This design comes from an exercise in tuning for small area, a short achievable clock period and few clock cycles on the open sky130 flow, not from production work. RTL that was checked went through simulation tests only; none was proved equivalent to the original. Some runs may be left out. An edit can pass the tests and still lose a function that they never use. For runs 2 to 6, 10 and 11, only the layout was checked, not whether the RTL still works.

==> design.v <==
module MUL_DIV_top (
    input           clk,
    input           rst_n,
    input  [31:0]   data1,
    input  [31:0]   data2,
    input           MUL_DIV_start,
    input  [2:0]    MUL_DIV_ctrl,
    output [31:0]   MUL_DIV_out,
    output          MUL_DIV_done 
);
wire is_MUL = ~MUL_DIV_ctrl[2];
wire is_DIV =  MUL_DIV_ctrl[2];
wire MUL_done, DIV_done;
wire [31:0] MUL_out, DIV_out;
assign MUL_DIV_out = MUL_done ? MUL_out : DIV_done ? DIV_out : 0;
assign MUL_DIV_done = MUL_done | DIV_done;
WallaceMultiplier m_WallaceMultiplier(
    .clk(clk),
    .rst_n(rst_n),
    .start(MUL_DIV_start & is_MUL),
    .multiplicand(data1), 
    .multiplier(data2),
    .MUL_DIV_ctrl(MUL_DIV_ctrl),
    .MUL_out(MUL_out),
    .MUL_done(MUL_done)
);
SRTDivider m_SRTDivider(
    .clk(clk),
    .rst_n(rst_n),
    .start(MUL_DIV_start & is_DIV),
    .remainder(data1), 
    .divisor(data2),
    .MUL_DIV_ctrl(MUL_DIV_ctrl),
    .DIV_out(DIV_out),
    .DIV_done(DIV_done)
);
endmodule
module WallaceMultiplier (
    input           clk,
    input           rst_n,
    input           start,
    input  [31:0]   multiplicand, 
    input  [31:0]   multiplier,
    input  [2:0]    MUL_DIV_ctrl,
    output [31:0]   MUL_out,
    output          MUL_done
);
wire higher;
wire [1:0] sign;
assign higher = ~(MUL_DIV_ctrl == 3'b000);
assign sign = MUL_DIV_ctrl[1:0];
wire [63:0] partial_0_temp [2:0];
wire [63:0] partial_0 [15:0];
wire [33:0] booth [16:0];
wire [63:0] partial_1 [7:0];
wire [63:0] partial_2 [3:0];
wire [63:0] partial_3 [1:0];
wire [((64 * 8) - 1):0] partial_1_flat;
wire [((64 * 2) - 1):0] partial_3_flat;
wire [((64 * 8) - 1):0] partial_1_flat_o;
wire [((64 * 2) - 1):0] partial_3_flat_o;
wire [63:0] partial_1_o [7:0];
wire [63:0] partial_3_o [1:0];
wire [1:0] r_sign_o [1:0];
wire r_higher_o [1:0];
wire r_start_o [1:0];
wire [63:0] partial_sum;
assign partial_sum = partial_3_o[0] + partial_3_o[1];
assign MUL_out = r_higher_o[1] ? partial_sum[63:32] : partial_sum[31:0];
assign MUL_done = r_start_o[1];
Booth4Decode m_booth_decoder_0 (
    .multiplicand(multiplicand),  
    .code({multiplier[1:0], 1'b0}),  
    .unsign(&sign[1:0]),
    .booth_out(booth[0])
);
assign partial_0[0] = {{30{booth[0][33]}}, booth[0]};  
genvar g_i;
generate
    for (g_i = 1; g_i < 14; g_i = g_i + 1) begin: m_booth_decoders_1_13
        Booth4Decode m_booth_decoder (
            .multiplicand(multiplicand),  
            .code(multiplier[(2 * g_i) + 1: (2 * g_i) - 1]),  
            .unsign(&sign[1:0]),
            .booth_out(booth[g_i])
        );
        assign partial_0[g_i] = {{(30 - (g_i * 2)){booth[g_i][33]}}, {booth[g_i]}, {(g_i * 2){1'b0}}};
    end
    for (g_i = 14; g_i < 16; g_i = g_i + 1) begin: m_booth_decoders_14_15
        Booth4Decode m_booth_decoder (
            .multiplicand(multiplicand),  
            .code(multiplier[(2 * g_i) + 1: (2 * g_i) - 1]),  
            .unsign(&sign[1:0]),
            .booth_out(booth[g_i])
        );
        assign partial_0_temp[g_i - 14] = {{(30 - (g_i * 2)){booth[g_i][33]}}, {booth[g_i]}, {(g_i * 2){1'b0}}};
    end
endgenerate
Booth4Decode m_booth_decoder_16 (
    .multiplicand(multiplicand),  
    .code({{2{~sign[1] & multiplier[31]}}, multiplier[31]}),  
    .unsign(&sign[1:0]),
    .booth_out(booth[16])
);
assign partial_0_temp[2] = {{booth[16][31:0]}, {32{1'b0}}};  
Compressor32 m_compressor_l0(
    .in1(partial_0_temp[0]),
    .in2(partial_0_temp[1]),
    .in3(partial_0_temp[2]),
    .out1(partial_0[14]),
    .out2(partial_0[15])
);
generate
    for (g_i = 0; g_i < 4; g_i = g_i + 1) begin: m_compressors_l1
        Compressor42 m_compressor (
            .in1(partial_0[((g_i * 4) + 0)]),
            .in2(partial_0[((g_i * 4) + 1)]),
            .in3(partial_0[((g_i * 4) + 2)]),
            .in4(partial_0[((g_i * 4) + 3)]),
            .out1(partial_1[((g_i * 2) + 0)]),
            .out2(partial_1[((g_i * 2) + 1)])
        );
    end
endgenerate
generate
    for (g_i = 0; g_i < 8; g_i = g_i + 1) begin: partial_1_flatten
        assign partial_1_flat[(64 * (g_i + 1) - 1):(64 * g_i)] = partial_1[g_i];
    end
endgenerate
MUL_Reg #(.SIZE(8)) m_MUL_0_Reg(
    .clk(clk),
    .rst_n(rst_n),
    .partial_i(partial_1_flat),
    .sign_i(sign),
    .higher_i(higher),
    .start_i(start),
    .partial_o(partial_1_flat_o),
    .sign_o(r_sign_o[0]),
    .higher_o(r_higher_o[0]),
    .start_o(r_start_o[0])
);
generate
    for (g_i = 0; g_i < 8; g_i = g_i + 1) begin: partial_1_o_unflatten
        assign partial_1_o[g_i] = partial_1_flat_o[(64 * (g_i + 1) - 1):(64 * g_i)];
    end
endgenerate
generate
    for (g_i = 0; g_i < 2; g_i = g_i + 1) begin: m_compressors_l2
        Compressor42 m_compressor (
            .in1(partial_1_o[((g_i * 4) + 0)]),
            .in2(partial_1_o[((g_i * 4) + 1)]),
            .in3(partial_1_o[((g_i * 4) + 2)]),
            .in4(partial_1_o[((g_i * 4) + 3)]),
            .out1(partial_2[((g_i * 2) + 0)]),
            .out2(partial_2[((g_i * 2) + 1)])
        );
    end
endgenerate
generate
    for (g_i = 0; g_i < 1; g_i = g_i + 1) begin: m_compressors_l3
        Compressor42 m_compressor (
            .in1(partial_2[((g_i * 4) + 0)]),
            .in2(partial_2[((g_i * 4) + 1)]),
            .in3(partial_2[((g_i * 4) + 2)]),
            .in4(partial_2[((g_i * 4) + 3)]),
            .out1(partial_3[((g_i * 2) + 0)]),
            .out2(partial_3[((g_i * 2) + 1)])
        );
    end
endgenerate
generate
    for (g_i = 0; g_i < 2; g_i = g_i + 1) begin: partial_3_flatten
        assign partial_3_flat[(64 * (g_i + 1) - 1):(64 * g_i)] = partial_3[g_i];
    end
endgenerate
MUL_Reg #(.SIZE(2)) m_MUL_3_Reg(
    .clk(clk),
    .rst_n(rst_n),
    .partial_i(partial_3_flat),
    .sign_i(r_sign_o[0]),
    .higher_i(r_higher_o[0]),
    .start_i(r_start_o[0]),
    .partial_o(partial_3_flat_o),
    .sign_o(r_sign_o[1]),
    .higher_o(r_higher_o[1]),
    .start_o(r_start_o[1])
);
generate
    for (g_i = 0; g_i < 2; g_i = g_i + 1) begin: partial_3_o_unflatten
        assign partial_3_o[g_i] = partial_3_flat_o[(64 * (g_i + 1) - 1):(64 * g_i)];
    end
endgenerate
endmodule
module Booth4Decode (
    input  [2:0]        code,
    input  [31:0]       multiplicand,
    input               unsign,
    output reg [33:0]   booth_out  
);
wire [32:0] pos_multiplicand;
wire [32:0] neg_multiplicand;
assign pos_multiplicand = {(unsign ? 1'b0 : multiplicand[31]), multiplicand};    
assign neg_multiplicand = -pos_multiplicand;                                     
always @(*) begin
    case(code)
        3'b000: booth_out = 34'b0;
        3'b001: booth_out = {pos_multiplicand[32], pos_multiplicand};  
        3'b010: booth_out = {pos_multiplicand[32], pos_multiplicand};
        3'b011: booth_out = {pos_multiplicand, 1'b0};  
        3'b100: booth_out = {neg_multiplicand, 1'b0};  
        3'b101: booth_out = {neg_multiplicand[32], neg_multiplicand};  
        3'b110: booth_out = {neg_multiplicand[32], neg_multiplicand};
        3'b111: booth_out = 34'b0;
        default: booth_out = 34'bx;
    endcase
end
endmodule
module Compressor32 #(
    parameter WIDTH = 64
)  
(
    input  [(WIDTH-1):0]    in1, in2, in3,
    output [(WIDTH-1):0]    out1, out2
);
assign out1 = in1 ^ in2 ^ in3;
assign out2 = ((in1 & in2) | (in1 & in3) | (in2 & in3)) << 1;
endmodule  
module Compressor42 #(
    parameter WIDTH = 64
) 
(
    input  [(WIDTH-1):0]    in1, in2, in3, in4,
    output [(WIDTH-1):0]    out1, out2
);
wire [(WIDTH-1):0] w1, w2, w3;
assign w1 = in1 ^ in2 ^ in3 ^ in4;
assign w2 = (in1 & in2) | (in3 & in4);
assign w3 = (in1 | in2) & (in3 | in4);
assign out1 = {w1} ^ {w3[(WIDTH-2):0], 1'b0};
assign out2 = ((w1 & {w3[(WIDTH-2):0], 1'b0}) | ((~w1) & w2)) << 1;
endmodule  
module MUL_Reg #(
    parameter SIZE = 16
)
(
    input                           clk,
    input                           rst_n,
    input                           start_i,
    input  [((64 * SIZE) - 1):0]    partial_i,
    input  [1:0]                    sign_i,
    input                           higher_i,
    output                          start_o,
    output [((64 * SIZE) - 1):0]    partial_o,
    output [1:0]                    sign_o,
    output                          higher_o
);
genvar g_i;
generate
    for (g_i = 0; g_i < SIZE; g_i = g_i + 1) begin: reg_partial_products
        PipelineRegister #(.WIDTH(64)) reg_partial (.clk(clk), .rst_n(rst_n), .clear(1'b0), .en(1'b1), .data_i(partial_i[(64 * (g_i + 1) - 1):(64 * g_i)]), .data_o(partial_o[(64 * (g_i + 1) - 1):(64 * g_i)]));
    end
endgenerate
PipelineRegister #(.WIDTH( 1)) reg_start    (.clk(clk), .rst_n(rst_n), .clear(1'b0), .en(1'b1), .data_i(start_i),    .data_o(start_o));
PipelineRegister #(.WIDTH( 2)) reg_sign     (.clk(clk), .rst_n(rst_n), .clear(1'b0), .en(1'b1), .data_i(sign_i),     .data_o(sign_o));
PipelineRegister #(.WIDTH( 1)) reg_higher   (.clk(clk), .rst_n(rst_n), .clear(1'b0), .en(1'b1), .data_i(higher_i),   .data_o(higher_o));
endmodule
module PipelineRegister #(
    parameter WIDTH = 32
)
(
    input                   clk,
    input                   rst_n,
    input                   clear,
    input                   en,
    input  [WIDTH-1:0]      data_i,
    output reg [WIDTH-1:0]  data_o
);
always @(posedge clk or negedge rst_n) begin
    if (~rst_n) data_o <= {WIDTH{1'b0}};
    else if (en) begin
        if (clear) data_o <= {WIDTH{1'b0}};
        else data_o <= data_i;
    end
end
endmodule
module SRTDivider (
    input           clk,
    input           rst_n,
    input           start,
    input  [31:0]   remainder,
    input  [31:0]   divisor,
    input  [2:0]    MUL_DIV_ctrl,
    output [31:0]   DIV_out,
    output          DIV_done
);
wire unsign;
wire rem;
assign unsign = MUL_DIV_ctrl[0];
assign rem = MUL_DIV_ctrl[1];
wire remainder_sign;
wire divisor_sign;
assign remainder_sign = remainder[31];
assign divisor_sign = divisor[31];
wire [31:0] abs_remainder;
wire [31:0] abs_divisor;
assign abs_remainder = remainder_sign & (~unsign) ? -remainder : remainder;
assign abs_divisor = divisor_sign & (~unsign) ? -divisor : divisor;
reg         s_start  [17:0];
reg  [31:0] s_r      [17:0];  
reg  [31:0] s_d      [17:0];  
reg  [31:0] s_a      [17:0];  
reg  [33:0] s_p      [17:0];  
reg  [31:0] s_q      [17:0];  
reg         s_r_sign [17:0];
reg         s_d_sign [17:0];
reg         s_unsign [17:0];
reg         s_rem    [17:0];
wire [33:0] t    [15:0];
wire [33:0] d1   [15:0];
wire [33:0] d2   [15:0];
wire [33:0] d3   [15:0];
wire [34:0] t_d1 [15:0];
wire [34:0] t_d2 [15:0];
wire [34:0] t_d3 [15:0];
wire [33:0] p_n  [15:0];
wire [1:0]  q_n  [15:0];
genvar g_i;
generate
    for (g_i = 0; g_i < 16; g_i = g_i + 1) begin: m_div_steps
        assign t[g_i]    = {s_p[g_i][31:0], s_a[g_i][31:30]};
        assign d1[g_i]   = {2'b0, s_d[g_i]};
        assign d2[g_i]   = {1'b0, s_d[g_i], 1'b0};
        assign d3[g_i]   = d1[g_i] + d2[g_i];
        assign t_d1[g_i] = {1'b0, t[g_i]} - {1'b0, d1[g_i]};
        assign t_d2[g_i] = {1'b0, t[g_i]} - {1'b0, d2[g_i]};
        assign t_d3[g_i] = {1'b0, t[g_i]} - {1'b0, d3[g_i]};
        assign q_n[g_i]  = !t_d3[g_i][34] ? 2'd3 : !t_d2[g_i][34] ? 2'd2 : !t_d1[g_i][34] ? 2'd1 : 2'd0;
        assign p_n[g_i]  = !t_d3[g_i][34] ? t_d3[g_i][33:0] : !t_d2[g_i][34] ? t_d2[g_i][33:0] :
                           !t_d1[g_i][34] ? t_d1[g_i][33:0] : t[g_i];
    end
endgenerate
integer i;
always @(posedge clk or negedge rst_n) begin
    if (!rst_n) begin
        for (i = 0; i < 18; i = i + 1) begin
            s_start[i]  <= 1'b0;
            s_r[i]      <= 32'b0;
            s_d[i]      <= 32'b0;
            s_a[i]      <= 32'b0;
            s_p[i]      <= 34'b0;
            s_q[i]      <= 32'b0;
            s_r_sign[i] <= 1'b0;
            s_d_sign[i] <= 1'b0;
            s_unsign[i] <= 1'b0;
            s_rem[i]    <= 1'b0;
        end
    end
    else begin
        s_start[0]  <= start;
        s_r[0]      <= remainder;
        s_d[0]      <= abs_divisor;
        s_a[0]      <= abs_remainder;
        s_p[0]      <= 34'b0;
        s_q[0]      <= 32'b0;
        s_r_sign[0] <= remainder_sign;
        s_d_sign[0] <= divisor_sign;
        s_unsign[0] <= unsign;
        s_rem[0]    <= rem;
        for (i = 1; i < 18; i = i + 1) begin
            s_start[i]  <= s_start[i-1];
            s_r[i]      <= s_r[i-1];
            s_d[i]      <= s_d[i-1];
            s_r_sign[i] <= s_r_sign[i-1];
            s_d_sign[i] <= s_d_sign[i-1];
            s_unsign[i] <= s_unsign[i-1];
            s_rem[i]    <= s_rem[i-1];
        end
        for (i = 1; i < 17; i = i + 1) begin
            s_a[i] <= {s_a[i-1][29:0], 2'b00};
            s_p[i] <= p_n[i-1];
            s_q[i] <= {s_q[i-1][29:0], q_n[i-1]};
        end
        s_a[17] <= s_a[16];
        s_p[17] <= s_p[16];
        s_q[17] <= s_q[16];
    end
end
wire d_zero = ~(|s_d[17]);
wire [31:0] quotient;
wire [31:0] remain;
assign quotient = d_zero ? 32'hffffffff : (s_r_sign[17] ^ s_d_sign[17]) & (~s_unsign[17]) ? -s_q[17] : s_q[17];  
assign remain = d_zero ? s_r[17] : s_r_sign[17] & (~s_unsign[17]) ? -s_p[17][31:0] : s_p[17][31:0];  
assign DIV_out = s_rem[17] ? remain : quotient;
assign DIV_done = s_start[17];
endmodule
==> run.sh <==
#!/bin/bash
# synth_recipe.tcl (not shown) runs the flow's synth.tcl, then flattens the netlist and writes it again
# the make line also repeats each setting of config.mk as NAME=value (left out here)
make -C /OpenROAD-flow-scripts/flow DESIGN_CONFIG=/design/flow/config.mk WORK_HOME=/design/flow/orfs CLKGATE_MAP_FILE= SYNTH_SCRIPT=/design/flow/synth_recipe.tcl finish
==> config.mk <==
export PLATFORM = sky130hd
export DESIGN_NAME = MUL_DIV_top
export DESIGN_NICKNAME = MUL_DIV_top
export VERILOG_FILES = /design/flow/design.v
export SDC_FILE = /design/flow/constraint.sdc
export NUM_CORES = 8
export LEC_CHECK = 0
export CAP_MARGIN = 20
export CORE_MARGIN = 2
export CORE_UTILIZATION = 40
export SLEW_MARGIN = 20
==> constraint.sdc <==
create_clock -name core_clock -period 9.0 [get_ports {clk}]
set_input_delay 1.8000 -clock core_clock [delete_from_list [all_inputs] [get_ports {clk}]]
set_output_delay 1.8000 -clock core_clock [all_outputs]
set_load 0.01 [all_outputs]
### Flops by top-level scope, run 1

Bar = 200 um. Other cells in gray.
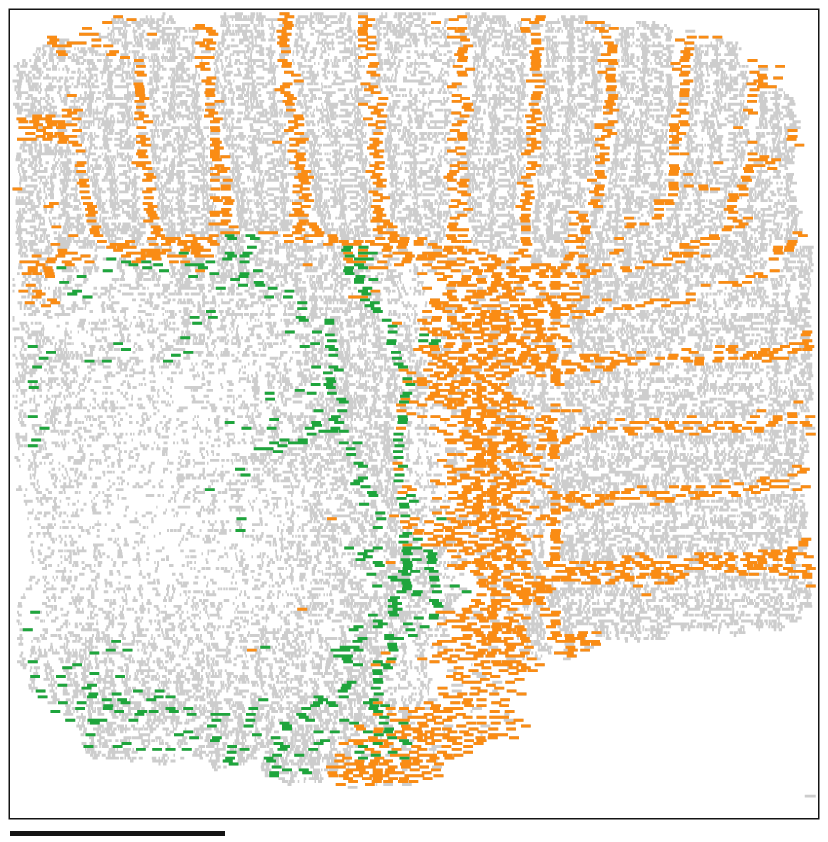
color	scope	placed flops
orange	m_SRTDivider	2,328
green	m_WallaceMultiplier	444
Final Util: 0.440
Post-Layout Cell Count: 33.0k
die area: 567,000 um^2

### Path with the least slack, run 1

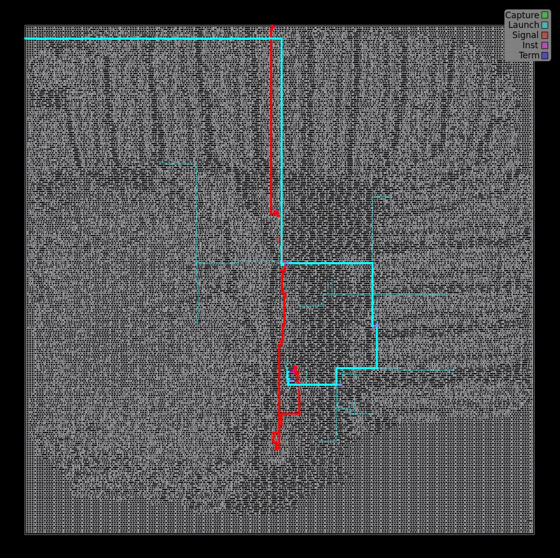
Sum Neg Setup Slack: 0 ns
final setup margin: 0.580 ns
Period minus WS final: 8.42 ns

### Clock wires, drivers and flops, run 1

Bar = 200 um.
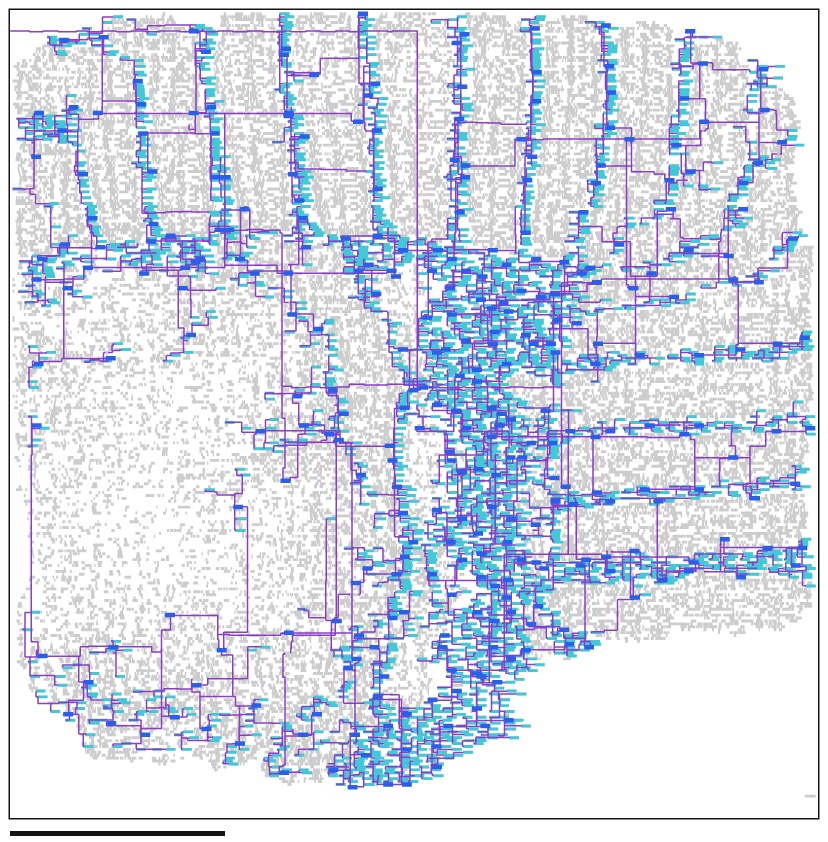
[blue] cells driving clock nets | count: 315
[cyan] flip-flops | count: 2,772
[purple] clock wires | length: 37.8 mm
flops lie	spread over the die
clock latency on the worst-skew pair: 1.02 ns
Fin Clk Skew: 0.119 ns

### Cell outlines without signal wires, run 1

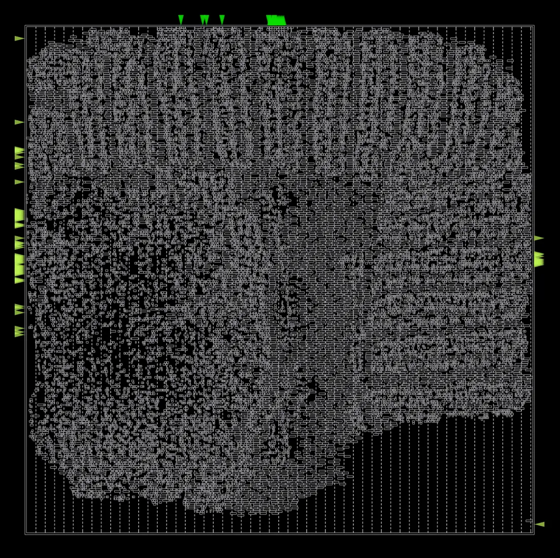
Seq area share: 0.281
Taps Inserted: 7,479

==> run summary, run 1 <==
- Worst setup path class: flop to primary output
- Layout cells sized above 1: 0.0673
- CP Data Required Time: 7.20 ns
- Area after DPL: 235,000 um^2
- CP startpoint kind: flop
- Non-clock buffers: 629
- CTS Sinks: 2,772
- CP arrival: 6.62 ns
- Post-Place Cells: 32.3k
- GRT Max-Usage Layer: met2
- Final Hold Fails: 0
- Worst reg2reg path depth: 16
- First-pass GRT wire length: 1290 mm
- Hold_ws: 0.257 ns
- Final weighted congestion in routability-driven placement: 1.10
- Die X: 753 um
- Most common cell in the synthesized netlist: dfrtp_1
- Number of fillers in the final layout: 54.6k
- Metal2 WL: 361 mm
- Row cnt: 275
- Min-delay src: m_SRTDivider.s_r[9][7]
- Multi-input logic area: 145,000 um^2
- Multi-In Gates: 19.9k
- Main area contributors after synthesis: dfrtp_1, ha_1, xnor2_1
- Worst Hold Path EP: m_SRTDivider.s_r[10][7]
- CTS Hold Bufs: 0
- Number of stages on the worst setup path: 15
- GRT Total Usage: 0.304
- Ys async rst share: 1.00
- Syn Std Cell Area: 224,000 um^2
- Non-Clock Buffer Area Fraction: 0.0206
- Top Family by Delay on Critical Path: compound AO/OA/AOI/OAI gates
- Mapped Nets: 28.2k
- End of the critical path: MUL_DIV_out[30]
- Post-DP HPWL: 672 mm
- Synth Area in Adders: 0.168
- Most frequent cells in the layout: dfrtp_1, a21oi_1, ha_1
- Worst r2r dst: m_SRTDivider.s_p[16][25]
- Initial antenna violation count: 104
- Crit-path cells: ha_1 > a21o_1 > a21o_1 > a31oi_1 > a31oi_1 > o211a_1 > o31a_1 > a41o_1 > a221oi_1 > o221ai_1 > buf_4 > a2111oi_0 > xor2_1 > o21ai_1 > clkdlybuf4s50_1
- R2R Setup Slk: 2.85 ns
- Clock slew at reported path FFs: 0.06 ns
- CLK BUF: 429
- Vias: 200k
- Compound-cell area share of the yosys netlist: 0.243
- Worst Path Buf+Inv: 2
- N_diodes: 78
- TritonCTS clock tree: yes
- Post-Synth Simple-Gate Area: 0.122
- Leading area contributor after synthesis: dfrtp_1
- Synth unique cells: 106
- CTS buffer count: 315
- Met2 GRT Util: 0.440
- Port Buffer Count: 102
- Area grow syn2layout: 9.85%
- Multi-input combinational area share: 0.590
- Grt total ovfl: 0
- Post-synthesis cell count: 25.4k
- Max Root-Sink Buffers: 4
- Worst path max stage delay: 0.82 ns
- Headroom to the max-slew limit: 0.0702
- Max-slew violation total from the final report: 0
- WHS Path Cells: 0
- Main combinational cell family by area after synthesis: compound AO/OA/AOI/OAI gates
- Seq cells post-synth: 2,772
- Largest net degree at the start of global routing: 170
- M3 GR Usage: 0.0928
- Top post-synthesis cells by count: dfrtp_1, a21oi_1, ha_1
- Fmax: 119 MHz
- Biggest Area Class: multi-input gates
- Total Nets Final: 27.9k
- Crit share post-route: 0.936
- Post-synth top area share: 0.309
- Multiplexer share of the synthesized area: 0.0215
- Setup Buffers After CTS: 0
- PostCTS Resize Cnt: 0
- EDFF count, synth: 0
- Worst-Margin Slew: 1.38 ns
- Antenna Violating Nets Remaining: 0
- Die Y: 753 um
- Seq/Total Area, Yosys: 0.309
- ClkCell Share: 0.0451
- Commonest non-fill, non-tap cell in the layout: dfrtp_1
- RSZ-0062 raised after global routing: no
- DRC: 0
- Status: timing/DRC/antenna clean
- Slowest CP cell: o21ai_1
- Initial Utilization: 0.401
- Syn Area/Cell: 8.83 um^2
- CP max FO: 5
- Post-Layout Inst Area: 246,000 um^2
- WL met3: 89.5 mm
- Core Area: 560,000 um^2
- Non-CTS inverters: 1,588
- Setup-failing EPs final: 0
Testbench counts for the RTL of run 1, summed over its fixed seeds: cycles 79,680.
### Wires at chosen ports, followed through buffers, run 1

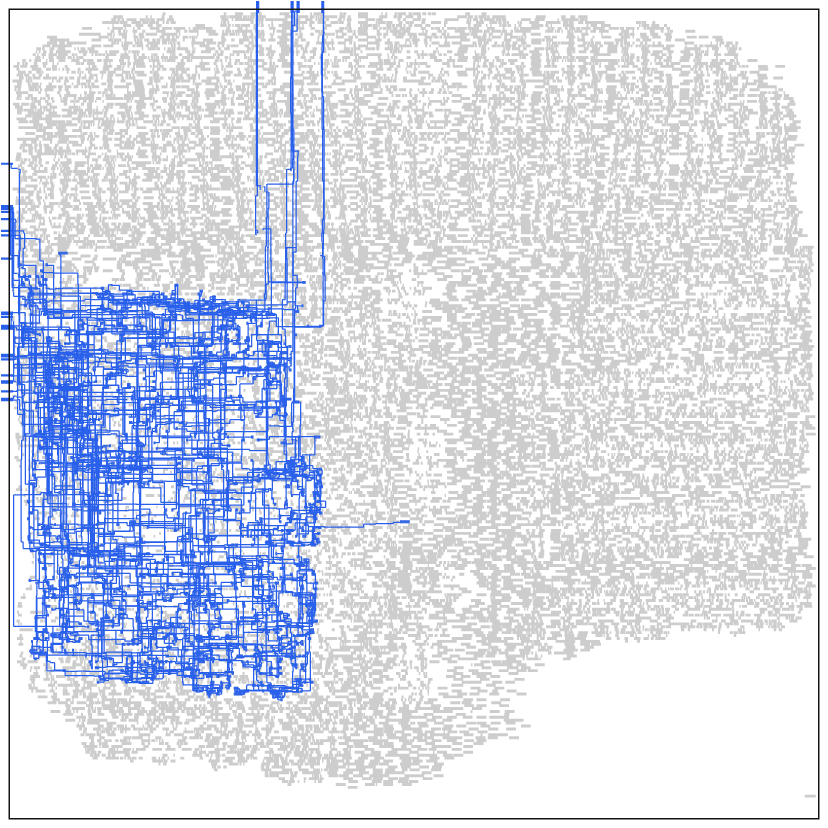

--- run 2 (changed files replaced; the others as in run 1) ---
==> design.v <==
module MUL_DIV_top (
    input           clk,
    input           rst_n,
    input  [31:0]   data1,
    input  [31:0]   data2,
    input           MUL_DIV_start,
    input  [2:0]    MUL_DIV_ctrl,
    output [31:0]   MUL_DIV_out,
    output          MUL_DIV_done
);
localparam [2:0] S_IDLE = 3'd0, S_MUL1 = 3'd1, S_MUL = 3'd2, S_TAIL = 3'd3,
                 S_CORR = 3'd4, S_DPREP = 3'd5, S_DIV = 3'd6, S_FIX = 3'd7;
reg  [2:0]  state;
reg         done_r;
reg  [2:0]  op;
reg         osel;       
reg  [3:0]  cnt;
reg  [4:0]  dcnt;
reg  [1:0]  tcnt;
reg         corr;
reg         rneg, qneg, dz;
reg  [34:0] X;
reg  [31:0] Y;
reg  [33:0] M;
reg         yb;         
function [5:0] clz32;
    input [31:0] v;
    integer i;
    reg found;
    begin
        clz32 = 6'd32;
        found = 1'b0;
        for (i = 31; i >= 0; i = i - 1)
            if (!found && v[i]) begin
                clz32 = 31 - i;
                found = 1'b1;
            end
    end
endfunction
wire op_div   = op[2];
wire op_rem   = op[2] & op[1];
wire a_signed = op[2] ? ~op[0] : (op[1:0] != 2'd3);
wire b_signed = op[2] ? ~op[0] : (op[1:0] == 2'd0 || op[1:0] == 2'd1);
reg         b_one, b_two, b_neg, b_y, cin;
wire [34:0] Mx = {M[33], M};
reg  [34:0] mag;
always @* begin
    mag = 35'd0;
    if (b_one) mag = Mx;
    if (b_two) mag = {M, 1'b0};
    if (b_y)   mag = {3'b000, Y};
end
wire [34:0] Bop = b_neg ? ~mag : mag;
wire [34:0] S   = X + Bop + {34'd0, cin};
wire [2:0] bd = {Y[1], Y[0], yb};
wire bd_one = (bd == 3'b001) | (bd == 3'b010) | (bd == 3'b101) | (bd == 3'b110);
wire bd_two = (bd == 3'b011) | (bd == 3'b100);
wire bd_neg = Y[1] & ~(Y[0] & yb);
wire        ysgn   = Y[31] & b_signed;
wire [5:0]  clz_y  = clz32(Y ^ {32{ysgn}});
wire [5:0]  sbits  = 6'd33 - clz_y;                
wire [4:0]  jd     = (sbits + 6'd1) >> 1;          
wire [4:0]  j16    = (jd > 5'd16) ? 5'd16 : jd;
wire [2:0]  jgrp   = (j16 + 5'd3) >> 2;            
wire        asgn   = M[31] & a_signed;
wire [5:0]  clz_a  = clz32(M[31:0] ^ {32{asgn}});
wire [6:0]  k_raw  = {1'b0, clz_y} - {1'b0, clz_a} + {6'd0, asgn};  
wire        k_neg  = k_raw[6];
wire [4:0]  k      = (k_raw[5]) ? 5'd31 : k_raw[4:0];
wire        b_zero = (Y == 32'd0);
wire [33:0] Msh    = {{2{ysgn}}, Y} << k;
always @* begin
    b_one = 1'b0; b_two = 1'b0; b_neg = 1'b0; b_y = 1'b0; cin = 1'b0;
    case (state)
        S_MUL1, S_MUL: begin b_one = bd_one; b_two = bd_two; b_neg = bd_neg; cin = bd_neg; end
        S_CORR:        begin b_one = 1'b1; end
        S_DPREP:       begin b_one = 1'b1; b_neg = asgn; cin = asgn; end    
        S_DIV:         begin b_one = 1'b1; b_neg = ~M[33]; cin = ~M[33]; end
        S_FIX: begin
            if (op_rem) begin b_neg = 1'b1; end                   
            else begin b_y = 1'b1; b_neg = 1'b1; cin = ~dz; end   
        end
        default: ;
    endcase
end
wire fix_needed_rem = rneg;
wire fix_needed_q   = qneg | dz;
always @(posedge clk or negedge rst_n) begin
    if (!rst_n) begin
        state  <= S_IDLE;
        done_r <= 1'b0;
    end else begin
        done_r <= 1'b0;
        case (state)
            S_IDLE: if (MUL_DIV_start) state <= MUL_DIV_ctrl[2] ? S_DPREP : S_MUL1;
            S_MUL1: state <= S_MUL;
            S_MUL: if (cnt == 4'd1) begin
                if (tcnt != 2'd0) state <= S_TAIL;
                else if (corr) state <= S_CORR;
                else begin state <= S_IDLE; done_r <= 1'b1; end
            end
            S_TAIL: if (tcnt == 2'd1) begin state <= S_IDLE; done_r <= 1'b1; end
            S_CORR: begin state <= S_IDLE; done_r <= 1'b1; end
            S_DPREP: begin
                if (!k_neg && !b_zero) state <= S_DIV;
                else if ((op_rem && asgn) || (!op_rem && b_zero)) state <= S_FIX;
                else begin state <= S_IDLE; done_r <= 1'b1; end
            end
            S_DIV: if (dcnt == 5'd0) begin
                if (op_rem ? rneg : qneg) state <= S_FIX;
                else begin state <= S_IDLE; done_r <= 1'b1; end
            end
            S_FIX: begin state <= S_IDLE; done_r <= 1'b1; end
            default: state <= S_IDLE;
        endcase
    end
end
wire q_bit = ~S[34];
always @(posedge clk) begin
    case (state)
        S_IDLE: if (MUL_DIV_start) begin
            op   <= MUL_DIV_ctrl;
            X    <= 35'd0;
            Y    <= data2;
            yb   <= 1'b0;
            M    <= {{2{data1[31] & (MUL_DIV_ctrl[2] ? ~MUL_DIV_ctrl[0] : (MUL_DIV_ctrl[1:0] != 2'd3))}}, data1};
            osel <= ~MUL_DIV_ctrl[2] & (MUL_DIV_ctrl[1:0] != 2'd0);
        end
        S_MUL1, S_MUL: begin
            X  <= {S[34], S[34], S[34:2]};
            Y  <= {S[1:0], Y[31:2]};
            yb <= Y[1];
            if (state == S_MUL1) begin
                cnt  <= {jgrp[2:0], 2'b00} - 4'd1;    
                tcnt <= 3'd4 - jgrp;
                corr <= (jd == 5'd17);
            end else
                cnt <= cnt - 4'd1;
        end
        S_TAIL: begin
            X    <= {{8{X[34]}}, X[34:8]};
            Y    <= {X[7:0], Y[31:8]};
            tcnt <= tcnt - 2'd1;
        end
        S_CORR: X <= S;
        S_DPREP: begin
            X    <= (op_rem | ~b_zero) ? S : 35'd0;   
            M    <= Msh;
            Y    <= 32'd0;
            dcnt <= k;
            dz   <= b_zero;
            rneg <= asgn;
            qneg <= (asgn ^ ysgn) & ~b_zero;
            osel <= op_rem & ~asgn;
        end
        S_DIV: begin
            if (q_bit) X <= (dcnt == 5'd0 && !op_rem) ? 35'd0 : S;
            else if (dcnt == 5'd0 && !op_rem) X <= 35'd0;
            Y    <= {Y[30:0], q_bit};
            M    <= {M[33], M[33:1]};
            dcnt <= dcnt - 5'd1;
        end
        S_FIX: begin
            Y    <= op_rem ? ~S[31:0] : S[31:0];
            osel <= 1'b0;
        end
        default: ;
    endcase
end
assign MUL_DIV_out  = osel ? X[31:0] : Y;
assign MUL_DIV_done = done_r;
endmodule
### Wires at chosen ports, followed through buffers, run 2

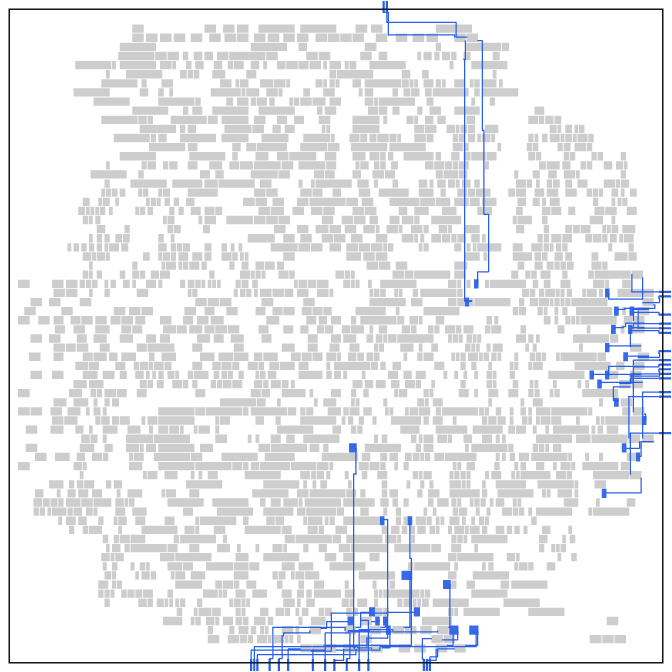
color	port	bits	direction	edge	end cells	wire
blue	data2	32	input	15 south, 15 east, 2 north	32	1,220 um
Port Buffer Count: 102
I/O Pins: 103

### PDN straps and rails, run 2

Bar = 50 um. Pins as bars on the die edge.
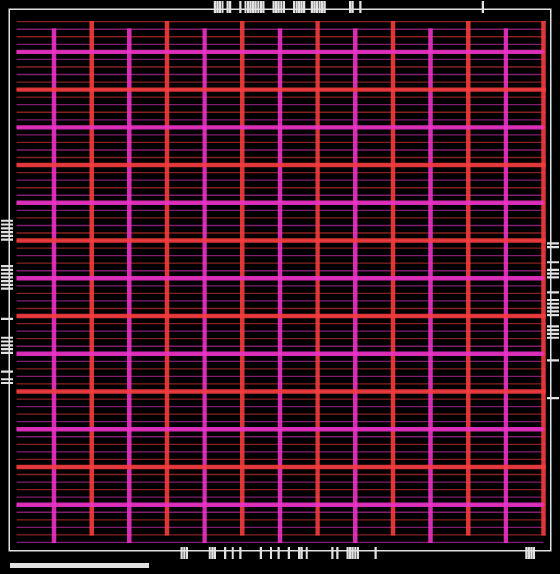
color	net
magenta	VSS
red	VDD
met1 rails	70
met5 straps	13
met4 straps	14

### Drive-strength map, run 2

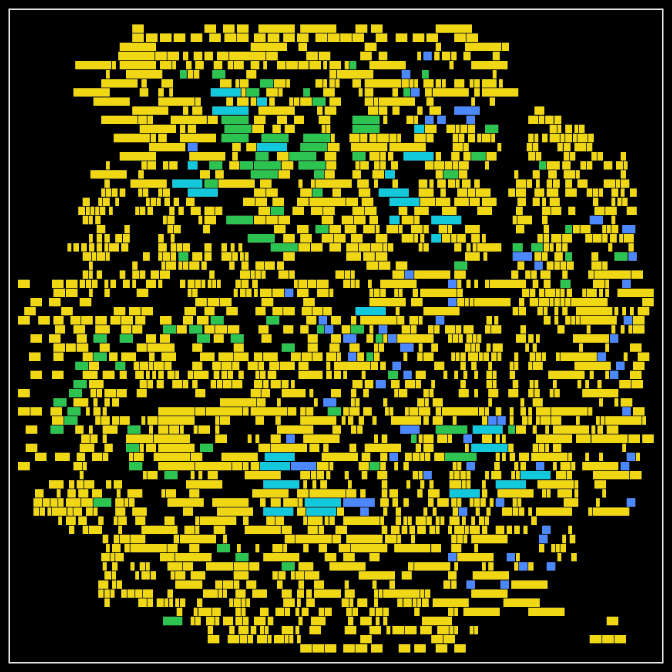
color	size	cells
cyan	drive 6 and up	27
blue	drive 3 to 4	61
yellow	drive 1 or less	1,641
green	drive 2	84
area grow syn2layout: 13.8%
final setup margin: 0.854 ns
Non-clock buffers: 148
Post-Layout Inst Area: 16,500 um^2

==> run summary, run 2 <==
- Status: timing/DRC/antenna clean
- Final Hold Fails: 0 (unchanged)
- GRT Max-Usage Layer: met2
- PostCTS Resize Cnt: 0 (unchanged)
- Die Y: 195 um (-74%)
- Fmax: 123 MHz (+3.4%)
- CTS Sinks: 125 (-95%)
- Max Root-Sink Buffers: 2 (-2)
- CP max FO: 35 (+30)
- R2R Setup Slk: 0.85 ns (-2.00 ns)
- Post-synth top area share: 0.250 (-0.0592)
- Vias: 15.8k (-92%)
- Period minus WS final: 8.15 ns (-0.274 ns)
- Setup-failing EPs final: 0 (unchanged)
- Synth Area in Adders: 0.0480 (-0.120)
- Compound-cell area share of the yosys netlist: 0.283 (+0.0398)
- Synth unique cells: 93 (-12%)
- EDFF count, synth: 121 (+121)
- Worst Path Buf+Inv: 2 (unchanged)
- Non-Clock Buffer Area Fraction: 0.0826 (+0.0620)
- Seq area share: 0.226 (-0.0557)
- Worst r2r dst: M[33]
- Post-Synth Simple-Gate Area: 0.185 (+0.0625)
- TritonCTS clock tree: yes
- Number of fillers in the final layout: 3,500 (-94%)
- Syn Area/Cell: 8.11 um^2 (-8.2%)
- Slowest CP cell: a2111oi_0
- Taps Inserted: 461 (-94%)
- CP Data Required Time: 9.17 ns (+1.97 ns)
- N_diodes: 2 (-97%)
- Met2 GRT Util: 0.470 (+0.0307)
- Max-slew violation total from the final report: 0 (unchanged)
- WHS Path Cells: 1 (+1)
- Top post-synthesis cells by count: nand2_1, nor2_1, a21oi_1
- Worst reg2reg path depth: 20 (+4)
- Biggest Area Class: multi-input gates
- M3 GR Usage: 0.0843 (-0.00850)
- Main area contributors after synthesis: edfxtp_1, mux2i_1, a21oi_1
- Post-synthesis cell count: 1,793 (-93%)
- Initial Utilization: 0.408 (+0.00685)
- Layout cells sized above 1: 0.0949 (+0.0276)
- End of the critical path: M[33]
- Crit share post-route: 0.905 (-0.0305)
- RSZ-0062 raised after global routing: no
- Most frequent cells in the layout: nand2_1, nor2_1, a21oi_1
- Crit-path cells: o21ai_0 > nand2_1 > clkinv_1 > buf_4 > nor2_1 > a2bb2oi_1 > or3_1 > nor3_1 > nand2_1 > a21oi_1 > a2111oi_0 > ha_1 > ha_1 > nor2b_1 > a211oi_2 > nand4_4 > mux4_2 > mux2i_1 > o22ai_1 > or4_1
- Core Area: 35,700 um^2 (-94%)
- Grt total ovfl: 0 (unchanged)
- Metal2 WL: 26.7 mm (-93%)
- ClkCell Share: 0.0383 (-0.00683)
- Ys async rst share: 0.0320 (-0.968)
- Post-Layout Cell Count: 2,276 (-93%)
- Final Util: 0.464 (+0.0238)
- Sum Neg Setup Slack: 0 ns (unchanged)
- Fin Clk Skew: 0.00908 ns (-0.110 ns)
- Antenna Violating Nets Remaining: 0 (unchanged)
- CP arrival: 8.32 ns (+1.70 ns)
- CLK BUF: 18 (-96%)
- CTS buffer count: 17 (-95%)
- Die area: 37,900 um^2 (-93%)
- Total Nets Final: 1,924 (-93%)
- Worst-Margin Slew: 1.29 ns (-0.0871 ns)
- Seq cells post-synth: 125 (-95%)
- Headroom to the max-slew limit: 0.116 (+0.0455)
- Post-Place Cells: 2,242 (-93%)
- Clock slew at reported path FFs: 0.07 ns (about the same)
- Worst path max stage delay: 1.08 ns (+0.26 ns)
- Final weighted congestion in routability-driven placement: 0.940 (-15%)
- Min-delay src: dcnt[0]
- Most common cell in the synthesized netlist: nand2_1
- Seq/Total Area, Yosys: 0.257 (-0.0523)
- Multiplexer share of the synthesized area: 0.104 (+0.0829)
- CP startpoint kind: flop
- Worst setup path class: flop to flop
- Post-DP HPWL: 46.7 mm (-93%)
- Number of stages on the worst setup path: 20 (+5)
- WL met3: 8.50 mm (-91%)
- First-pass GRT wire length: 93.7 mm (-93%)
- Multi-In Gates: 1,447 (-93%)
- Main combinational cell family by area after synthesis: compound AO/OA/AOI/OAI gates
- Row cnt: 69 (-75%)
### Path with the least slack, run 2

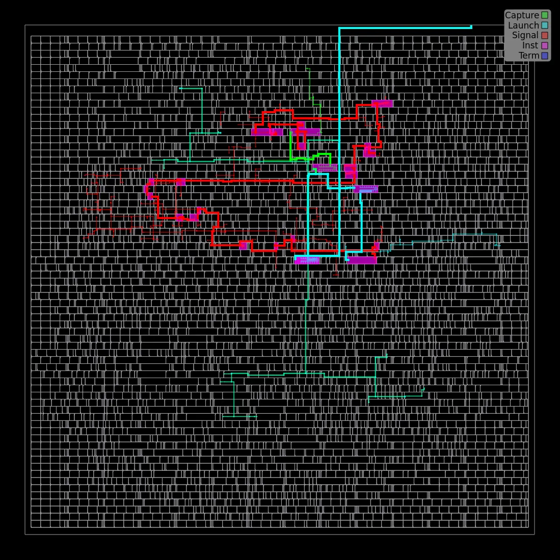

==> run 3: a larger rewrite; changed files in full <==
==> design.v <==
module MUL_DIV_top (
    input           clk,
    input           rst_n,
    input  [31:0]   data1,
    input  [31:0]   data2,
    input           MUL_DIV_start,
    input  [2:0]    MUL_DIV_ctrl,
    output [31:0]   MUL_DIV_out,
    output          MUL_DIV_done
);
localparam [2:0] S_IDLE = 3'd0, S_MUL1 = 3'd1, S_MUL = 3'd2, S_TAIL = 3'd3,
                 S_CORR = 3'd4, S_DPREP = 3'd5, S_DIV = 3'd6, S_FIX = 3'd7;
function [5:0] clz32;
    input [31:0] v;
    reg   [15:0] z1;  reg [15:0] c1;
    reg   [7:0]  z2;  reg [15:0] c2;
    reg   [3:0]  z3;  reg [11:0] c3;
    reg   [1:0]  z4;  reg [7:0]  c4;
    reg          z5;  reg [4:0]  c5;
    integer i;
    begin
        for (i = 0; i < 16; i = i + 1) begin
            z1[i] = ~(v[2*i+1] | v[2*i]);
            c1[i] = ~v[2*i+1];
        end
        for (i = 0; i < 8; i = i + 1) begin
            z2[i] = z1[2*i+1] & z1[2*i];
            c2[2*i+1 -: 2] = z1[2*i+1] ? {1'b1, c1[2*i]} : {1'b0, c1[2*i+1]};
        end
        for (i = 0; i < 4; i = i + 1) begin
            z3[i] = z2[2*i+1] & z2[2*i];
            c3[3*i+2 -: 3] = z2[2*i+1] ? {1'b1, c2[4*i+1 -: 2]} : {1'b0, c2[4*i+3 -: 2]};
        end
        for (i = 0; i < 2; i = i + 1) begin
            z4[i] = z3[2*i+1] & z3[2*i];
            c4[4*i+3 -: 4] = z3[2*i+1] ? {1'b1, c3[6*i+2 -: 3]} : {1'b0, c3[6*i+5 -: 3]};
        end
        z5 = z4[1] & z4[0];
        c5 = z4[1] ? {1'b1, c4[3:0]} : {1'b0, c4[7:4]};
        clz32 = z5 ? 6'd32 : {1'b0, c5};
    end
endfunction
function [2:0] booth;
    input [2:0] b;
    begin
        booth[2] = b[1] ^ b[0];                                    
        booth[1] = (b == 3'b011) | (b == 3'b100);                  
        booth[0] = b[2] & ~(b[1] & b[0]);                          
    end
endfunction
reg  [2:0]  state;
reg         done_r;
reg  [2:0]  op;
reg         osel;            
reg  [2:0]  cnt;             
reg  [1:0]  tcnt;            
reg  [4:0]  dcnt;            
reg         corr;
reg         rneg, qneg, dz;
reg  [5:0]  clza_r, clzb_r;  
reg  [34:0] X;
reg  [31:0] Y;
reg  [33:0] M;
reg         one0, two0, neg0, one1, two1, neg1, magy, cin;
wire op_rem   = op[2] & op[1];
wire a_signed = op[2] ? ~op[0] : (op[1:0] != 2'd3);
wire b_signed = op[2] ? ~op[0] : ~op[1];
localparam W = 38;
wire [W-1:0] Mx   = {{(W-34){M[33]}}, M};
wire [W-1:0] mag0 = (one0 ? Mx : {W{1'b0}}) | (two0 ? {Mx[W-2:0], 1'b0} : {W{1'b0}})
                  | (magy ? {{(W-32){1'b0}}, Y} : {W{1'b0}});
wire [W-1:0] mag1 = (one1 ? {Mx[W-3:0], 2'b00} : {W{1'b0}}) | (two1 ? {Mx[W-4:0], 3'b000} : {W{1'b0}});
wire [W-1:0] A    = {{(W-35){X[34]}}, X};
wire [W-1:0] B    = mag0 ^ {W{neg0}};
wire [W-1:0] C    = mag1 ^ {W{neg1}};
wire [W-1:0] cs_s = A ^ B ^ C;
wire [W-1:0] cs_c = {(A[W-2:0] & B[W-2:0]) | (A[W-2:0] & C[W-2:0]) | (B[W-2:0] & C[W-2:0]), neg1};
wire [W-1:0] S    = cs_s + cs_c + {{(W-1){1'b0}}, cin};
wire        asgn  = M[31] & a_signed;
wire        bsgn  = Y[31] & b_signed;
wire [5:0]  clz_a = (M[31] & ~a_signed) ? 6'd0 : clza_r;
wire [5:0]  clz_b = (Y[31] & ~b_signed) ? 6'd0 : clzb_r;
wire [5:0]  jd    = (6'd34 - clz_b) >> 1;                   
wire [4:0]  j16   = (jd > 6'd16) ? 5'd16 : jd[4:0];
wire [2:0]  jg    = (j16 + 5'd3) >> 2;                      
wire [6:0]  k_raw = {1'b0, clz_b} - {1'b0, clz_a} + {6'd0, asgn};
wire        k_neg = k_raw[6];
wire [4:0]  k     = k_raw[5] ? 5'd31 : k_raw[4:0];
wire        b_zero = (clzb_r == 6'd32) & ~Y[31];
wire [33:0] Msh   = {{2{bsgn}}, Y} << k;
reg [2:0] nstate;
reg       ndone;
always @* begin
    nstate = state;
    ndone  = 1'b0;
    case (state)
        S_IDLE:  if (MUL_DIV_start) nstate = MUL_DIV_ctrl[2] ? S_DPREP : S_MUL1;
        S_MUL1:  nstate = S_MUL;
        S_MUL:   if (cnt == 3'd1) begin
                     if (tcnt != 2'd0) nstate = S_TAIL;
                     else if (corr) nstate = S_CORR;
                     else begin nstate = S_IDLE; ndone = 1'b1; end
                 end
        S_TAIL:  if (tcnt == 2'd1) begin nstate = S_IDLE; ndone = 1'b1; end
        S_CORR:  begin nstate = S_IDLE; ndone = 1'b1; end
        S_DPREP: if (!k_neg && !b_zero) nstate = S_DIV;
                 else if (op_rem ? asgn : b_zero) nstate = S_FIX;
                 else begin nstate = S_IDLE; ndone = 1'b1; end
        S_DIV:   if (dcnt == 5'd0) begin
                     if (op_rem ? rneg : qneg) nstate = S_FIX;
                     else begin nstate = S_IDLE; ndone = 1'b1; end
                 end
        S_FIX:   begin nstate = S_IDLE; ndone = 1'b1; end
        default: nstate = S_IDLE;
    endcase
end
always @(posedge clk or negedge rst_n) begin
    if (!rst_n) begin
        state  <= S_IDLE;
        done_r <= 1'b0;
    end else begin
        state  <= nstate;
        done_r <= ndone;
    end
end
wire       in_asgn = data1[31] & (MUL_DIV_ctrl[2] ? ~MUL_DIV_ctrl[0] : (MUL_DIV_ctrl[1:0] != 2'd3));
wire [2:0] bd0_in  = booth({data2[1:0], 1'b0});
wire [2:0] bd1_in  = booth(data2[3:1]);
wire [2:0] bd0_y   = booth(Y[5:3]);
wire [2:0] bd1_y   = booth(Y[7:5]);
wire       fix_rem = op_rem;
wire       dsgn    = (state == S_DPREP) ? bsgn : M[33];    
reg  [7:0] nctl;    
always @* begin
    nctl = 8'd0;
    case (nstate)
        S_MUL1:  nctl = {bd0_in, bd1_in, 1'b0, bd0_in[0]};
        S_MUL:   nctl = {bd0_y, bd1_y, 1'b0, bd0_y[0]};
        S_CORR:  nctl = {3'b100, 3'b000, 1'b0, 1'b0};
        S_DPREP: nctl = {2'b10, in_asgn, 3'b000, 1'b0, in_asgn};
        S_DIV:   nctl = {2'b10, ~dsgn, 3'b000, 1'b0, ~dsgn};
        S_FIX:   nctl = fix_rem ? {3'b001, 3'b000, 1'b0, 1'b0}
                                : {3'b001, 3'b000, 1'b1, (state == S_DPREP) ? ~b_zero : ~dz};
        default: nctl = 8'd0;
    endcase
end
always @(posedge clk) {one0, two0, neg0, one1, two1, neg1, magy, cin} <= nctl;
wire q_bit = ~S[W-1];
always @(posedge clk) begin
    case (state)
        S_IDLE: if (MUL_DIV_start) begin
            op     <= MUL_DIV_ctrl;
            X      <= 35'd0;
            Y      <= data2;
            M      <= {{2{in_asgn}}, data1};
            osel   <= ~MUL_DIV_ctrl[2] & (MUL_DIV_ctrl[1:0] != 2'd0);
            clza_r <= clz32(data1 ^ {32{data1[31]}});
            clzb_r <= clz32(data2 ^ {32{data2[31]}});
        end
        S_MUL1, S_MUL: begin
            X <= {S[W-1], S[W-1:4]};
            Y <= {S[3:0], Y[31:4]};
            if (state == S_MUL1) begin
                cnt  <= {jg, 1'b0} - 3'd1;     
                tcnt <= 3'd4 - jg;
                corr <= jd[4] & jd[0];         
            end else
                cnt <= cnt - 3'd1;
        end
        S_TAIL: begin
            X    <= {{8{X[34]}}, X[34:8]};
            Y    <= {X[7:0], Y[31:8]};
            tcnt <= tcnt - 2'd1;
        end
        S_CORR: X <= S[34:0];
        S_DPREP: begin
            X    <= (op_rem | ~b_zero) ? S[34:0] : 35'd0;    
            M    <= Msh;
            Y    <= 32'd0;
            dcnt <= k;
            dz   <= b_zero;
            rneg <= asgn;
            qneg <= (asgn ^ bsgn) & ~b_zero;
            osel <= op_rem & ~asgn;
        end
        S_DIV: begin
            if (dcnt == 5'd0 && !op_rem) X <= 35'd0;
            else if (q_bit) X <= S[34:0];
            Y    <= {Y[30:0], q_bit};
            M    <= {M[33], M[33:1]};
            dcnt <= dcnt - 5'd1;
        end
        S_FIX: begin
            Y    <= fix_rem ? ~S[31:0] : S[31:0];
            osel <= 1'b0;
        end
        default: ;
    endcase
end
assign MUL_DIV_out  = osel ? X[31:0] : Y;
assign MUL_DIV_done = done_r;
endmodule
### Path with the least slack, run 3

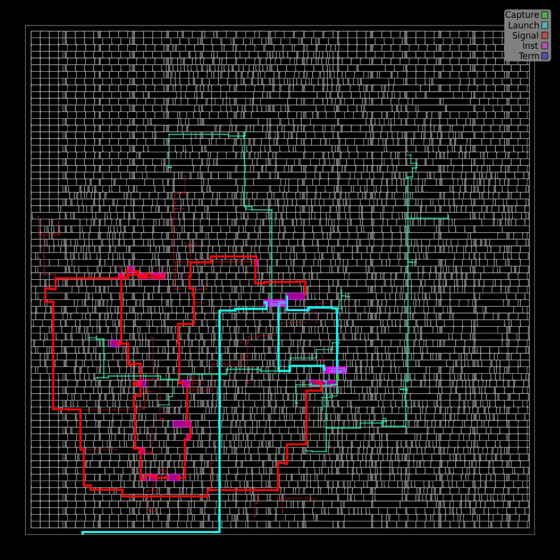
Post-Layout Cell Count: 2,542
Final Util: 0.453
final setup margin: 3.45 ns
Period minus WS final: 5.55 ns

### Clock wires, drivers and flops, run 3

Bar = 50 um.
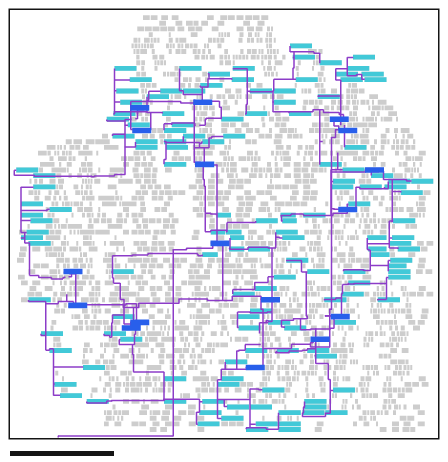
[cyan] flip-flops | count: 143
[purple] clock wires | length: 2,660 um
[blue] cells driving clock nets | count: 17
routed clock nets	18
flops lie	spread over the die

==> run summary, run 3 <==
- Post-synthesis cell count: 1,976 (+10%)
- YS warnings: 1
- GRT Max-Usage Layer: met2
- Number of stages on the worst setup path: 15 (-25%)
- Number of fillers in the final layout: 4,049 (+16%)
- Core Area: 40,600 um^2 (+14%)
- Initial Utilization: 0.403 (-0.00477)
- Crit-path cells: inv_2 > xnor2_1 > fa_1 > inv_1 > ha_1 > a211oi_1 > nor2_1 > or3_1 > a41oi_1 > or4b_1 > a21oi_1 > o21ai_0 > a21oi_1 > nor3_2 > buf_4
- TritonCTS clock tree: yes
- Post-Place Cells: 2,508 (+12%)
- Top reg by flops: X
- Fmax: 180 MHz (+47%)
- End of the critical path: X[0]
- I/O Pins: 103 (unchanged)
- Leading area contributor after synthesis: edfxtp_1
- Main area contributors after synthesis: edfxtp_1, xnor2_1, mux2i_1
- Most used flip-flop cell after synthesis: edfxtp_1
- WL met3: 7.04 mm (-17%)
- Compound-cell area share of the yosys netlist: 0.257 (-0.0260)
- Synth unique cells: 85 (-8.6%)
- Metal2 WL: 29.0 mm (+8.8%)
- Post-DP HPWL: 49.5 mm (+6.0%)
- Most common cell in the synthesized netlist: nor2_1
- CP arrival: 5.66 ns (-2.66 ns)
- Largest net degree at the start of global routing: 63
- Setup Buffers After CTS: 0
- EDFF count, synth: 131 (+8.3%)
- Crit share post-route: 0.617 (-0.288)
- Die Y: 206 um (+6.0%)
- PostCTS Resize Cnt: 0 (unchanged)
- Sum Neg Setup Slack: 0 ns (unchanged)
- Seq/Total Area, Yosys: 0.256 (-0.000758)
- Ys async rst share: 0.0280 (-0.00403)
- Reg area: 4200 um^2
- Antenna Violating Nets Remaining: 0 (unchanged)
- Worst setup path class: flop to flop
- Status: timing/DRC/antenna clean
- Worst reg2reg path depth: 15 (-25%)
- R2R Setup Slk: 3.45 ns (+2.60 ns)
- Htree depth: 4
- Headroom to the max-slew limit: 0.278 (+0.162)
- Biggest Area Class: multi-input gates
- Multiplexer share of the synthesized area: 0.0875 (-0.0169)
- Initial DRC Count: 2,508
- Post-Synth Simple-Gate Area: 0.163 (-0.0215)
- Worst r2r dst: X[0]
- Post-synth top area share: 0.240 (-0.00976)
- Clock slew at reported path FFs: 0.08 ns (about the same)
- Worst Path Buf+Inv: 3 (+1)
- WHS Path Cells: 1 (unchanged)
- Max-slew violation total from the final report: 0 (unchanged)
- Slowest CP cell: dfxtp_1
- M3 GR Usage: 0.0640 (-0.0203)
- GRT Total Usage: 0.309
- CLK BUF: 19 (+1)
- CP startpoint kind: flop
- Area after DPL: 17,800 um^2
- Total Nets Final: 2,165 (+13%)
- Port Buffer Count: 102 (unchanged)
- Grt total ovfl: 0 (unchanged)
- Taps Inserted: 532 (+15%)
- Non-Clock Buffer Area Fraction: 0.0691 (-0.0135)
- Worst path max stage delay: 0.82 ns (-0.26 ns)
- Met2 GRT Util: 0.471 (+0.000774)
- Setup-failing EPs final: 0 (unchanged)
- CTS buffer count: 17 (unchanged)
- Multi-In Gates: 1,561 (+7.9%)
- CTS Hold Bufs: 0
- Top Family by Delay on Critical Path: compound AO/OA/AOI/OAI gates
- N_diodes: 1 (-1)
- Fin Clk Skew: 0.0160 ns (+0.00687 ns)
- Min-delay src: dcnt[0]
- Max Root-Sink Buffers: 2 (unchanged)
- RSZ-0062 raised after global routing: no
- CP max FO: 34 (-2.9%)
- CTS Sinks: 143 (+14%)
- Most frequent cells in the layout: nor2_1, nand2_1, inv_1
- R2r startpoint: neg1
- Synth Area in Adders: 0.0935 (+0.0455)
- ClkCell Share: 0.0324 (-0.00585)
- Top post-synthesis cells by count: nor2_1, nand2_1, inv_1
- Seq cells post-synth: 143 (+14%)
- Vias in the first global route: 15.5k
- Die area: 42,600 um^2 (+12%)
- Main combinational cell family by area after synthesis: compound AO/OA/AOI/OAI gates
- Layout cells sized above 1: 0.0722 (-0.0227)
- Seq area share: 0.228 (+0.00237)
- CP Data Required Time: 9.11 ns (-0.06 ns)
- Worst-Margin Slew: 1.08 ns (-0.211 ns)
- Row cnt: 74 (+7.2%)
- Vias: 16.6k (+5.5%)
- Final Hold Fails: 0 (unchanged)
- First-pass GRT wire length: 97.5 mm (+4.1%)
- Final weighted congestion in routability-driven placement: 0.965 (+2.7%)
- Syn Area/Cell: 8.29 um^2 (+2.2%)
### Drive-strength map, run 3

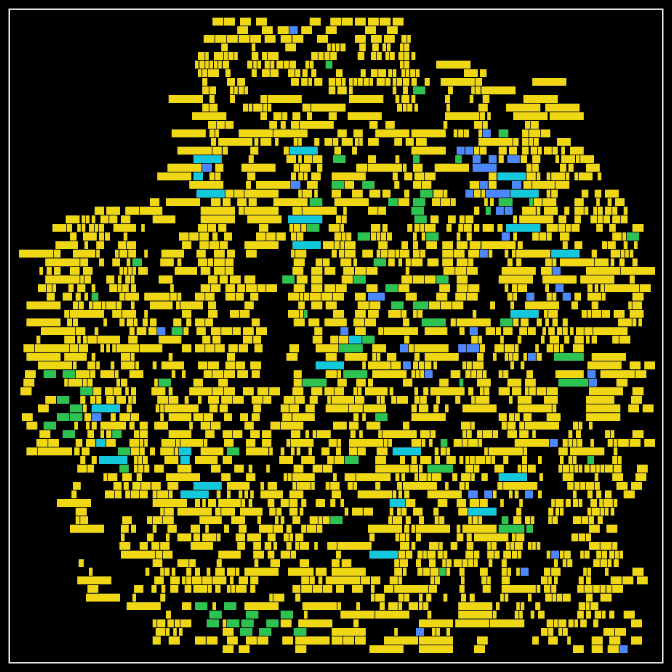
color	size	cells
yellow	drive 1 or less	1,864
cyan	drive 6 and up	25
green	drive 2	77
blue	drive 3 to 4	43
Non-clock buffers: 135
area grow syn2layout: 12.5%
Post-Layout Inst Area: 18,400 um^2

### Cell outlines without signal wires, run 3

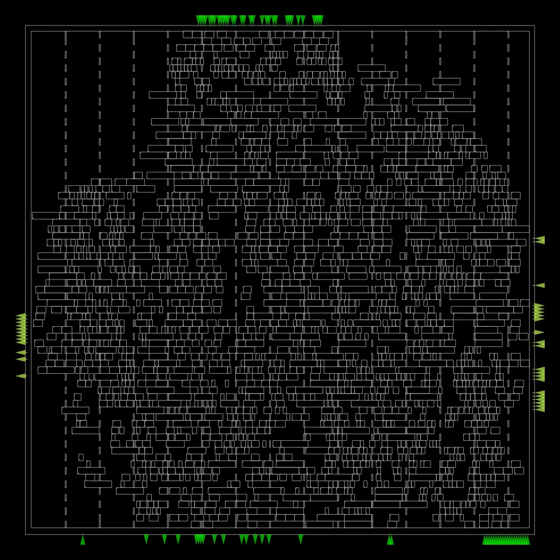

## Run 4: what changed since run 3
--- a/config.mk
+++ b/config.mk
@@ -7,2 +7,3 @@
 export LEC_CHECK = 0
+export ABC_CLOCK_PERIOD_IN_PS = 3000
 export CAP_MARGIN = 20
@@ -10,2 +11,3 @@
 export CORE_UTILIZATION = 40
+export SETUP_SLACK_MARGIN = 5
 export SLEW_MARGIN = 20
### Cell outlines without signal wires, run 4

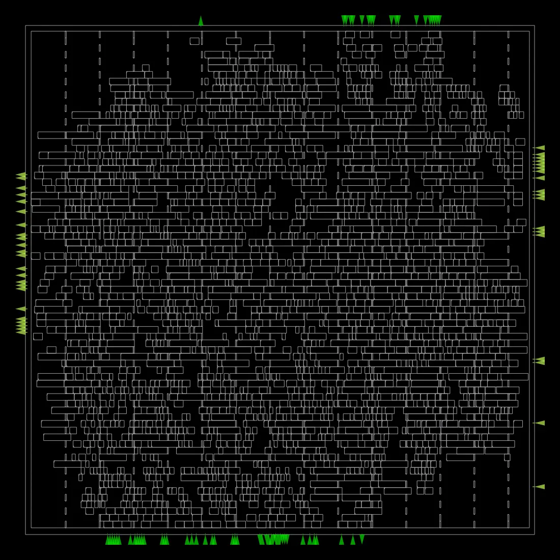
number of fillers in the final layout: 3,518
Post-Layout Cell Count: 2,748
number of flip-flops and latches: 143
Final Util: 0.554

### Path with the least slack, run 4

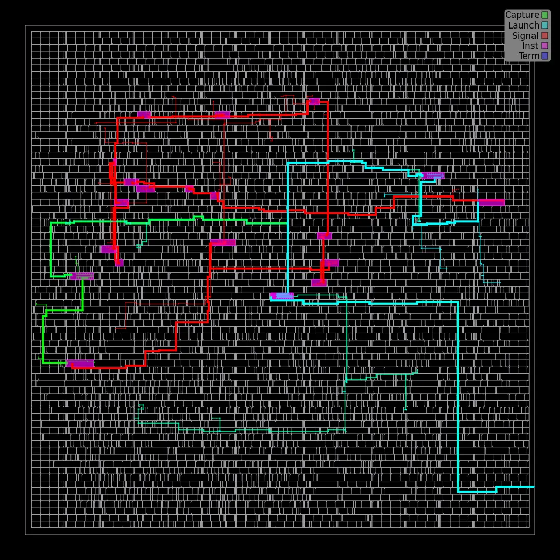
Period minus WS final: 4.57 ns
final setup margin: 4.43 ns

==> run summary, run 4 <==
- Final Hold Fails: 0 (unchanged)
- Slowest CP cell: edfxtp_1
- Port Buffer Count: 102 (unchanged)
- Top post-synthesis cells by count: nor2_1, nand2_1, inv_1
- I/O Pins: 103 (unchanged)
- Metal2 WL: 33.5 mm (+16%)
- Post-Synth Simple-Gate Area: 0.163 (unchanged)
- Seq area share: 0.187 (-0.0413)
- Crit-path cells: a222oi_1 > xor2_1 > fa_1 > inv_1 > ha_1 > nand2_1 > o21ai_4 > nor4bb_2 > o21a_2 > or4b_4 > a21oi_4 > or3_4 > a21oi_4 > nor3_4 > buf_12 > buf_16
- Reg area: 4210 um^2 (+0.24%)
- Top Family by Delay on Critical Path: simple AND/OR/NAND/NOR gates
- Antenna Violating Nets Remaining: 0 (unchanged)
- Post-Place Cells: 2,512 (+0.16%)
- N_diodes: 0 (-1)
- Most frequent cells in the layout: buf_4, nor2_1, nand2_1
- Die area: 42,600 um^2 (unchanged)
- YS warnings: 1 (unchanged)
- Setup-failing EPs final: 0 (unchanged)
- Initial Utilization: 0.403 (unchanged)
- TritonCTS clock tree: yes
- WL met3: 9.19 mm (+30%)
- Max-slew violation total from the final report: 0 (unchanged)
- CTS Hold Bufs: 0 (unchanged)
- Main area contributors after synthesis: edfxtp_1, xnor2_1, mux2i_1
- Synth Area in Adders: 0.0935 (unchanged)
- Fin Clk Skew: 0.0191 ns (+0.00320 ns)
- First-pass GRT wire length: 109 mm (+11%)
- Main combinational cell family by area after synthesis: compound AO/OA/AOI/OAI gates
- Initial DRC Count: 2,764 (+10%)
- Area after DPL: 18,000 um^2 (+1.3%)
- Final weighted congestion in routability-driven placement: 0.967 (+0.16%)
- Max Root-Sink Buffers: 2 (unchanged)
- Post-Layout Inst Area: 22,500 um^2 (+22%)
- CLK BUF: 19 (unchanged)
- CTS buffer count: 17 (unchanged)
- Layout cells sized above 1: 0.277 (+0.204)
- RSZ-0062 raised after global routing: yes
- Worst setup path class: flop to flop
- Top reg by flops: X
- M3 GR Usage: 0.0793 (+0.0153)
- ClkCell Share: 0.0264 (-0.00604)
- Biggest Area Class: multi-input gates
- EDFF count, synth: 131 (unchanged)
- Vias: 18.1k (+8.9%)
- Status: timing/DRC/antenna clean
- Taps Inserted: 532 (unchanged)
- Crit share post-route: 0.508 (-0.108)
- WHS Path Cells: 1 (unchanged)
- Seq/Total Area, Yosys: 0.256 (unchanged)
- Compound-cell area share of the yosys netlist: 0.257 (unchanged)
- Largest net degree at the start of global routing: 66 (+4.8%)
- Grt total ovfl: 0 (unchanged)
- Worst path max stage delay: 0.57 ns (-0.25 ns)
- PostCTS Resize Cnt: 253 (+253)
- R2R Setup Slk: 4.43 ns (+0.98 ns)
- Met2 GRT Util: 0.533 (+0.0615)
- R2r startpoint: M[19]
- CP Data Required Time: 9.18 ns (+0.07 ns)
- Worst r2r dst: X[10]
- Non-Clock Buffer Area Fraction: 0.146 (+0.0772)
- Fmax: 219 MHz (+21%)
- Worst Path Buf+Inv: 3 (unchanged)
- Setup Buffers After CTS: 112 (+112)
- Syn Area/Cell: 8.29 um^2 (unchanged)
- GRT Total Usage: 0.346 (+0.0373)
- Seq cells post-synth: 143 (unchanged)
- Multi-In Gates: 1,565 (+0.26%)
- Min-delay src: cnt[0]
- CP arrival: 4.75 ns (-0.91 ns)
- Most common cell in the synthesized netlist: nor2_1
- Synth unique cells: 85 (unchanged)
- End of the critical path: X[10]
- Post-synth top area share: 0.240 (unchanged)
- Die Y: 206 um (unchanged)
### PDN straps and rails, run 4

Bar = 50 um. Pins as bars on the die edge.
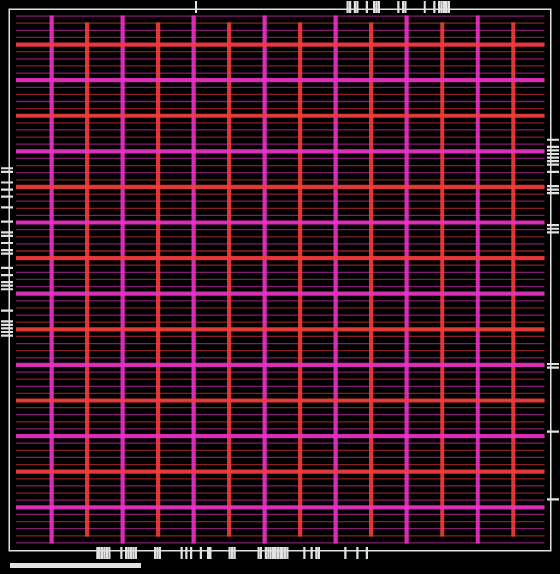
color	net
magenta	VSS
red	VDD
signal pins	103
met1 rails	75
met4 straps	14
met5 straps	14
rows	74

### Wires at chosen ports, followed through buffers, run 4

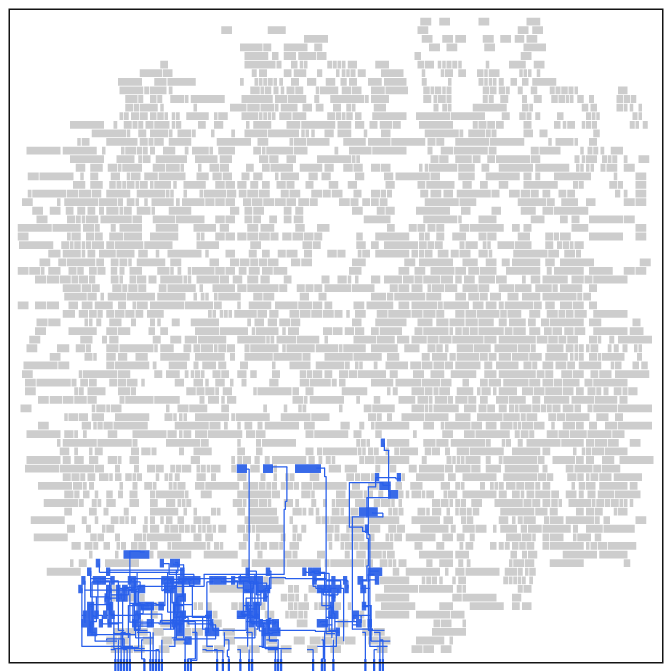

## Run 5: what changed since run 4
--- a/config.mk
+++ b/config.mk
@@ -11,3 +11,2 @@
 export CORE_UTILIZATION = 40
-export SETUP_SLACK_MARGIN = 5
 export SLEW_MARGIN = 20
### Wires at chosen ports, followed through buffers, run 5

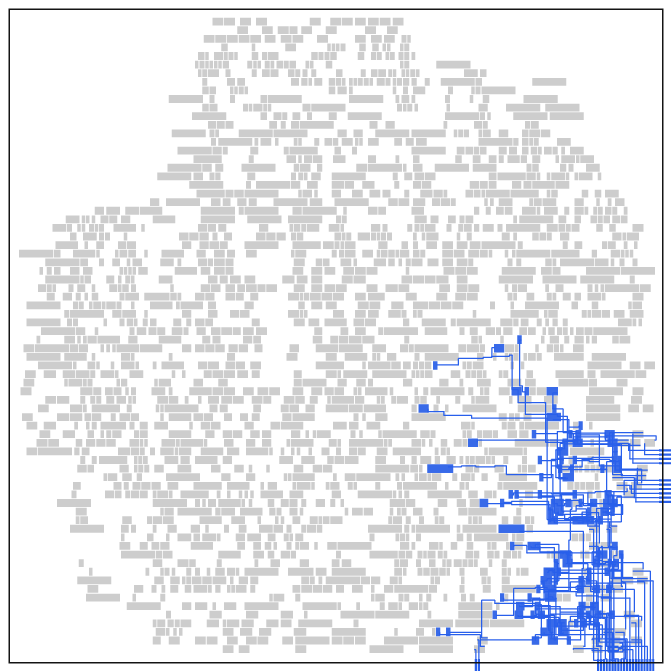
color	port	bits	direction	edge	end cells	wire
blue	data2	32	input	22 south, 10 east	127	2,820 um

==> run summary, run 5 <==
- Worst r2r dst: X[0]
- M3 GR Usage: 0.0640 (-0.0153)
- TritonCTS clock tree: yes
- Layout cells sized above 1: 0.0722 (-0.204)
- R2r startpoint: neg1
- Grt total ovfl: 0 (unchanged)
- Main combinational cell family by area after synthesis: compound AO/OA/AOI/OAI gates
- Die Y: 206 um (unchanged)
- Slowest CP cell: dfxtp_1
- WL met3: 7.04 mm (-23%)
- Taps Inserted: 532 (unchanged)
- Most frequent cells in the layout: nor2_1, nand2_1, inv_1
- GRT Total Usage: 0.309 (-0.0373)
- Seq cells post-synth: 143 (unchanged)
- Min-delay src: dcnt[0]
- Worst Path Buf+Inv: 3 (unchanged)
- Max Root-Sink Buffers: 2 (unchanged)
- Compound-cell area share of the yosys netlist: 0.257 (unchanged)
- ClkCell Share: 0.0324 (+0.00604)
- Synth unique cells: 85 (unchanged)
- CLK BUF: 19 (unchanged)
- N_diodes: 1 (+1)
- First-pass GRT wire length: 97.5 mm (-10%)
- Period minus WS final: 5.55 ns (+0.976 ns)
- Number of flip-flops and latches: 143 (unchanged)
- EDFF count, synth: 131 (unchanged)
- YS warnings: 1 (unchanged)
- Initial DRC Count: 2,508 (-9.3%)
- CP Data Required Time: 9.11 ns (-0.07 ns)
- Metal2 WL: 29.0 mm (-14%)
- Vias: 16.6k (-8.2%)
- RSZ-0062 raised after global routing: no
- Syn Area/Cell: 8.29 um^2 (unchanged)
- PostCTS Resize Cnt: 0 (-100%)
- Antenna Violating Nets Remaining: 0 (unchanged)
- Fin Clk Skew: 0.0160 ns (-0.00320 ns)
- CTS Hold Bufs: 0 (unchanged)
- Fmax: 180 MHz (-18%)
- Post-synth top area share: 0.240 (unchanged)
- Post-Place Cells: 2,508 (-0.16%)
- Top post-synthesis cells by count: nor2_1, nand2_1, inv_1
- Final Util: 0.453 (-0.101)
- Final weighted congestion in routability-driven placement: 0.965 (-0.16%)
- Top reg by flops: X
- Port Buffer Count: 102 (unchanged)
- Post-Layout Inst Area: 18,400 um^2 (-18%)
- Setup Buffers After CTS: 0 (-100%)
- Main area contributors after synthesis: edfxtp_1, xnor2_1, mux2i_1
- Most common cell in the synthesized netlist: nor2_1
- End of the critical path: X[0]
- Number of fillers in the final layout: 4,049 (+15%)
- Worst path max stage delay: 0.82 ns (+0.25 ns)
- CTS buffer count: 17 (unchanged)
- Met2 GRT Util: 0.471 (-0.0615)
- CP arrival: 5.66 ns (+0.91 ns)
- Non-Clock Buffer Area Fraction: 0.0691 (-0.0772)
- Crit share post-route: 0.617 (+0.108)
- Top Family by Delay on Critical Path: compound AO/OA/AOI/OAI gates
- Biggest Area Class: multi-input gates
- Die area: 42,600 um^2 (unchanged)
- Post-Synth Simple-Gate Area: 0.163 (unchanged)
- Status: timing/DRC/antenna clean
- I/O Pins: 103 (unchanged)
- Final setup margin: 3.45 ns (-0.976 ns)
### PDN straps and rails, run 5

Bar = 50 um. Pins as bars on the die edge.
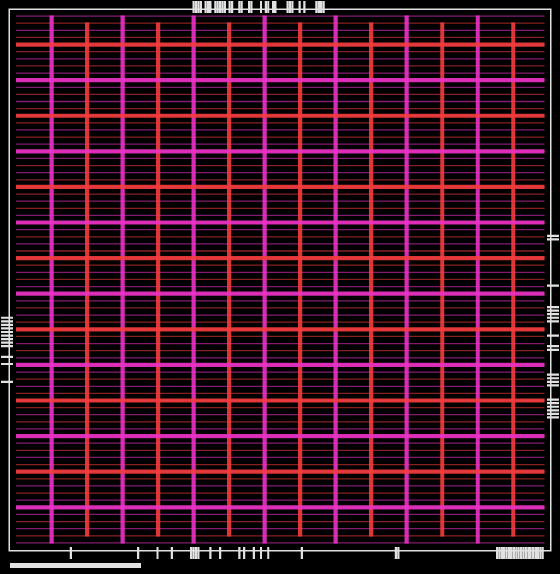
color	net
magenta	VSS
red	VDD
met5 straps	14
met4 straps	14
met1 rails	75
signal pins	103

## Run 6: what changed since run 5
--- a/config.mk
+++ b/config.mk
@@ -7,3 +7,3 @@
 export LEC_CHECK = 0
-export ABC_CLOCK_PERIOD_IN_PS = 3000
+export ABC_CLOCK_PERIOD_IN_PS = 4500
 export CAP_MARGIN = 20
==> run summary, run 6 <==
- Routed WL: 66.5 mm
- Number of stages on the worst setup path: 15
- Synth unique cells: 85 (unchanged)
- Die X: 206 um
- Min-delay src: dcnt[0]
- RSZ-0062 raised after global routing: no
- CP Data Required Time: 9.11 ns (about the same)
- Non-Clock Buffer Area Fraction: 0.0691 (unchanged)
- Worst Hold Path EP: dcnt[0]
- N_diodes: 1 (unchanged)
- WHS Path Cells: 1
- Non-CTS inverters: 138
- Worst reg2reg path depth: 15
- PostCTS Resize Cnt: 0 (unchanged)
- CP startpoint kind: flop
- Grt total ovfl: 0 (unchanged)
- CLK BUF: 19 (unchanged)
- M1 wire length: 27.5 mm
- Multiplexer share of the synthesized area: 0.0875
- Most frequent cells in the layout: nor2_1, nand2_1, inv_1
- Hold_ws: 0.630 ns
- GRT Total Usage: 0.309 (unchanged)
- Period minus WS final: 5.55 ns (unchanged)
- Slowest CP cell: dfxtp_1
- First-pass GRT wire length: 97.5 mm (unchanged)
- Vias: 16.6k (unchanged)
- TritonCTS clock tree: yes
- Compound-cell area share of the yosys netlist: 0.257 (unchanged)
- Area after DPL: 17,800 um^2
- Top Registers: X: 35 flops, M: 34 flops, Y: 32 flops
- Layout cells sized above 1: 0.0722 (unchanged)
- WL met3: 7.04 mm (unchanged)
- EDFF count, synth: 131 (unchanged)
- Multi-input logic area: 11,200 um^2
- Ys async rst share: 0.0280
- Fin Clk Skew: 0.0160 ns (unchanged)
- Number of flip-flops and latches: 143 (unchanged)
- CTS Sinks: 143
- YS warnings: 1 (unchanged)
- Max Root-Sink Buffers: 2 (unchanged)
- Setup Buffers After CTS: 0 (unchanged)
- Commonest non-fill, non-tap cell in the layout: nor2_1
- GRT Max-Usage Layer: met2
- Clock latency on the worst-skew pair: 0.47 ns
- End of the critical path: X[0]
- Post-synthesis cell count: 1,976
- Top post-synthesis cells by count: nor2_1, nand2_1, inv_1
- Crit share post-route: 0.617 (unchanged)
- Top Family by Delay on Critical Path: compound AO/OA/AOI/OAI gates
- Post-Synth Simple-Gate Area: 0.163 (unchanged)
- Port Buffer Count: 102 (unchanged)
- Seq cells post-synth: 143 (unchanged)
- Main area contributors after synthesis: edfxtp_1, xnor2_1, mux2i_1
- R2r startpoint: neg1
- Top reg by flops: X
- Initial DRC Count: 2,508 (unchanged)
- Wire length per cell: 26.2 um
- CTS Hold Bufs: 0 (unchanged)
- Status: timing/DRC/antenna clean
- Multi-In Gates: 1,561
- Main combinational cell family by area after synthesis: compound AO/OA/AOI/OAI gates
- Vias in the first global route: 15.5k
- CTS Root Cell: clkbuf_16
- Most used flip-flop cell after synthesis: edfxtp_1
- R2R Setup Slk: 3.45 ns
- Core Area: 40,600 um^2
- Worst path max stage delay: 0.82 ns (about the same)
- Setup crit start: neg1
- Final setup margin: 3.45 ns (unchanged)
- Antenna Violating Nets Remaining: 0 (unchanged)
- Worst Path Buf+Inv: 3 (unchanged)
- Headroom to the max-slew limit: 0.278
- Fmax: 180 MHz (unchanged)
- CP most frequent cell: a21oi_1
- Largest register FFs: 35
- Number of fillers in the final layout: 4,049 (unchanged)
- Setup-failing EPs final: 0
- DRC: 0
- Final Util: 0.453 (unchanged)
- Syn Area/Cell: 8.29 um^2 (unchanged)
- Die area: 42,600 um^2 (unchanged)
- CTS buffer count: 17 (unchanged)
- Clock slew at reported path FFs: 0.08 ns
- Worst setup path class: flop to flop
- Crit-path cells: inv_2 > xnor2_1 > fa_1 > inv_1 > ha_1 > a211oi_1 > nor2_1 > or3_1 > a41oi_1 > or4b_1 > a21oi_1 > o21ai_0 > a21oi_1 > nor3_2 > buf_4
- Largest net degree at the start of global routing: 63
- Initial Utilization: 0.403
- Post-Place Cells: 2,508 (unchanged)
- Setup crit end kind: flop
- Worst Hold Class: flop to flop
- Via density: 6.54
- Final weighted congestion in routability-driven placement: 0.965 (unchanged)
- Synth Area in Adders: 0.0935
- Die Y: 206 um (unchanged)
- Reg area: 4200 um^2
- Biggest Area Class: multi-input gates
- Post-Layout Inst Area: 18,400 um^2 (unchanged)
- Setup WS pre-CTS: 3.60 ns
- Met1 Usage GRT: 0.419
- Max layer used: met4
- Sum Neg Setup Slack: 0 ns
- Worst r2r dst: X[0]
- Final Hold Fails: 0
- CP arrival: 5.66 ns (about the same)
- Seq/Total Area, Yosys: 0.256
- I/O Pins: 103 (unchanged)
- Met2 GRT Util: 0.471 (unchanged)
- M3 GR Usage: 0.0640 (unchanged)
- Area grow syn2layout: 12.5%
- Metal2 WL: 29.0 mm (unchanged)
- Htree depth: 4
- Taps Inserted: 532 (unchanged)
- Worst-Margin Slew: 1.08 ns
- Syn Std Cell Area: 16,400 um^2
- Post-synth top area share: 0.240 (unchanged)
- ClkCell Share: 0.0324 (unchanged)
- Initial antenna violation count: 3
- Most common cell in the synthesized netlist: nor2_1
- Post-DP HPWL: 49.5 mm
- Detailed Routing Iterations Pass 1: 17
- Multi-input combinational area share: 0.606
- Mapped Nets: 2,145
## Run 7: what changed since run 6
--- a/design.v
+++ b/design.v
@@ -10,4 +10,5 @@
 );
-localparam [2:0] S_IDLE = 3'd0, S_MUL1 = 3'd1, S_MUL = 3'd2, S_TAIL = 3'd3,
-                 S_CORR = 3'd4, S_DPREP = 3'd5, S_DIV = 3'd6, S_FIX = 3'd7;
+localparam [3:0] S_IDLE = 4'd0, S_MUL1 = 4'd1, S_MUL = 4'd2, S_TAIL = 4'd3,
+                 S_CORR = 4'd4, S_DPREP = 4'd5, S_DIV = 4'd6, S_FIX = 4'd7,
+                 S_RCOR = 4'd8;
 function [5:0] clz32;
@@ -50,3 +51,3 @@
 endfunction
-reg  [2:0]  state;
+reg  [3:0]  state;
 reg         done_r;
@@ -63,3 +64,5 @@
 reg  [33:0] M;
-reg         one0, two0, neg0, one1, two1, neg1, magy, cin;
+reg         one0, two0, neg0r, one1, two1, neg1, magy, cinr, dmode;
+wire        neg0 = neg0r ^ (dmode & X[34]);
+wire        cin  = cinr  ^ (dmode & X[34]);
 wire op_rem   = op[2] & op[1];
@@ -90,3 +93,3 @@
 wire [33:0] Msh   = {{2{bsgn}}, Y} << k;
-reg [2:0] nstate;
+reg [3:0] nstate;
 reg       ndone;
@@ -109,5 +112,8 @@
         S_DIV:   if (dcnt == 5'd0) begin
-                     if (op_rem ? rneg : qneg) nstate = S_FIX;
+                     if (op_rem ? S[W-1] : qneg) nstate = op_rem ? S_RCOR : S_FIX;
+                     else if (op_rem & rneg) nstate = S_FIX;
                      else begin nstate = S_IDLE; ndone = 1'b1; end
                  end
+        S_RCOR:  if (rneg) nstate = S_FIX;
+                 else begin nstate = S_IDLE; ndone = 1'b1; end
         S_FIX:   begin nstate = S_IDLE; ndone = 1'b1; end
@@ -139,2 +145,3 @@
         S_CORR:  nctl = {3'b100, 3'b000, 1'b0, 1'b0};
+        S_RCOR:  nctl = {2'b10, M[33], 3'b000, 1'b0, M[33]};           
         S_DPREP: nctl = {2'b10, in_asgn, 3'b000, 1'b0, in_asgn};
@@ -146,3 +153,6 @@
 end
-always @(posedge clk) {one0, two0, neg0, one1, two1, neg1, magy, cin} <= nctl;
+always @(posedge clk) begin
+    {one0, two0, neg0r, one1, two1, neg1, magy, cinr} <= nctl;
+    dmode <= (nstate == S_DIV);
+end
 wire q_bit = ~S[W-1];
@@ -186,8 +196,8 @@
         S_DIV: begin
-            if (dcnt == 5'd0 && !op_rem) X <= 35'd0;
-            else if (q_bit) X <= S[34:0];
+            X    <= (dcnt == 5'd0 && !op_rem) ? 35'd0 : S[34:0];
             Y    <= {Y[30:0], q_bit};
-            M    <= {M[33], M[33:1]};
+            if (dcnt != 5'd0) M <= {M[33], M[33:1]};
             dcnt <= dcnt - 5'd1;
         end
+        S_RCOR: X <= S[34:0];
         S_FIX: begin
--- a/config.mk
+++ b/config.mk
@@ -7,3 +7,2 @@
 export LEC_CHECK = 0
-export ABC_CLOCK_PERIOD_IN_PS = 4500
 export CAP_MARGIN = 20
### Path with the least slack, run 7

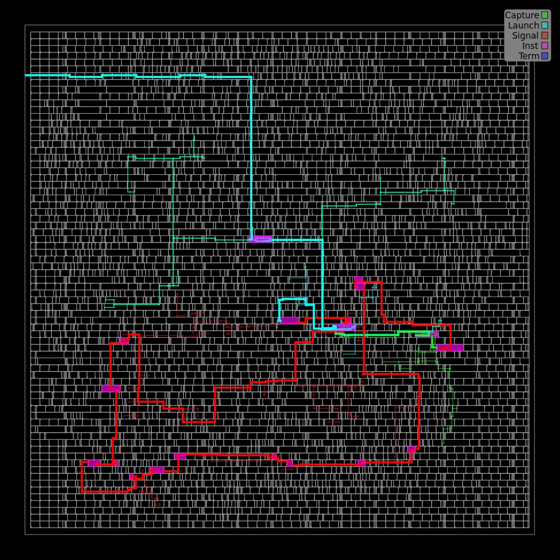
Period minus WS final: 5.92 ns
Post-Layout Cell Count: 2,454

### PDN straps and rails, run 7

Bar = 50 um. Pins as bars on the die edge.
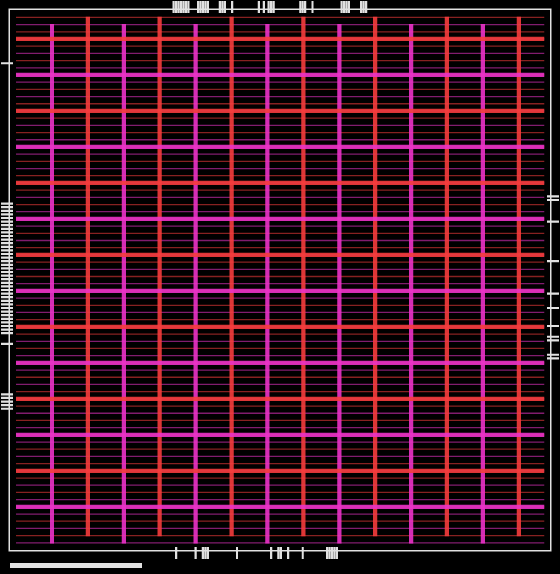
color	net
red	VDD
magenta	VSS
met1 rails	74
signal pins	103
met5 straps	14
Core Area: 39,600 um^2
Die Y: 204 um

==> run summary, run 7 <==
- Fmax: 169 MHz (-6.2%)
- GRT Total Usage: 0.307 (-0.00152)
- Met1 Usage GRT: 0.392 (-0.0266)
- Setup-failing EPs final: 0 (unchanged)
- Main area contributors after synthesis: edfxtp_1, xnor2_1, mux2i_1
- M3 GR Usage: 0.105 (+0.0407)
- Antenna Violating Nets Remaining: 0 (unchanged)
- N_diodes: 2 (+1)
- Crit-path cells: inv_2 > xnor2_1 > fa_1 > inv_1 > ha_1 > nand2_1 > a2111oi_2 > o211ai_2 > nand2_1 > a31oi_1 > o31ai_1 > xnor2_1 > mux2i_1 > a221oi_1
- Die area: 41,600 um^2 (-2.2%)
- Final Hold Fails: 0 (unchanged)
- CTS Hold Bufs: 0 (unchanged)
- Port Buffer Count: 102 (unchanged)
- Slowest CP cell: dfxtp_1
- Compound-cell area share of the yosys netlist: 0.251 (-0.00608)
- Number of flip-flops and latches: 145 (+1.4%)
- M1 wire length: 25.5 mm (-7.2%)
- Area grow syn2layout: 13.3%
- Headroom to the max-slew limit: 0.228 (-0.0499)
- PostCTS Resize Cnt: 0 (unchanged)
- Vias in the first global route: 15.4k (-0.34%)
- Fin Clk Skew: 0.0135 ns (-0.00244 ns)
- Sum Neg Setup Slack: 0 ns (unchanged)
- Initial antenna violation count: 2 (-1)
- CP Data Required Time: 9.17 ns (+0.06 ns)
- Ys async rst share: 0.0345 (+0.00651)
- ClkCell Share: 0.0344 (+0.00201)
- Post-DP HPWL: 49.5 mm (about the same)
- Multi-input logic area: 10,900 um^2 (-2.7%)
- Post-Synth Simple-Gate Area: 0.170 (+0.00634)
- Post-Place Cells: 2,422 (-3.4%)
- Reg area: 4240 um^2 (+0.89%)
- Multi-In Gates: 1,488 (-4.7%)
- Seq/Total Area, Yosys: 0.265 (+0.00860)
- I/O Pins: 103 (unchanged)
- Hold_ws: 0.616 ns (-0.0142 ns)
- Synth unique cells: 89 (+4.7%)
- Final weighted congestion in routability-driven placement: 0.997 (+3.3%)
- Worst setup path class: flop to flop
- Top Family by Delay on Critical Path: compound AO/OA/AOI/OAI gates
- WHS Path Cells: 2 (+1)
- Setup crit end kind: flop
- Multiplexer share of the synthesized area: 0.0830 (-0.00451)
- Status: timing/DRC/antenna clean
- Post-Layout Inst Area: 18,100 um^2 (-1.5%)
- Post-synth top area share: 0.246 (+0.00543)
- R2r startpoint: neg1
- Main combinational cell family by area after synthesis: compound AO/OA/AOI/OAI gates
- Post-synthesis cell count: 1,884 (-4.7%)
- CTS Sinks: 145 (+1.4%)
- Taps Inserted: 525 (-1.3%)
- Most used flip-flop cell after synthesis: edfxtp_1
- Syn Std Cell Area: 16,000 um^2 (-2.2%)
- CTS Root Cell: clkbuf_16
Testbench counts for the RTL of run 7, summed over its fixed seeds: cycles 64,181.
### Cell outlines without signal wires, run 7

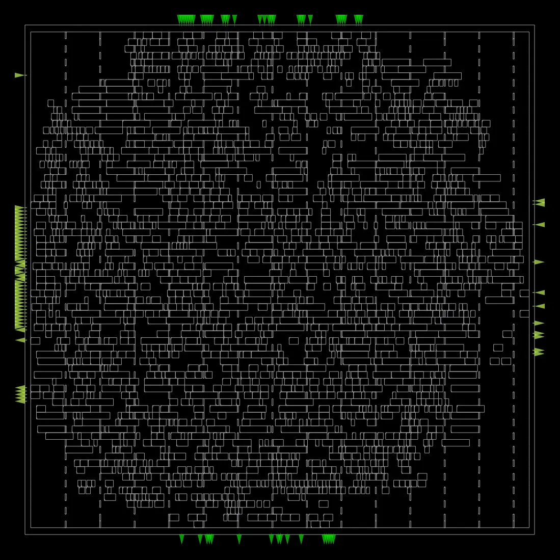
Seq area share: 0.234
number of fillers in the final layout: 3,911

### Clock wires, drivers and flops, run 7

Bar = 50 um.
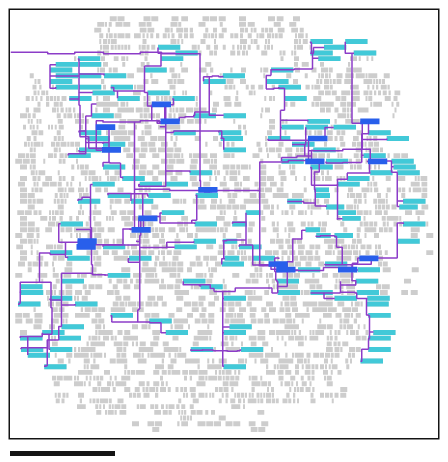

## Run 8: what changed since run 7
--- a/config.mk
+++ b/config.mk
@@ -10,2 +10,3 @@
 export CORE_UTILIZATION = 40
+export SETUP_SLACK_MARGIN = 4.5
 export SLEW_MARGIN = 20
### Clock wires, drivers and flops, run 8

Bar = 50 um.
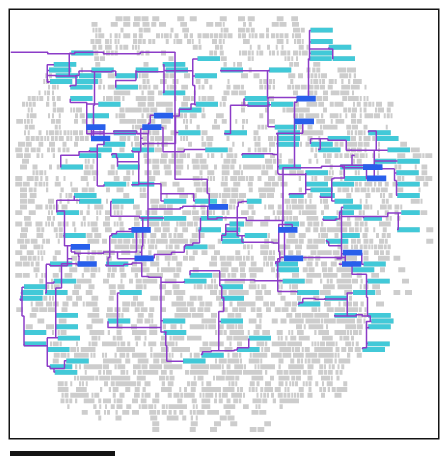
[cyan] flip-flops | count: 145
[purple] clock wires | length: 2,480 um
[blue] cells driving clock nets | count: 17
routed clock nets	18
Fin Clk Skew: 0.0173 ns
clock latency on the worst-skew pair: 0.45 ns

### Drive-strength map, run 8

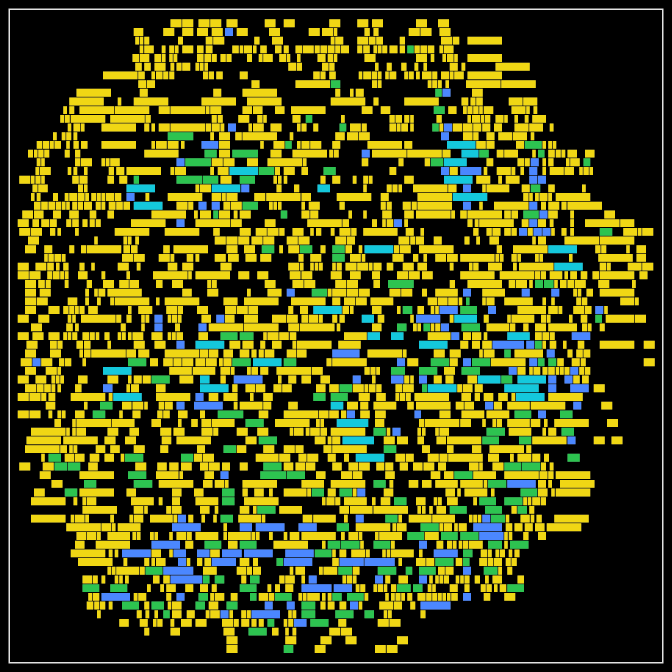
color	size	cells
green	drive 2	161
blue	drive 3 to 4	117
cyan	drive 6 and up	35
yellow	drive 1 or less	1,674

==> run summary, run 8 <==
- Status: timing/DRC/antenna clean
- Post-Layout Inst Area: 19,500 um^2 (+7.5%)
- Syn Std Cell Area: 16,000 um^2 (unchanged)
- Clock slew at reported path FFs: 0.07 ns
- CP max FO: 9
- Multi-input logic area: 11,700 um^2 (+7.6%)
- M1 wire length: 26.9 mm (+5.2%)
- Worst setup path class: flop to flop
- GRT Total Usage: 0.316 (+0.00907)
- Die area: 41,600 um^2 (unchanged)
- GRT Max-Usage Layer: met2
- R2R Setup Slk: 4.47 ns
- Synth unique cells: 89 (unchanged)
- Synth Area in XOR/XNOR: 0.0744
- CTS Hold Bufs: 0 (unchanged)
- Post-synthesis cell count: 1,884 (unchanged)
- Setup crit end kind: flop
- Multi-In Gates: 1,488 (unchanged)
- WHS Path Cells: 2 (unchanged)
- Headroom to the max-slew limit: 0.393 (+0.166)
- PostCTS Resize Cnt: 48 (+48)
- Seq area share: 0.218 (-0.0161)
- Seq/Total Area, Yosys: 0.265 (unchanged)
- Compound-cell area share of the yosys netlist: 0.251 (unchanged)
- Final Hold Fails: 0 (unchanged)
- N_diodes: 1 (-1)
- Multi-input combinational area share: 0.599
- M3 GR Usage: 0.0918 (-0.0129)
- Post-DP HPWL: 50.1 mm (+1.2%)
- Period minus WS final: 4.53 ns (-1.39 ns)
- Hold_ws: 0.616 ns (+0.000234 ns)
- Vias in the first global route: 15.6k (+1.1%)
- Row cnt: 73
- ClkCell Share: 0.0293 (-0.00516)
- R2r startpoint: Y[4]
- Most used flip-flop cell after synthesis: edfxtp_1
- Metal2 WL: 30.2 mm
- Main combinational cell family by area after synthesis: compound AO/OA/AOI/OAI gates
- Ys async rst share: 0.0345 (unchanged)
- Crit-path cells: a222oi_1 > xnor2_2 > fa_1 > inv_1 > ha_4 > a21o_1 > or3_4 > o211ai_4 > a21oi_4 > or4_4 > a21oi_2 > nor2_2 > nor3_4 > inv_2 > a221oi_2 > o21ai_1
- Number of fillers in the final layout: 3,835 (-1.9%)
- CTS buffer count: 17
- Die Y: 204 um (unchanged)
- Syn Area/Cell: 8.50 um^2
- Multiplexer share of the synthesized area: 0.0830 (unchanged)
- Worst r2r dst: cinr
- Top Family by Delay on Critical Path: compound AO/OA/AOI/OAI gates
- I/O Pins: 103 (unchanged)
- Post-Place Cells: 2,424 (+0.083%)
- Max-slew violation total from the final report: 0
- Number of flip-flops and latches: 145 (unchanged)
- Leading area contributor after synthesis: edfxtp_1
- Met1 Usage GRT: 0.416 (+0.0242)
- CLK BUF: 18
- Fmax: 221 MHz (+31%)
- Post-Layout Cell Count: 2,513 (+2.4%)
- CP arrival: 4.85 ns
- Number of stages on the worst setup path: 16
- CP startpoint kind: flop
- Slowest CP cell: edfxtp_1
- Setup Buffers After CTS: 13
- Setup crit start: Y[4]
- Area grow syn2layout: 21.8%
- CP Data Required Time: 9.32 ns (+0.15 ns)
- Reg area: 4240 um^2 (about the same)
- Initial antenna violation count: 0 (-2)
- Sum Neg Setup Slack: 0 ns (unchanged)
- Antenna Violating Nets Remaining: 0 (unchanged)
- Main area contributors after synthesis: edfxtp_1, xnor2_1, mux2i_1
- YS warnings: 1
- Core Area: 39,600 um^2 (unchanged)
- Max layer used: met4
- CTS Root Cell: clkbuf_16
- CTS Sinks: 145 (unchanged)
- Taps Inserted: 525 (unchanged)
- Post-Synth Simple-Gate Area: 0.170 (unchanged)
- Setup-failing EPs final: 0 (unchanged)
- Final weighted congestion in routability-driven placement: 1.02 (+2.5%)
- Port Buffer Count: 102 (unchanged)
- Area after DPL: 17,500 um^2
- Most frequent cells in the layout: nand2_1, nor2_1, edfxtp_1, inv_1, clkdlybuf4s50_1
- Post-synth top area share: 0.246 (unchanged)
- Worst Path Buf+Inv: 2
- Non-CTS inverters: 134
### PDN straps and rails, run 8

Bar = 50 um. Pins as bars on the die edge.
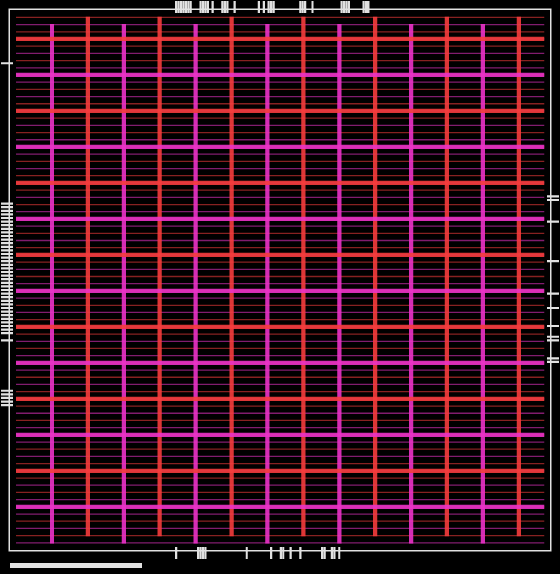
color	net
red	VDD
magenta	VSS
met5 straps	14
rows	73
met1 rails	74
met4 straps	14

### Cell outlines without signal wires, run 8

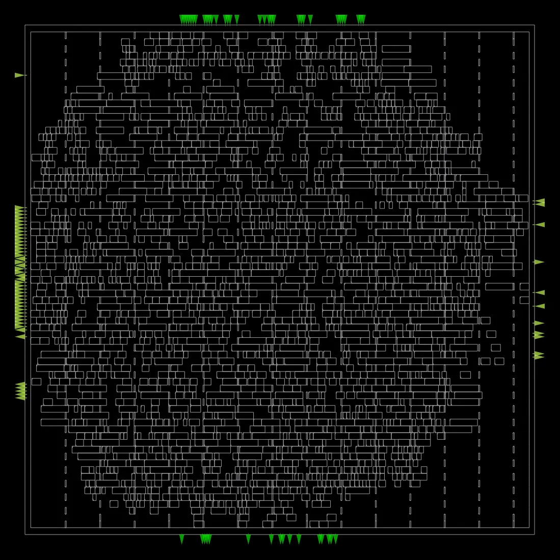

## Run 9: what changed since run 8
--- a/config.mk
+++ b/config.mk
@@ -10,3 +10,3 @@
 export CORE_UTILIZATION = 40
-export SETUP_SLACK_MARGIN = 4.5
+export SETUP_SLACK_MARGIN = 4
 export SLEW_MARGIN = 20
### Cell outlines without signal wires, run 9

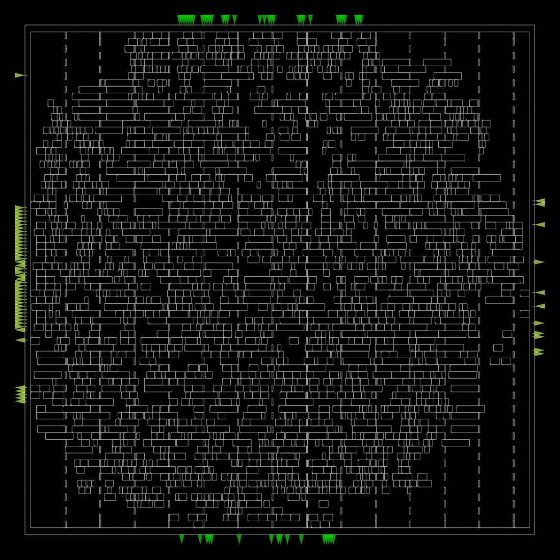
Final Util: 0.466
Post-Layout Cell Count: 2,464

### Drive-strength map, run 9

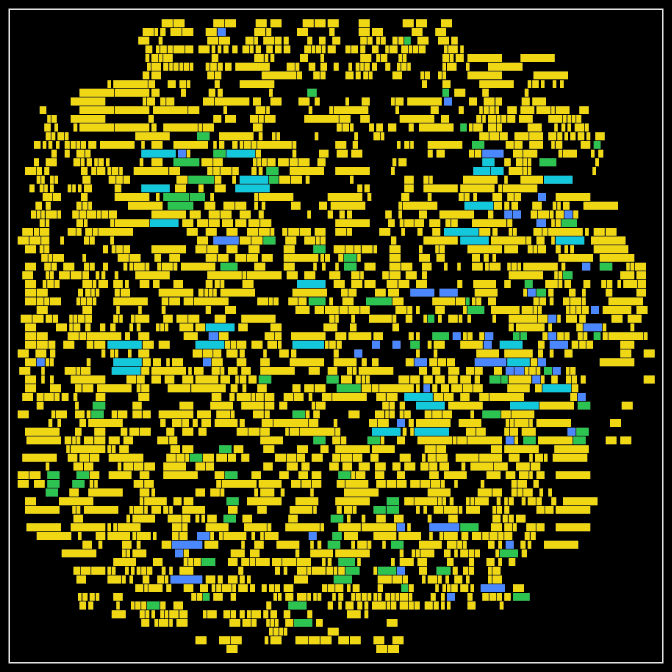
color	size	cells
yellow	drive 1 or less	1,775
blue	drive 3 to 4	51
green	drive 2	84
cyan	drive 6 and up	29
final setup margin: 4.12 ns
area grow syn2layout: 15.3%
Non-clock buffers: 142

==> run summary, run 9 <==
- R2R Setup Slk: 4.12 ns (-0.35 ns)
- CP arrival: 5.20 ns (+0.35 ns)
- Period minus WS final: 4.88 ns (+0.348 ns)
- Core Area: 39,600 um^2 (unchanged)
- Post-Synth Simple-Gate Area: 0.170 (unchanged)
- Seq/Total Area, Yosys: 0.265 (unchanged)
- Multi-input logic area: 11,000 um^2 (-5.5%)
- Clock slew at reported path FFs: 0.07 ns (about the same)
- Main combinational cell family by area after synthesis: compound AO/OA/AOI/OAI gates
- Max layer used: met5
- GRT Total Usage: 0.307 (-0.00871)
- Sum Neg Setup Slack: 0 ns (unchanged)
- Slowest CP cell: edfxtp_1
- M1 wire length: 25.7 mm (-4.2%)
- Hold_ws: 0.617 ns (+0.00116 ns)
- Headroom to the max-slew limit: 0.390 (-0.00350)
- CP startpoint kind: flop
- PostCTS Resize Cnt: 14 (-71%)
- CTS Root Cell: clkbuf_16
- Initial antenna violation count: 1 (+1)
- Multiplexer share of the synthesized area: 0.0830 (unchanged)
- Most frequent cells in the layout: nand2_1, nor2_1, edfxtp_1, inv_1
- Post-synthesis cell count: 1,884 (unchanged)
- Post-Place Cells: 2,422 (-0.083%)
- Max-slew violation total from the final report: 0 (unchanged)
- Post-Layout Inst Area: 18,500 um^2 (-5.3%)
- Worst Path Buf+Inv: 3 (+1)
- Setup-failing EPs final: 0 (unchanged)
- YS warnings: 1 (unchanged)
- Setup crit start: X[34]
- CTS Hold Bufs: 0 (unchanged)
- Synth unique cells: 89 (unchanged)
- Syn Std Cell Area: 16,000 um^2 (unchanged)
- I/O Pins: 103 (unchanged)
- Leading area contributor after synthesis: edfxtp_1
- Multi-In Gates: 1,488 (unchanged)
- CP Data Required Time: 9.32 ns (about the same)
- Reg area: 4240 um^2 (about the same)
- WHS Path Cells: 1 (-1)
- Fmax: 205 MHz (-7.1%)
- Post-DP HPWL: 49.5 mm (-1.2%)
- Post-synth top area share: 0.246 (unchanged)
- Synth Area in XOR/XNOR: 0.0744 (unchanged)
- CLK BUF: 21 (+3)
- Met1 Usage GRT: 0.393 (-0.0238)
- Top Family by Delay on Critical Path: simple AND/OR/NAND/NOR gates
- Seq area share: 0.230 (+0.0120)
- Die Y: 204 um (unchanged)
- GRT Max-Usage Layer: met2
- Taps Inserted: 525 (unchanged)
- Vias in the first global route: 15.4k (-0.98%)
- Status: timing/DRC/antenna clean
- Non-CTS inverters: 134 (unchanged)
- Number of flip-flops and latches: 145 (unchanged)
- Die area: 41,600 um^2 (unchanged)
- Row cnt: 73 (unchanged)
- Clock latency on the worst-skew pair: 0.45 ns (about the same)
- Final weighted congestion in routability-driven placement: 0.997 (-2.4%)
- Number of stages on the worst setup path: 17 (+1)
- Final Hold Fails: 0 (unchanged)
- Worst setup path class: flop to flop
- ClkCell Share: 0.0338 (+0.00454)
- Antenna Violating Nets Remaining: 0 (unchanged)
- Worst r2r dst: two0
- Syn Area/Cell: 8.50 um^2 (unchanged)
### Clock wires, drivers and flops, run 9

Bar = 50 um.
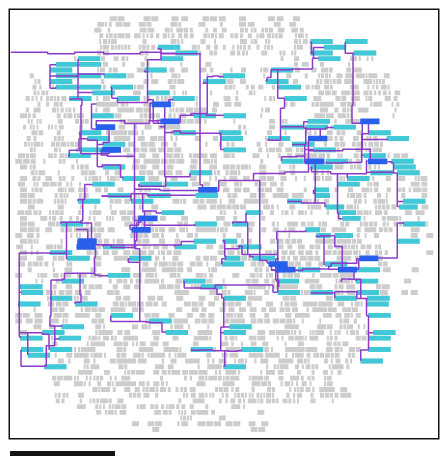
[purple] clock wires | length: 2,550 um
[blue] cells driving clock nets | count: 17
[cyan] flip-flops | count: 145
routed clock nets	18
flops lie	spread over the die
Fin Clk Skew: 0.0153 ns

### Wires at chosen ports, followed through buffers, run 9

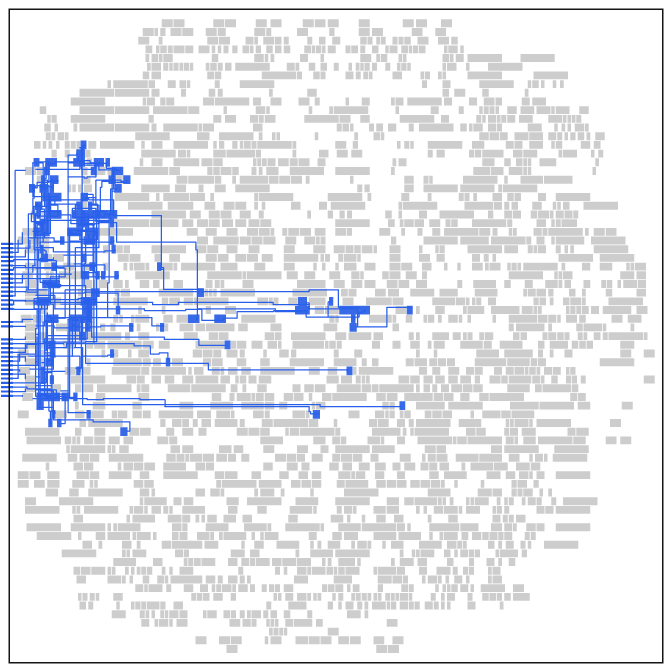

## Run 10: what changed since run 9
--- a/design.v
+++ b/design.v
@@ -67,5 +67,7 @@
 wire        cin  = cinr  ^ (dmode & X[34]);
+reg  a_signed, b_signed;       
+reg  fz_a, fz_b;               
 wire op_rem   = op[2] & op[1];
-wire a_signed = op[2] ? ~op[0] : (op[1:0] != 2'd3);
-wire b_signed = op[2] ? ~op[0] : ~op[1];
+wire in_as    = MUL_DIV_ctrl[2] ? ~MUL_DIV_ctrl[0] : (MUL_DIV_ctrl[1:0] != 2'd3);
+wire in_bs    = MUL_DIV_ctrl[2] ? ~MUL_DIV_ctrl[0] : ~MUL_DIV_ctrl[1];
 localparam W = 38;
@@ -83,4 +85,4 @@
 wire        bsgn  = Y[31] & b_signed;
-wire [5:0]  clz_a = (M[31] & ~a_signed) ? 6'd0 : clza_r;
-wire [5:0]  clz_b = (Y[31] & ~b_signed) ? 6'd0 : clzb_r;
+wire [5:0]  clz_a = fz_a ? 6'd0 : clza_r;
+wire [5:0]  clz_b = fz_b ? 6'd0 : clzb_r;
 wire [5:0]  jd    = (6'd34 - clz_b) >> 1;                   
@@ -112,4 +114,4 @@
         S_DIV:   if (dcnt == 5'd0) begin
-                     if (op_rem ? S[W-1] : qneg) nstate = op_rem ? S_RCOR : S_FIX;
-                     else if (op_rem & rneg) nstate = S_FIX;
+                     if (op_rem) nstate = S_RCOR;
+                     else if (qneg) nstate = S_FIX;
                      else begin nstate = S_IDLE; ndone = 1'b1; end
@@ -131,3 +133,3 @@
 end
-wire       in_asgn = data1[31] & (MUL_DIV_ctrl[2] ? ~MUL_DIV_ctrl[0] : (MUL_DIV_ctrl[1:0] != 2'd3));
+wire       in_asgn = data1[31] & in_as;
 wire [2:0] bd0_in  = booth({data2[1:0], 1'b0});
@@ -145,3 +147,3 @@
         S_CORR:  nctl = {3'b100, 3'b000, 1'b0, 1'b0};
-        S_RCOR:  nctl = {2'b10, M[33], 3'b000, 1'b0, M[33]};           
+        S_RCOR:  nctl = {2'b10, ~M[33], 3'b000, 1'b0, ~M[33]};         
         S_DPREP: nctl = {2'b10, in_asgn, 3'b000, 1'b0, in_asgn};
@@ -155,3 +157,3 @@
     {one0, two0, neg0r, one1, two1, neg1, magy, cinr} <= nctl;
-    dmode <= (nstate == S_DIV);
+    dmode <= (nstate == S_DIV) | (nstate == S_RCOR);
 end
@@ -167,2 +169,6 @@
             clza_r <= clz32(data1 ^ {32{data1[31]}});
+            a_signed <= in_as;
+            b_signed <= in_bs;
+            fz_a   <= data1[31] & ~in_as;
+            fz_b   <= data2[31] & ~in_bs;
             clzb_r <= clz32(data2 ^ {32{data2[31]}});
@@ -201,3 +207,3 @@
         end
-        S_RCOR: X <= S[34:0];
+        S_RCOR: if (X[34]) X <= S[34:0];
         S_FIX: begin
--- a/config.mk
+++ b/config.mk
@@ -10,3 +10,3 @@
 export CORE_UTILIZATION = 40
-export SETUP_SLACK_MARGIN = 4
+export SETUP_SLACK_MARGIN = 5
 export SLEW_MARGIN = 20
### Wires at chosen ports, followed through buffers, run 10

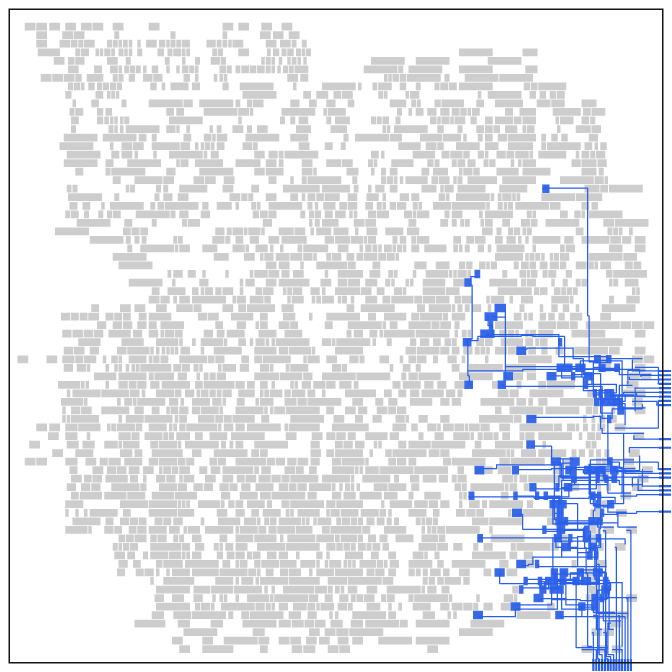
color	port	bits	direction	edge	end cells	wire
blue	data2	32	input	18 east, 14 south	123	2,680 um

### Drive-strength map, run 10

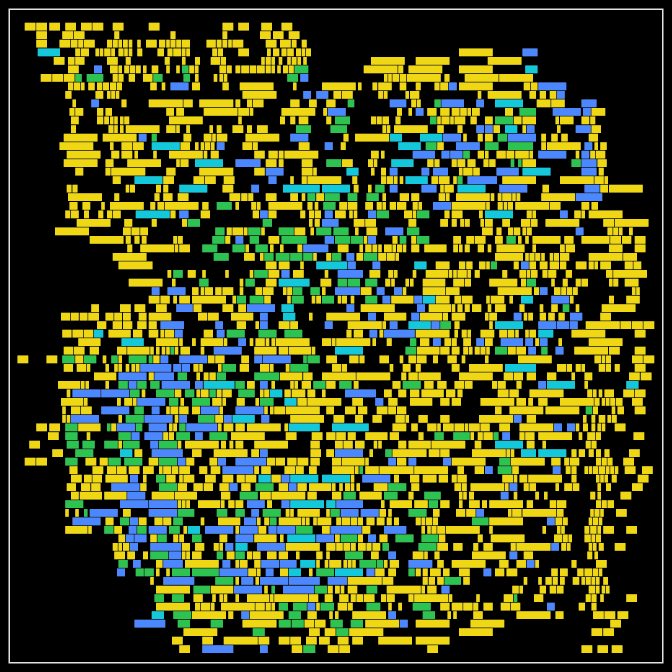
color	size	cells
blue	drive 3 to 4	234
cyan	drive 6 and up	58
yellow	drive 1 or less	1,620
green	drive 2	214

### Cell outlines without signal wires, run 10

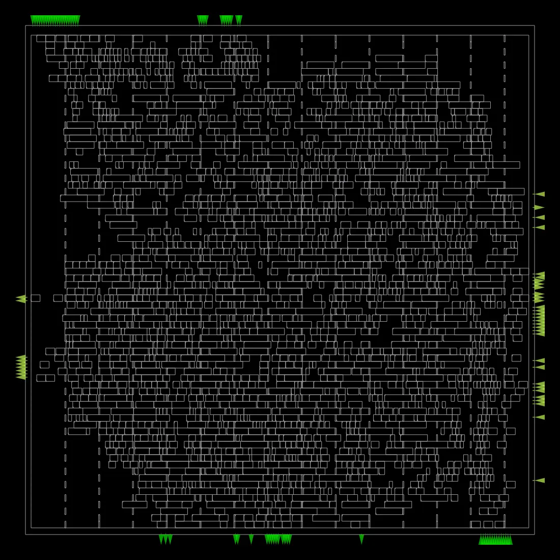
Post-Layout Cell Count: 2,658
row cnt: 74
number of fillers in the final layout: 3,747

==> run summary, run 10 <==
- Status: timing/DRC/antenna clean
- CP startpoint kind: flop
- Reg area: 4330 um^2 (+2.1%)
- Mapped Nets: 2,159
- Antenna Violating Nets Remaining: 0 (unchanged)
- Top Family by Delay on Critical Path: compound AO/OA/AOI/OAI gates
- Biggest Area Class: multi-input gates
- Min-delay src: dz
- ClkCell Share: 0.0270 (-0.00685)
- CTS Root Cell: clkbuf_16
- Worst Path Buf+Inv: 3 (unchanged)
- Synth unique cells: 87 (-2.2%)
- CP Data Required Time: 9.21 ns (-0.11 ns)
- Final setup margin: 4.69 ns (+0.569 ns)
- Max layer used: met4
- Most used flip-flop cell after synthesis: edfxtp_1
- GRT Total Usage: 0.321 (+0.0139)
- Worst Hold Class: flop to flop
- Crit share post-route: 0.479
- Syn Std Cell Area: 16,600 um^2 (+3.9%)
- Max-slew violation total from the final report: 0 (unchanged)
- End of the critical path: X[32]
- Largest net degree at the start of global routing: 75
- Most frequent cells in the layout: nand2_1, edfxtp_1, buf_4
- R2R Setup Slk: 4.69 ns (+0.57 ns)
- Die area: 43,200 um^2 (+3.8%)
- Post-DP HPWL: 50.3 mm (+1.6%)
- Area grow syn2layout: 29.7%
- DRC: 0
- Headroom to the max-slew limit: 0.260 (-0.130)
- Initial antenna violation count: 0 (-1)
- Taps Inserted: 532 (+1.3%)
- Clock latency on the worst-skew pair: 0.46 ns (about the same)
- PostCTS Resize Cnt: 177 (+163)
- Leading area contributor after synthesis: edfxtp_1
- I/O Pins: 103 (unchanged)
- Top post-synthesis cells by count: nand2_1, edfxtp_1, o21ai_0
- GRT Max-Usage Layer: met2
- Detailed Routing Iterations Pass 1: 10
- Multi-In Gates: 1,560 (+4.8%)
- Hold_ws: 0.599 ns (-0.0180 ns)
- Post-synth top area share: 0.242 (-0.00386)
- Setup WS pre-CTS: 3.93 ns
- Non-CTS inverters: 127 (-5.2%)
- Compound-cell area share of the yosys netlist: 0.266
- Slowest CP cell: fa_1
- First-pass GRT wire length: 105 mm
- Core Area: 40,900 um^2 (+3.2%)
- Number of flip-flops and latches: 148 (+2.1%)
- Sum Neg Setup Slack: 0 ns (unchanged)
- Fin Clk Skew: 0.0137 ns (-0.00159 ns)
- Area after DPL: 18,300 um^2
- Met2 GRT Util: 0.477
- Metal2 WL: 31.7 mm
- TritonCTS clock tree: yes
- EDFF count, synth: 134
- Met1 Usage GRT: 0.442 (+0.0495)
- N_diodes: 0
- M3 GR Usage: 0.0832
- Main area contributors after synthesis: edfxtp_1, xnor2_1, fa_1
- Wire length per cell: 27.5 um
- Port Buffer Count: 102
- Vias: 17.6k
- Worst path max stage delay: 0.56 ns
- Post-synthesis cell count: 1,989 (+5.6%)
- R2r startpoint: X[34]
- M1 wire length: 29.2 mm (+13%)
- Main combinational cell family by area after synthesis: compound AO/OA/AOI/OAI gates
- Final weighted congestion in routability-driven placement: 0.995 (-0.18%)
- CLK BUF: 24 (+14%)
- CP most frequent cell: buf_12
- Ys async rst share: 0.0338
- Setup-failing EPs final: 0 (unchanged)
- Top reg by flops: X
- WHS Path Cells: 3 (+2)
- CTS Sinks: 148
- YS warnings: 1 (unchanged)
- Setup Buffers After CTS: 45
- Max Root-Sink Buffers: 2
- Final Util: 0.527 (+0.0615)
- Syn Area/Cell: 8.37 um^2 (-1.6%)
- Seq/Total Area, Yosys: 0.260 (-0.00458)
- Vias in the first global route: 16.1k (+4.6%)
- Layout cells sized above 1: 0.238
- Worst r2r dst: X[32]
- RSZ-0062 raised after global routing: yes
- Non-clock buffers: 259 (+82%)
- Top Registers: X: 35 flops, M: 34 flops, Y: 32 flops
- Grt total ovfl: 0
- Non-Clock Buffer Area Fraction: 0.117
- Multi-input logic area: 13,000 um^2 (+18%)
- Final Hold Fails: 0 (unchanged)
- CTS Hold Bufs: 0 (unchanged)
- Clock slew at reported path FFs: 0.07 ns (about the same)
- Number of stages on the worst setup path: 17 (unchanged)
- Via density: 6.63
- Die X: 208 um
- Post-Synth Simple-Gate Area: 0.165 (-0.00422)
- Seq cells post-synth: 148
- Routed WL: 73.1 mm
- Seq area share: 0.201 (-0.0290)
- Largest register FFs: 35
- WL met3: 8.43 mm
- Post-Layout Inst Area: 21,600 um^2 (+17%)
- Worst reg2reg path depth: 17
- CTS buffer count: 17
- Worst setup path class: flop to flop
- Initial Utilization: 0.407
- Multi-input combinational area share: 0.602
- CP arrival: 4.52 ns (-0.68 ns)
- Post-Place Cells: 2,517 (+3.9%)
- Setup crit start: X[34]
- Worst Hold Path EP: cinr
- Htree depth: 4
- Setup crit end kind: flop
- Fmax: 232 MHz (+13%)
- Total Nets Final: 2,283
- Commonest non-fill, non-tap cell in the layout: nand2_1
- Crit-path cells: nand2_2 > xor2_4 > buf_12 > buf_12 > xnor2_1 > fa_1 > inv_1 > ha_4 > nand2_1 > o21ai_2 > a31o_2 > a31oi_4 > o21ai_4 > a311oi_2 > o31ai_1 > xor2_1 > a221o_1
- CP max FO: 7
- Period minus WS final: 4.31 ns (-0.569 ns)
- Initial DRC Count: 2,671
- Synth Area in XOR/XNOR: 0.0776 (+0.00321)
- Most common cell in the synthesized netlist: nand2_1
- Multiplexer share of the synthesized area: 0.0681 (-0.0149)
- Die Y: 208 um (+1.9%)
- Maxcap violations: 0
- Worst-Margin Slew: 1.11 ns
### PDN straps and rails, run 10

Bar = 50 um. Pins as bars on the die edge.
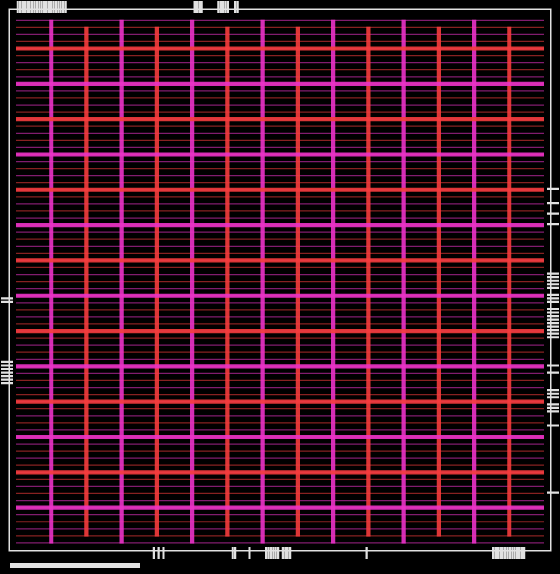

## Run 11: what changed since run 10
--- a/config.mk
+++ b/config.mk
@@ -10,3 +10,3 @@
 export CORE_UTILIZATION = 40
-export SETUP_SLACK_MARGIN = 5
+export SETUP_SLACK_MARGIN = 4
 export SLEW_MARGIN = 20
### PDN straps and rails, run 11

Bar = 50 um. Pins as bars on the die edge.
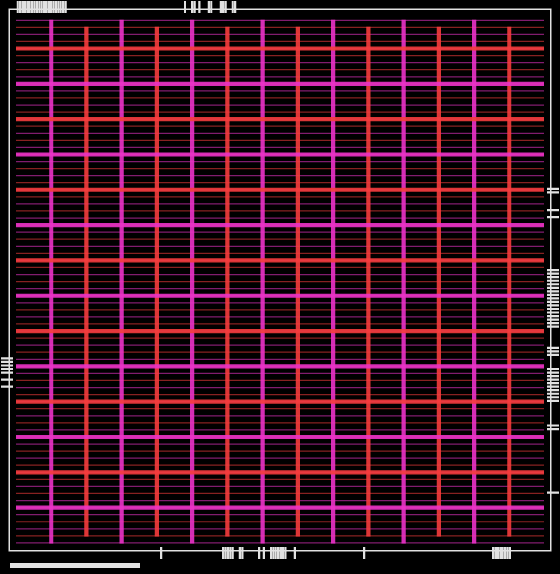
color	net
red	VDD
magenta	VSS
signal pins	103
met4 straps	14
rows	74

### Drive-strength map, run 11

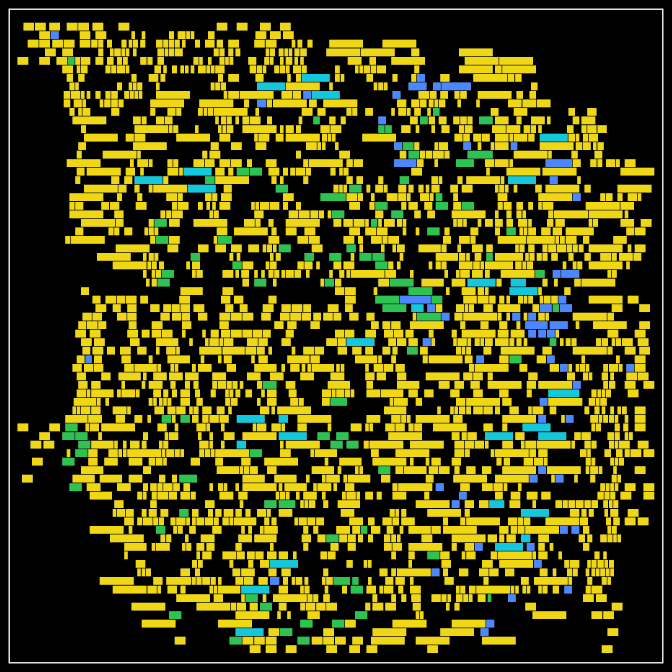
color	size	cells
yellow	drive 1 or less	1,835
green	drive 2	93
blue	drive 3 to 4	58
cyan	drive 6 and up	28

==> run summary, run 11 <==
- Setup crit start: Y[2]
- Top Family by Delay on Critical Path: compound AO/OA/AOI/OAI gates
- Final Hold Fails: 0 (unchanged)
- Worst r2r dst: X[24]
- Synth unique cells: 87 (unchanged)
- Seq/Total Area, Yosys: 0.260 (unchanged)
- Worst reg2reg path depth: 14 (-3)
- Synth Area in Adders: 0.0928
- CP startpoint kind: flop
- Maxcap violations: 0 (unchanged)
- Main area contributors after synthesis: edfxtp_1, xnor2_1, fa_1
- EDFF count, synth: 134 (unchanged)
- Largest net degree at the start of global routing: 75 (unchanged)
- Port Buffer Count: 102 (unchanged)
- Vias in the first global route: 15.3k (-5.1%)
- Largest register FFs: 35 (unchanged)
- Met2 GRT Util: 0.456 (-0.0210)
- Non-Clock Buffer Area Fraction: 0.0742 (-0.0433)
- Compound-cell area share of the yosys netlist: 0.266 (unchanged)
- Status: timing/DRC/antenna clean
- Reg area: 4340 um^2 (+0.14%)
- Area after DPL: 18,100 um^2 (-1.2%)
- Mapped Nets: 2,159 (unchanged)
- Seq cells post-synth: 148 (unchanged)
- Detailed Routing Iterations Pass 1: 8 (-2)
- Top reg by flops: X
- Multi-input combinational area share: 0.600 (-0.00127)
- M1 wire length: 28.3 mm (-3.1%)
- TritonCTS clock tree: yes
- CLK BUF: 26 (+8.3%)
- Via density: 6.56 (-0.99%)
- Most common cell in the synthesized netlist: nand2_1
- Final weighted congestion in routability-driven placement: 0.997 (+0.17%)
- Worst Hold Path EP: cinr
- M3 GR Usage: 0.0818 (-0.00136)
- Core Area: 40,900 um^2 (unchanged)
- RSZ-0062 raised after global routing: yes
- Most used flip-flop cell after synthesis: edfxtp_1
- Commonest non-fill, non-tap cell in the layout: nand2_1
- Max layer used: met4
- PostCTS Resize Cnt: 4 (-98%)
- Die X: 208 um (unchanged)
- Htree depth: 4 (unchanged)
- Synth Area in XOR/XNOR: 0.0776 (unchanged)
- End of the critical path: X[24]
- Ys async rst share: 0.0338 (unchanged)
- Initial antenna violation count: 1 (+1)
- DRC: 0 (unchanged)
- CP Data Required Time: 9.30 ns (+0.09 ns)
- R2R Setup Slk: 4.11 ns (-0.58 ns)
- Most frequent cells in the layout: nand2_1, edfxtp_1, o21ai_0
- Period minus WS final: 4.89 ns (+0.577 ns)
- R2r startpoint: Y[2]
- Setup-failing EPs final: 0 (unchanged)
- Antenna Violating Nets Remaining: 0 (unchanged)
- Post-Synth Simple-Gate Area: 0.165 (unchanged)
- Area grow syn2layout: 12.6%
- Met1 Usage GRT: 0.419 (-0.0226)
- Post-DP HPWL: 51.1 mm (+1.6%)
- Syn Area/Cell: 8.37 um^2 (unchanged)
- Setup Buffers After CTS: 1 (-98%)
- Worst Path Buf+Inv: 1 (-2)
- Syn Std Cell Area: 16,600 um^2 (unchanged)
- Post-synth top area share: 0.242 (unchanged)
- Post-synthesis cell count: 1,989 (unchanged)
- Metal2 WL: 29.6 mm (-6.6%)
- Total Nets Final: 2,171 (-4.9%)
- I/O Pins: 103 (unchanged)
- Post-Layout Inst Area: 18,700 um^2 (-13%)
- Multi-In Gates: 1,559 (-0.064%)
- Vias: 16.7k (-5.1%)
- Setup WS pre-CTS: 3.87 ns (-0.0646 ns)
- WHS Path Cells: 3 (unchanged)
- Initial DRC Count: 2,638 (-1.2%)
- Headroom to the max-slew limit: 0.288 (+0.0286)
- Multi-input logic area: 11,300 um^2 (-13%)
- YS warnings: 1 (unchanged)
- Taps Inserted: 532 (unchanged)
- CTS Hold Bufs: 0 (unchanged)
- Setup crit end kind: flop
- Initial Utilization: 0.407 (unchanged)
- Hold_ws: 0.596 ns (-0.00341 ns)
- Main combinational cell family by area after synthesis: compound AO/OA/AOI/OAI gates
- Leading area contributor after synthesis: edfxtp_1
- Top post-synthesis cells by count: nand2_1, edfxtp_1, o21ai_0
- CTS Sinks: 148 (unchanged)
- Seq area share: 0.231 (+0.0308)
- First-pass GRT wire length: 100 mm (-5.0%)
- Number of fillers in the final layout: 4,050 (+8.1%)
- Post-Place Cells: 2,513 (-0.16%)
- GRT Total Usage: 0.308 (-0.0135)
- CP arrival: 5.19 ns (+0.67 ns)
- Multiplexer share of the synthesized area: 0.0681 (unchanged)
- Fmax: 205 MHz (-12%)
- Final setup margin: 4.11 ns (-0.577 ns)
- Row cnt: 74 (unchanged)
- Worst setup path class: flop to flop
- Number of stages on the worst setup path: 14 (-3)
- N_diodes: 1 (+1)
- GRT Max-Usage Layer: met2
- Layout cells sized above 1: 0.0889 (-0.149)
- WL met3: 7.81 mm (-7.4%)
- Non-CTS inverters: 127 (unchanged)
- Clock slew at reported path FFs: 0.07 ns (about the same)
- Die Y: 208 um (unchanged)
- Worst Hold Class: flop to flop
- Grt total ovfl: 0 (unchanged)
- Max Root-Sink Buffers: 2 (unchanged)
- Biggest Area Class: multi-input gates
- Sum Neg Setup Slack: 0 ns (unchanged)
- Crit-path cells: a222oi_1 > xnor2_1 > fa_1 > inv_1 > ha_1 > a211o_1 > o211ai_2 > a21oi_1 > a31oi_1 > o21ai_0 > a21oi_1 > xnor2_1 > a22oi_1 > nand2_1
- Die area: 43,200 um^2 (unchanged)
- Routed WL: 68.7 mm (-6.0%)
- Worst path max stage delay: 0.70 ns (+0.14 ns)
- ClkCell Share: 0.0328 (+0.00583)
- Slowest CP cell: edfxtp_1
- Crit share post-route: 0.543 (+0.0641)
- Top Registers: X: 35 flops, M: 34 flops, Y: 32 flops
- CTS buffer count: 17 (unchanged)
- Number of flip-flops and latches: 148 (unchanged)
- Post-Layout Cell Count: 2,547 (-4.2%)
- Non-clock buffers: 148 (-43%)
- Final Util: 0.458 (-0.0696)
- Worst-Margin Slew: 1.07 ns (-0.0445 ns)
- Min-delay src: dz
- CTS Root Cell: clkbuf_16
- Max-slew violation total from the final report: 0 (unchanged)
- CP max FO: 8 (+1)
- Wire length per cell: 27.0 um (-1.9%)
### Clock wires, drivers and flops, run 11

Bar = 50 um.
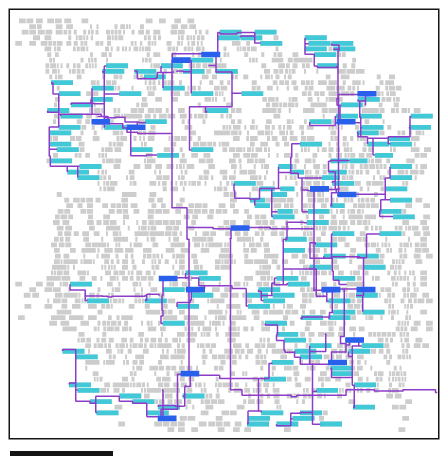
[blue] cells driving clock nets | count: 17
[cyan] flip-flops | count: 148
[purple] clock wires | length: 2,480 um
routed clock nets	18
flops lie	spread over the die
Fin Clk Skew: 0.0164 ns
clock latency on the worst-skew pair: 0.47 ns

-- re-timing with driven ports --
The flow's constraints put no driver on any port. The routed layouts listed below were extracted and timed again, unchanged, in two steps. Step 1, drivers: a clkbuf_16 drives clk and a buf_2 each remaining input, both assumed. Step 2 moves the port delays by t, midway between the first and last clock arrival at a register: inputs arrive t later, outputs are due t later. That takes back most of the time a late clock gives input paths. Slacks: ideal / step 1 / step 2; pairs: ideal / step 1.
| run | t, ns | setup slack, ns | clock arrival spread, ns | worst data-port slew with drivers (ns) |
|---|---|---|---|---|
| run 1 | 1.098 | 0.580 / 0.442 / 0.644 | 0.122 / 0.122 | 0.30 |
| run 2 | 0.481 | 0.854 / 0.854 / 0.854 | 0.009 / 0.010 | 0.07 |
| run 3 | 0.514 | 3.450 / 3.450 / 3.450 | 0.017 / 0.016 | 0.06 |
| run 4 | 0.526 | 4.426 / 4.426 / 4.426 | 0.019 / 0.019 | 0.04 |
| run 5 | 0.514 | 3.450 / 3.450 / 3.450 | 0.017 / 0.016 | 0.06 |
| run 6 | 0.514 | 3.450 / 3.450 / 3.450 | 0.017 / 0.016 | 0.06 |
| run 7 | 0.488 | 3.081 / 3.081 / 3.081 | 0.013 / 0.014 | 0.06 |
| run 8 | 0.494 | 4.469 / 4.469 / 4.325 | 0.018 / 0.018 | 0.06 |
| run 9 | 0.493 | 4.121 / 4.121 / 4.121 | 0.015 / 0.015 | 0.06 |
| run 10 | 0.512 | 4.690 / 4.690 / 4.643 | 0.014 / 0.014 | 0.06 |
| run 11 | 0.520 | 4.113 / 4.113 / 4.113 | 0.017 / 0.017 | 0.05 |
After both steps setup and hold are still met in every run listed. For run 8, which loses most, drivers alone change the setup slack by 0.000 ns; drivers and shift together by -0.144 ns.
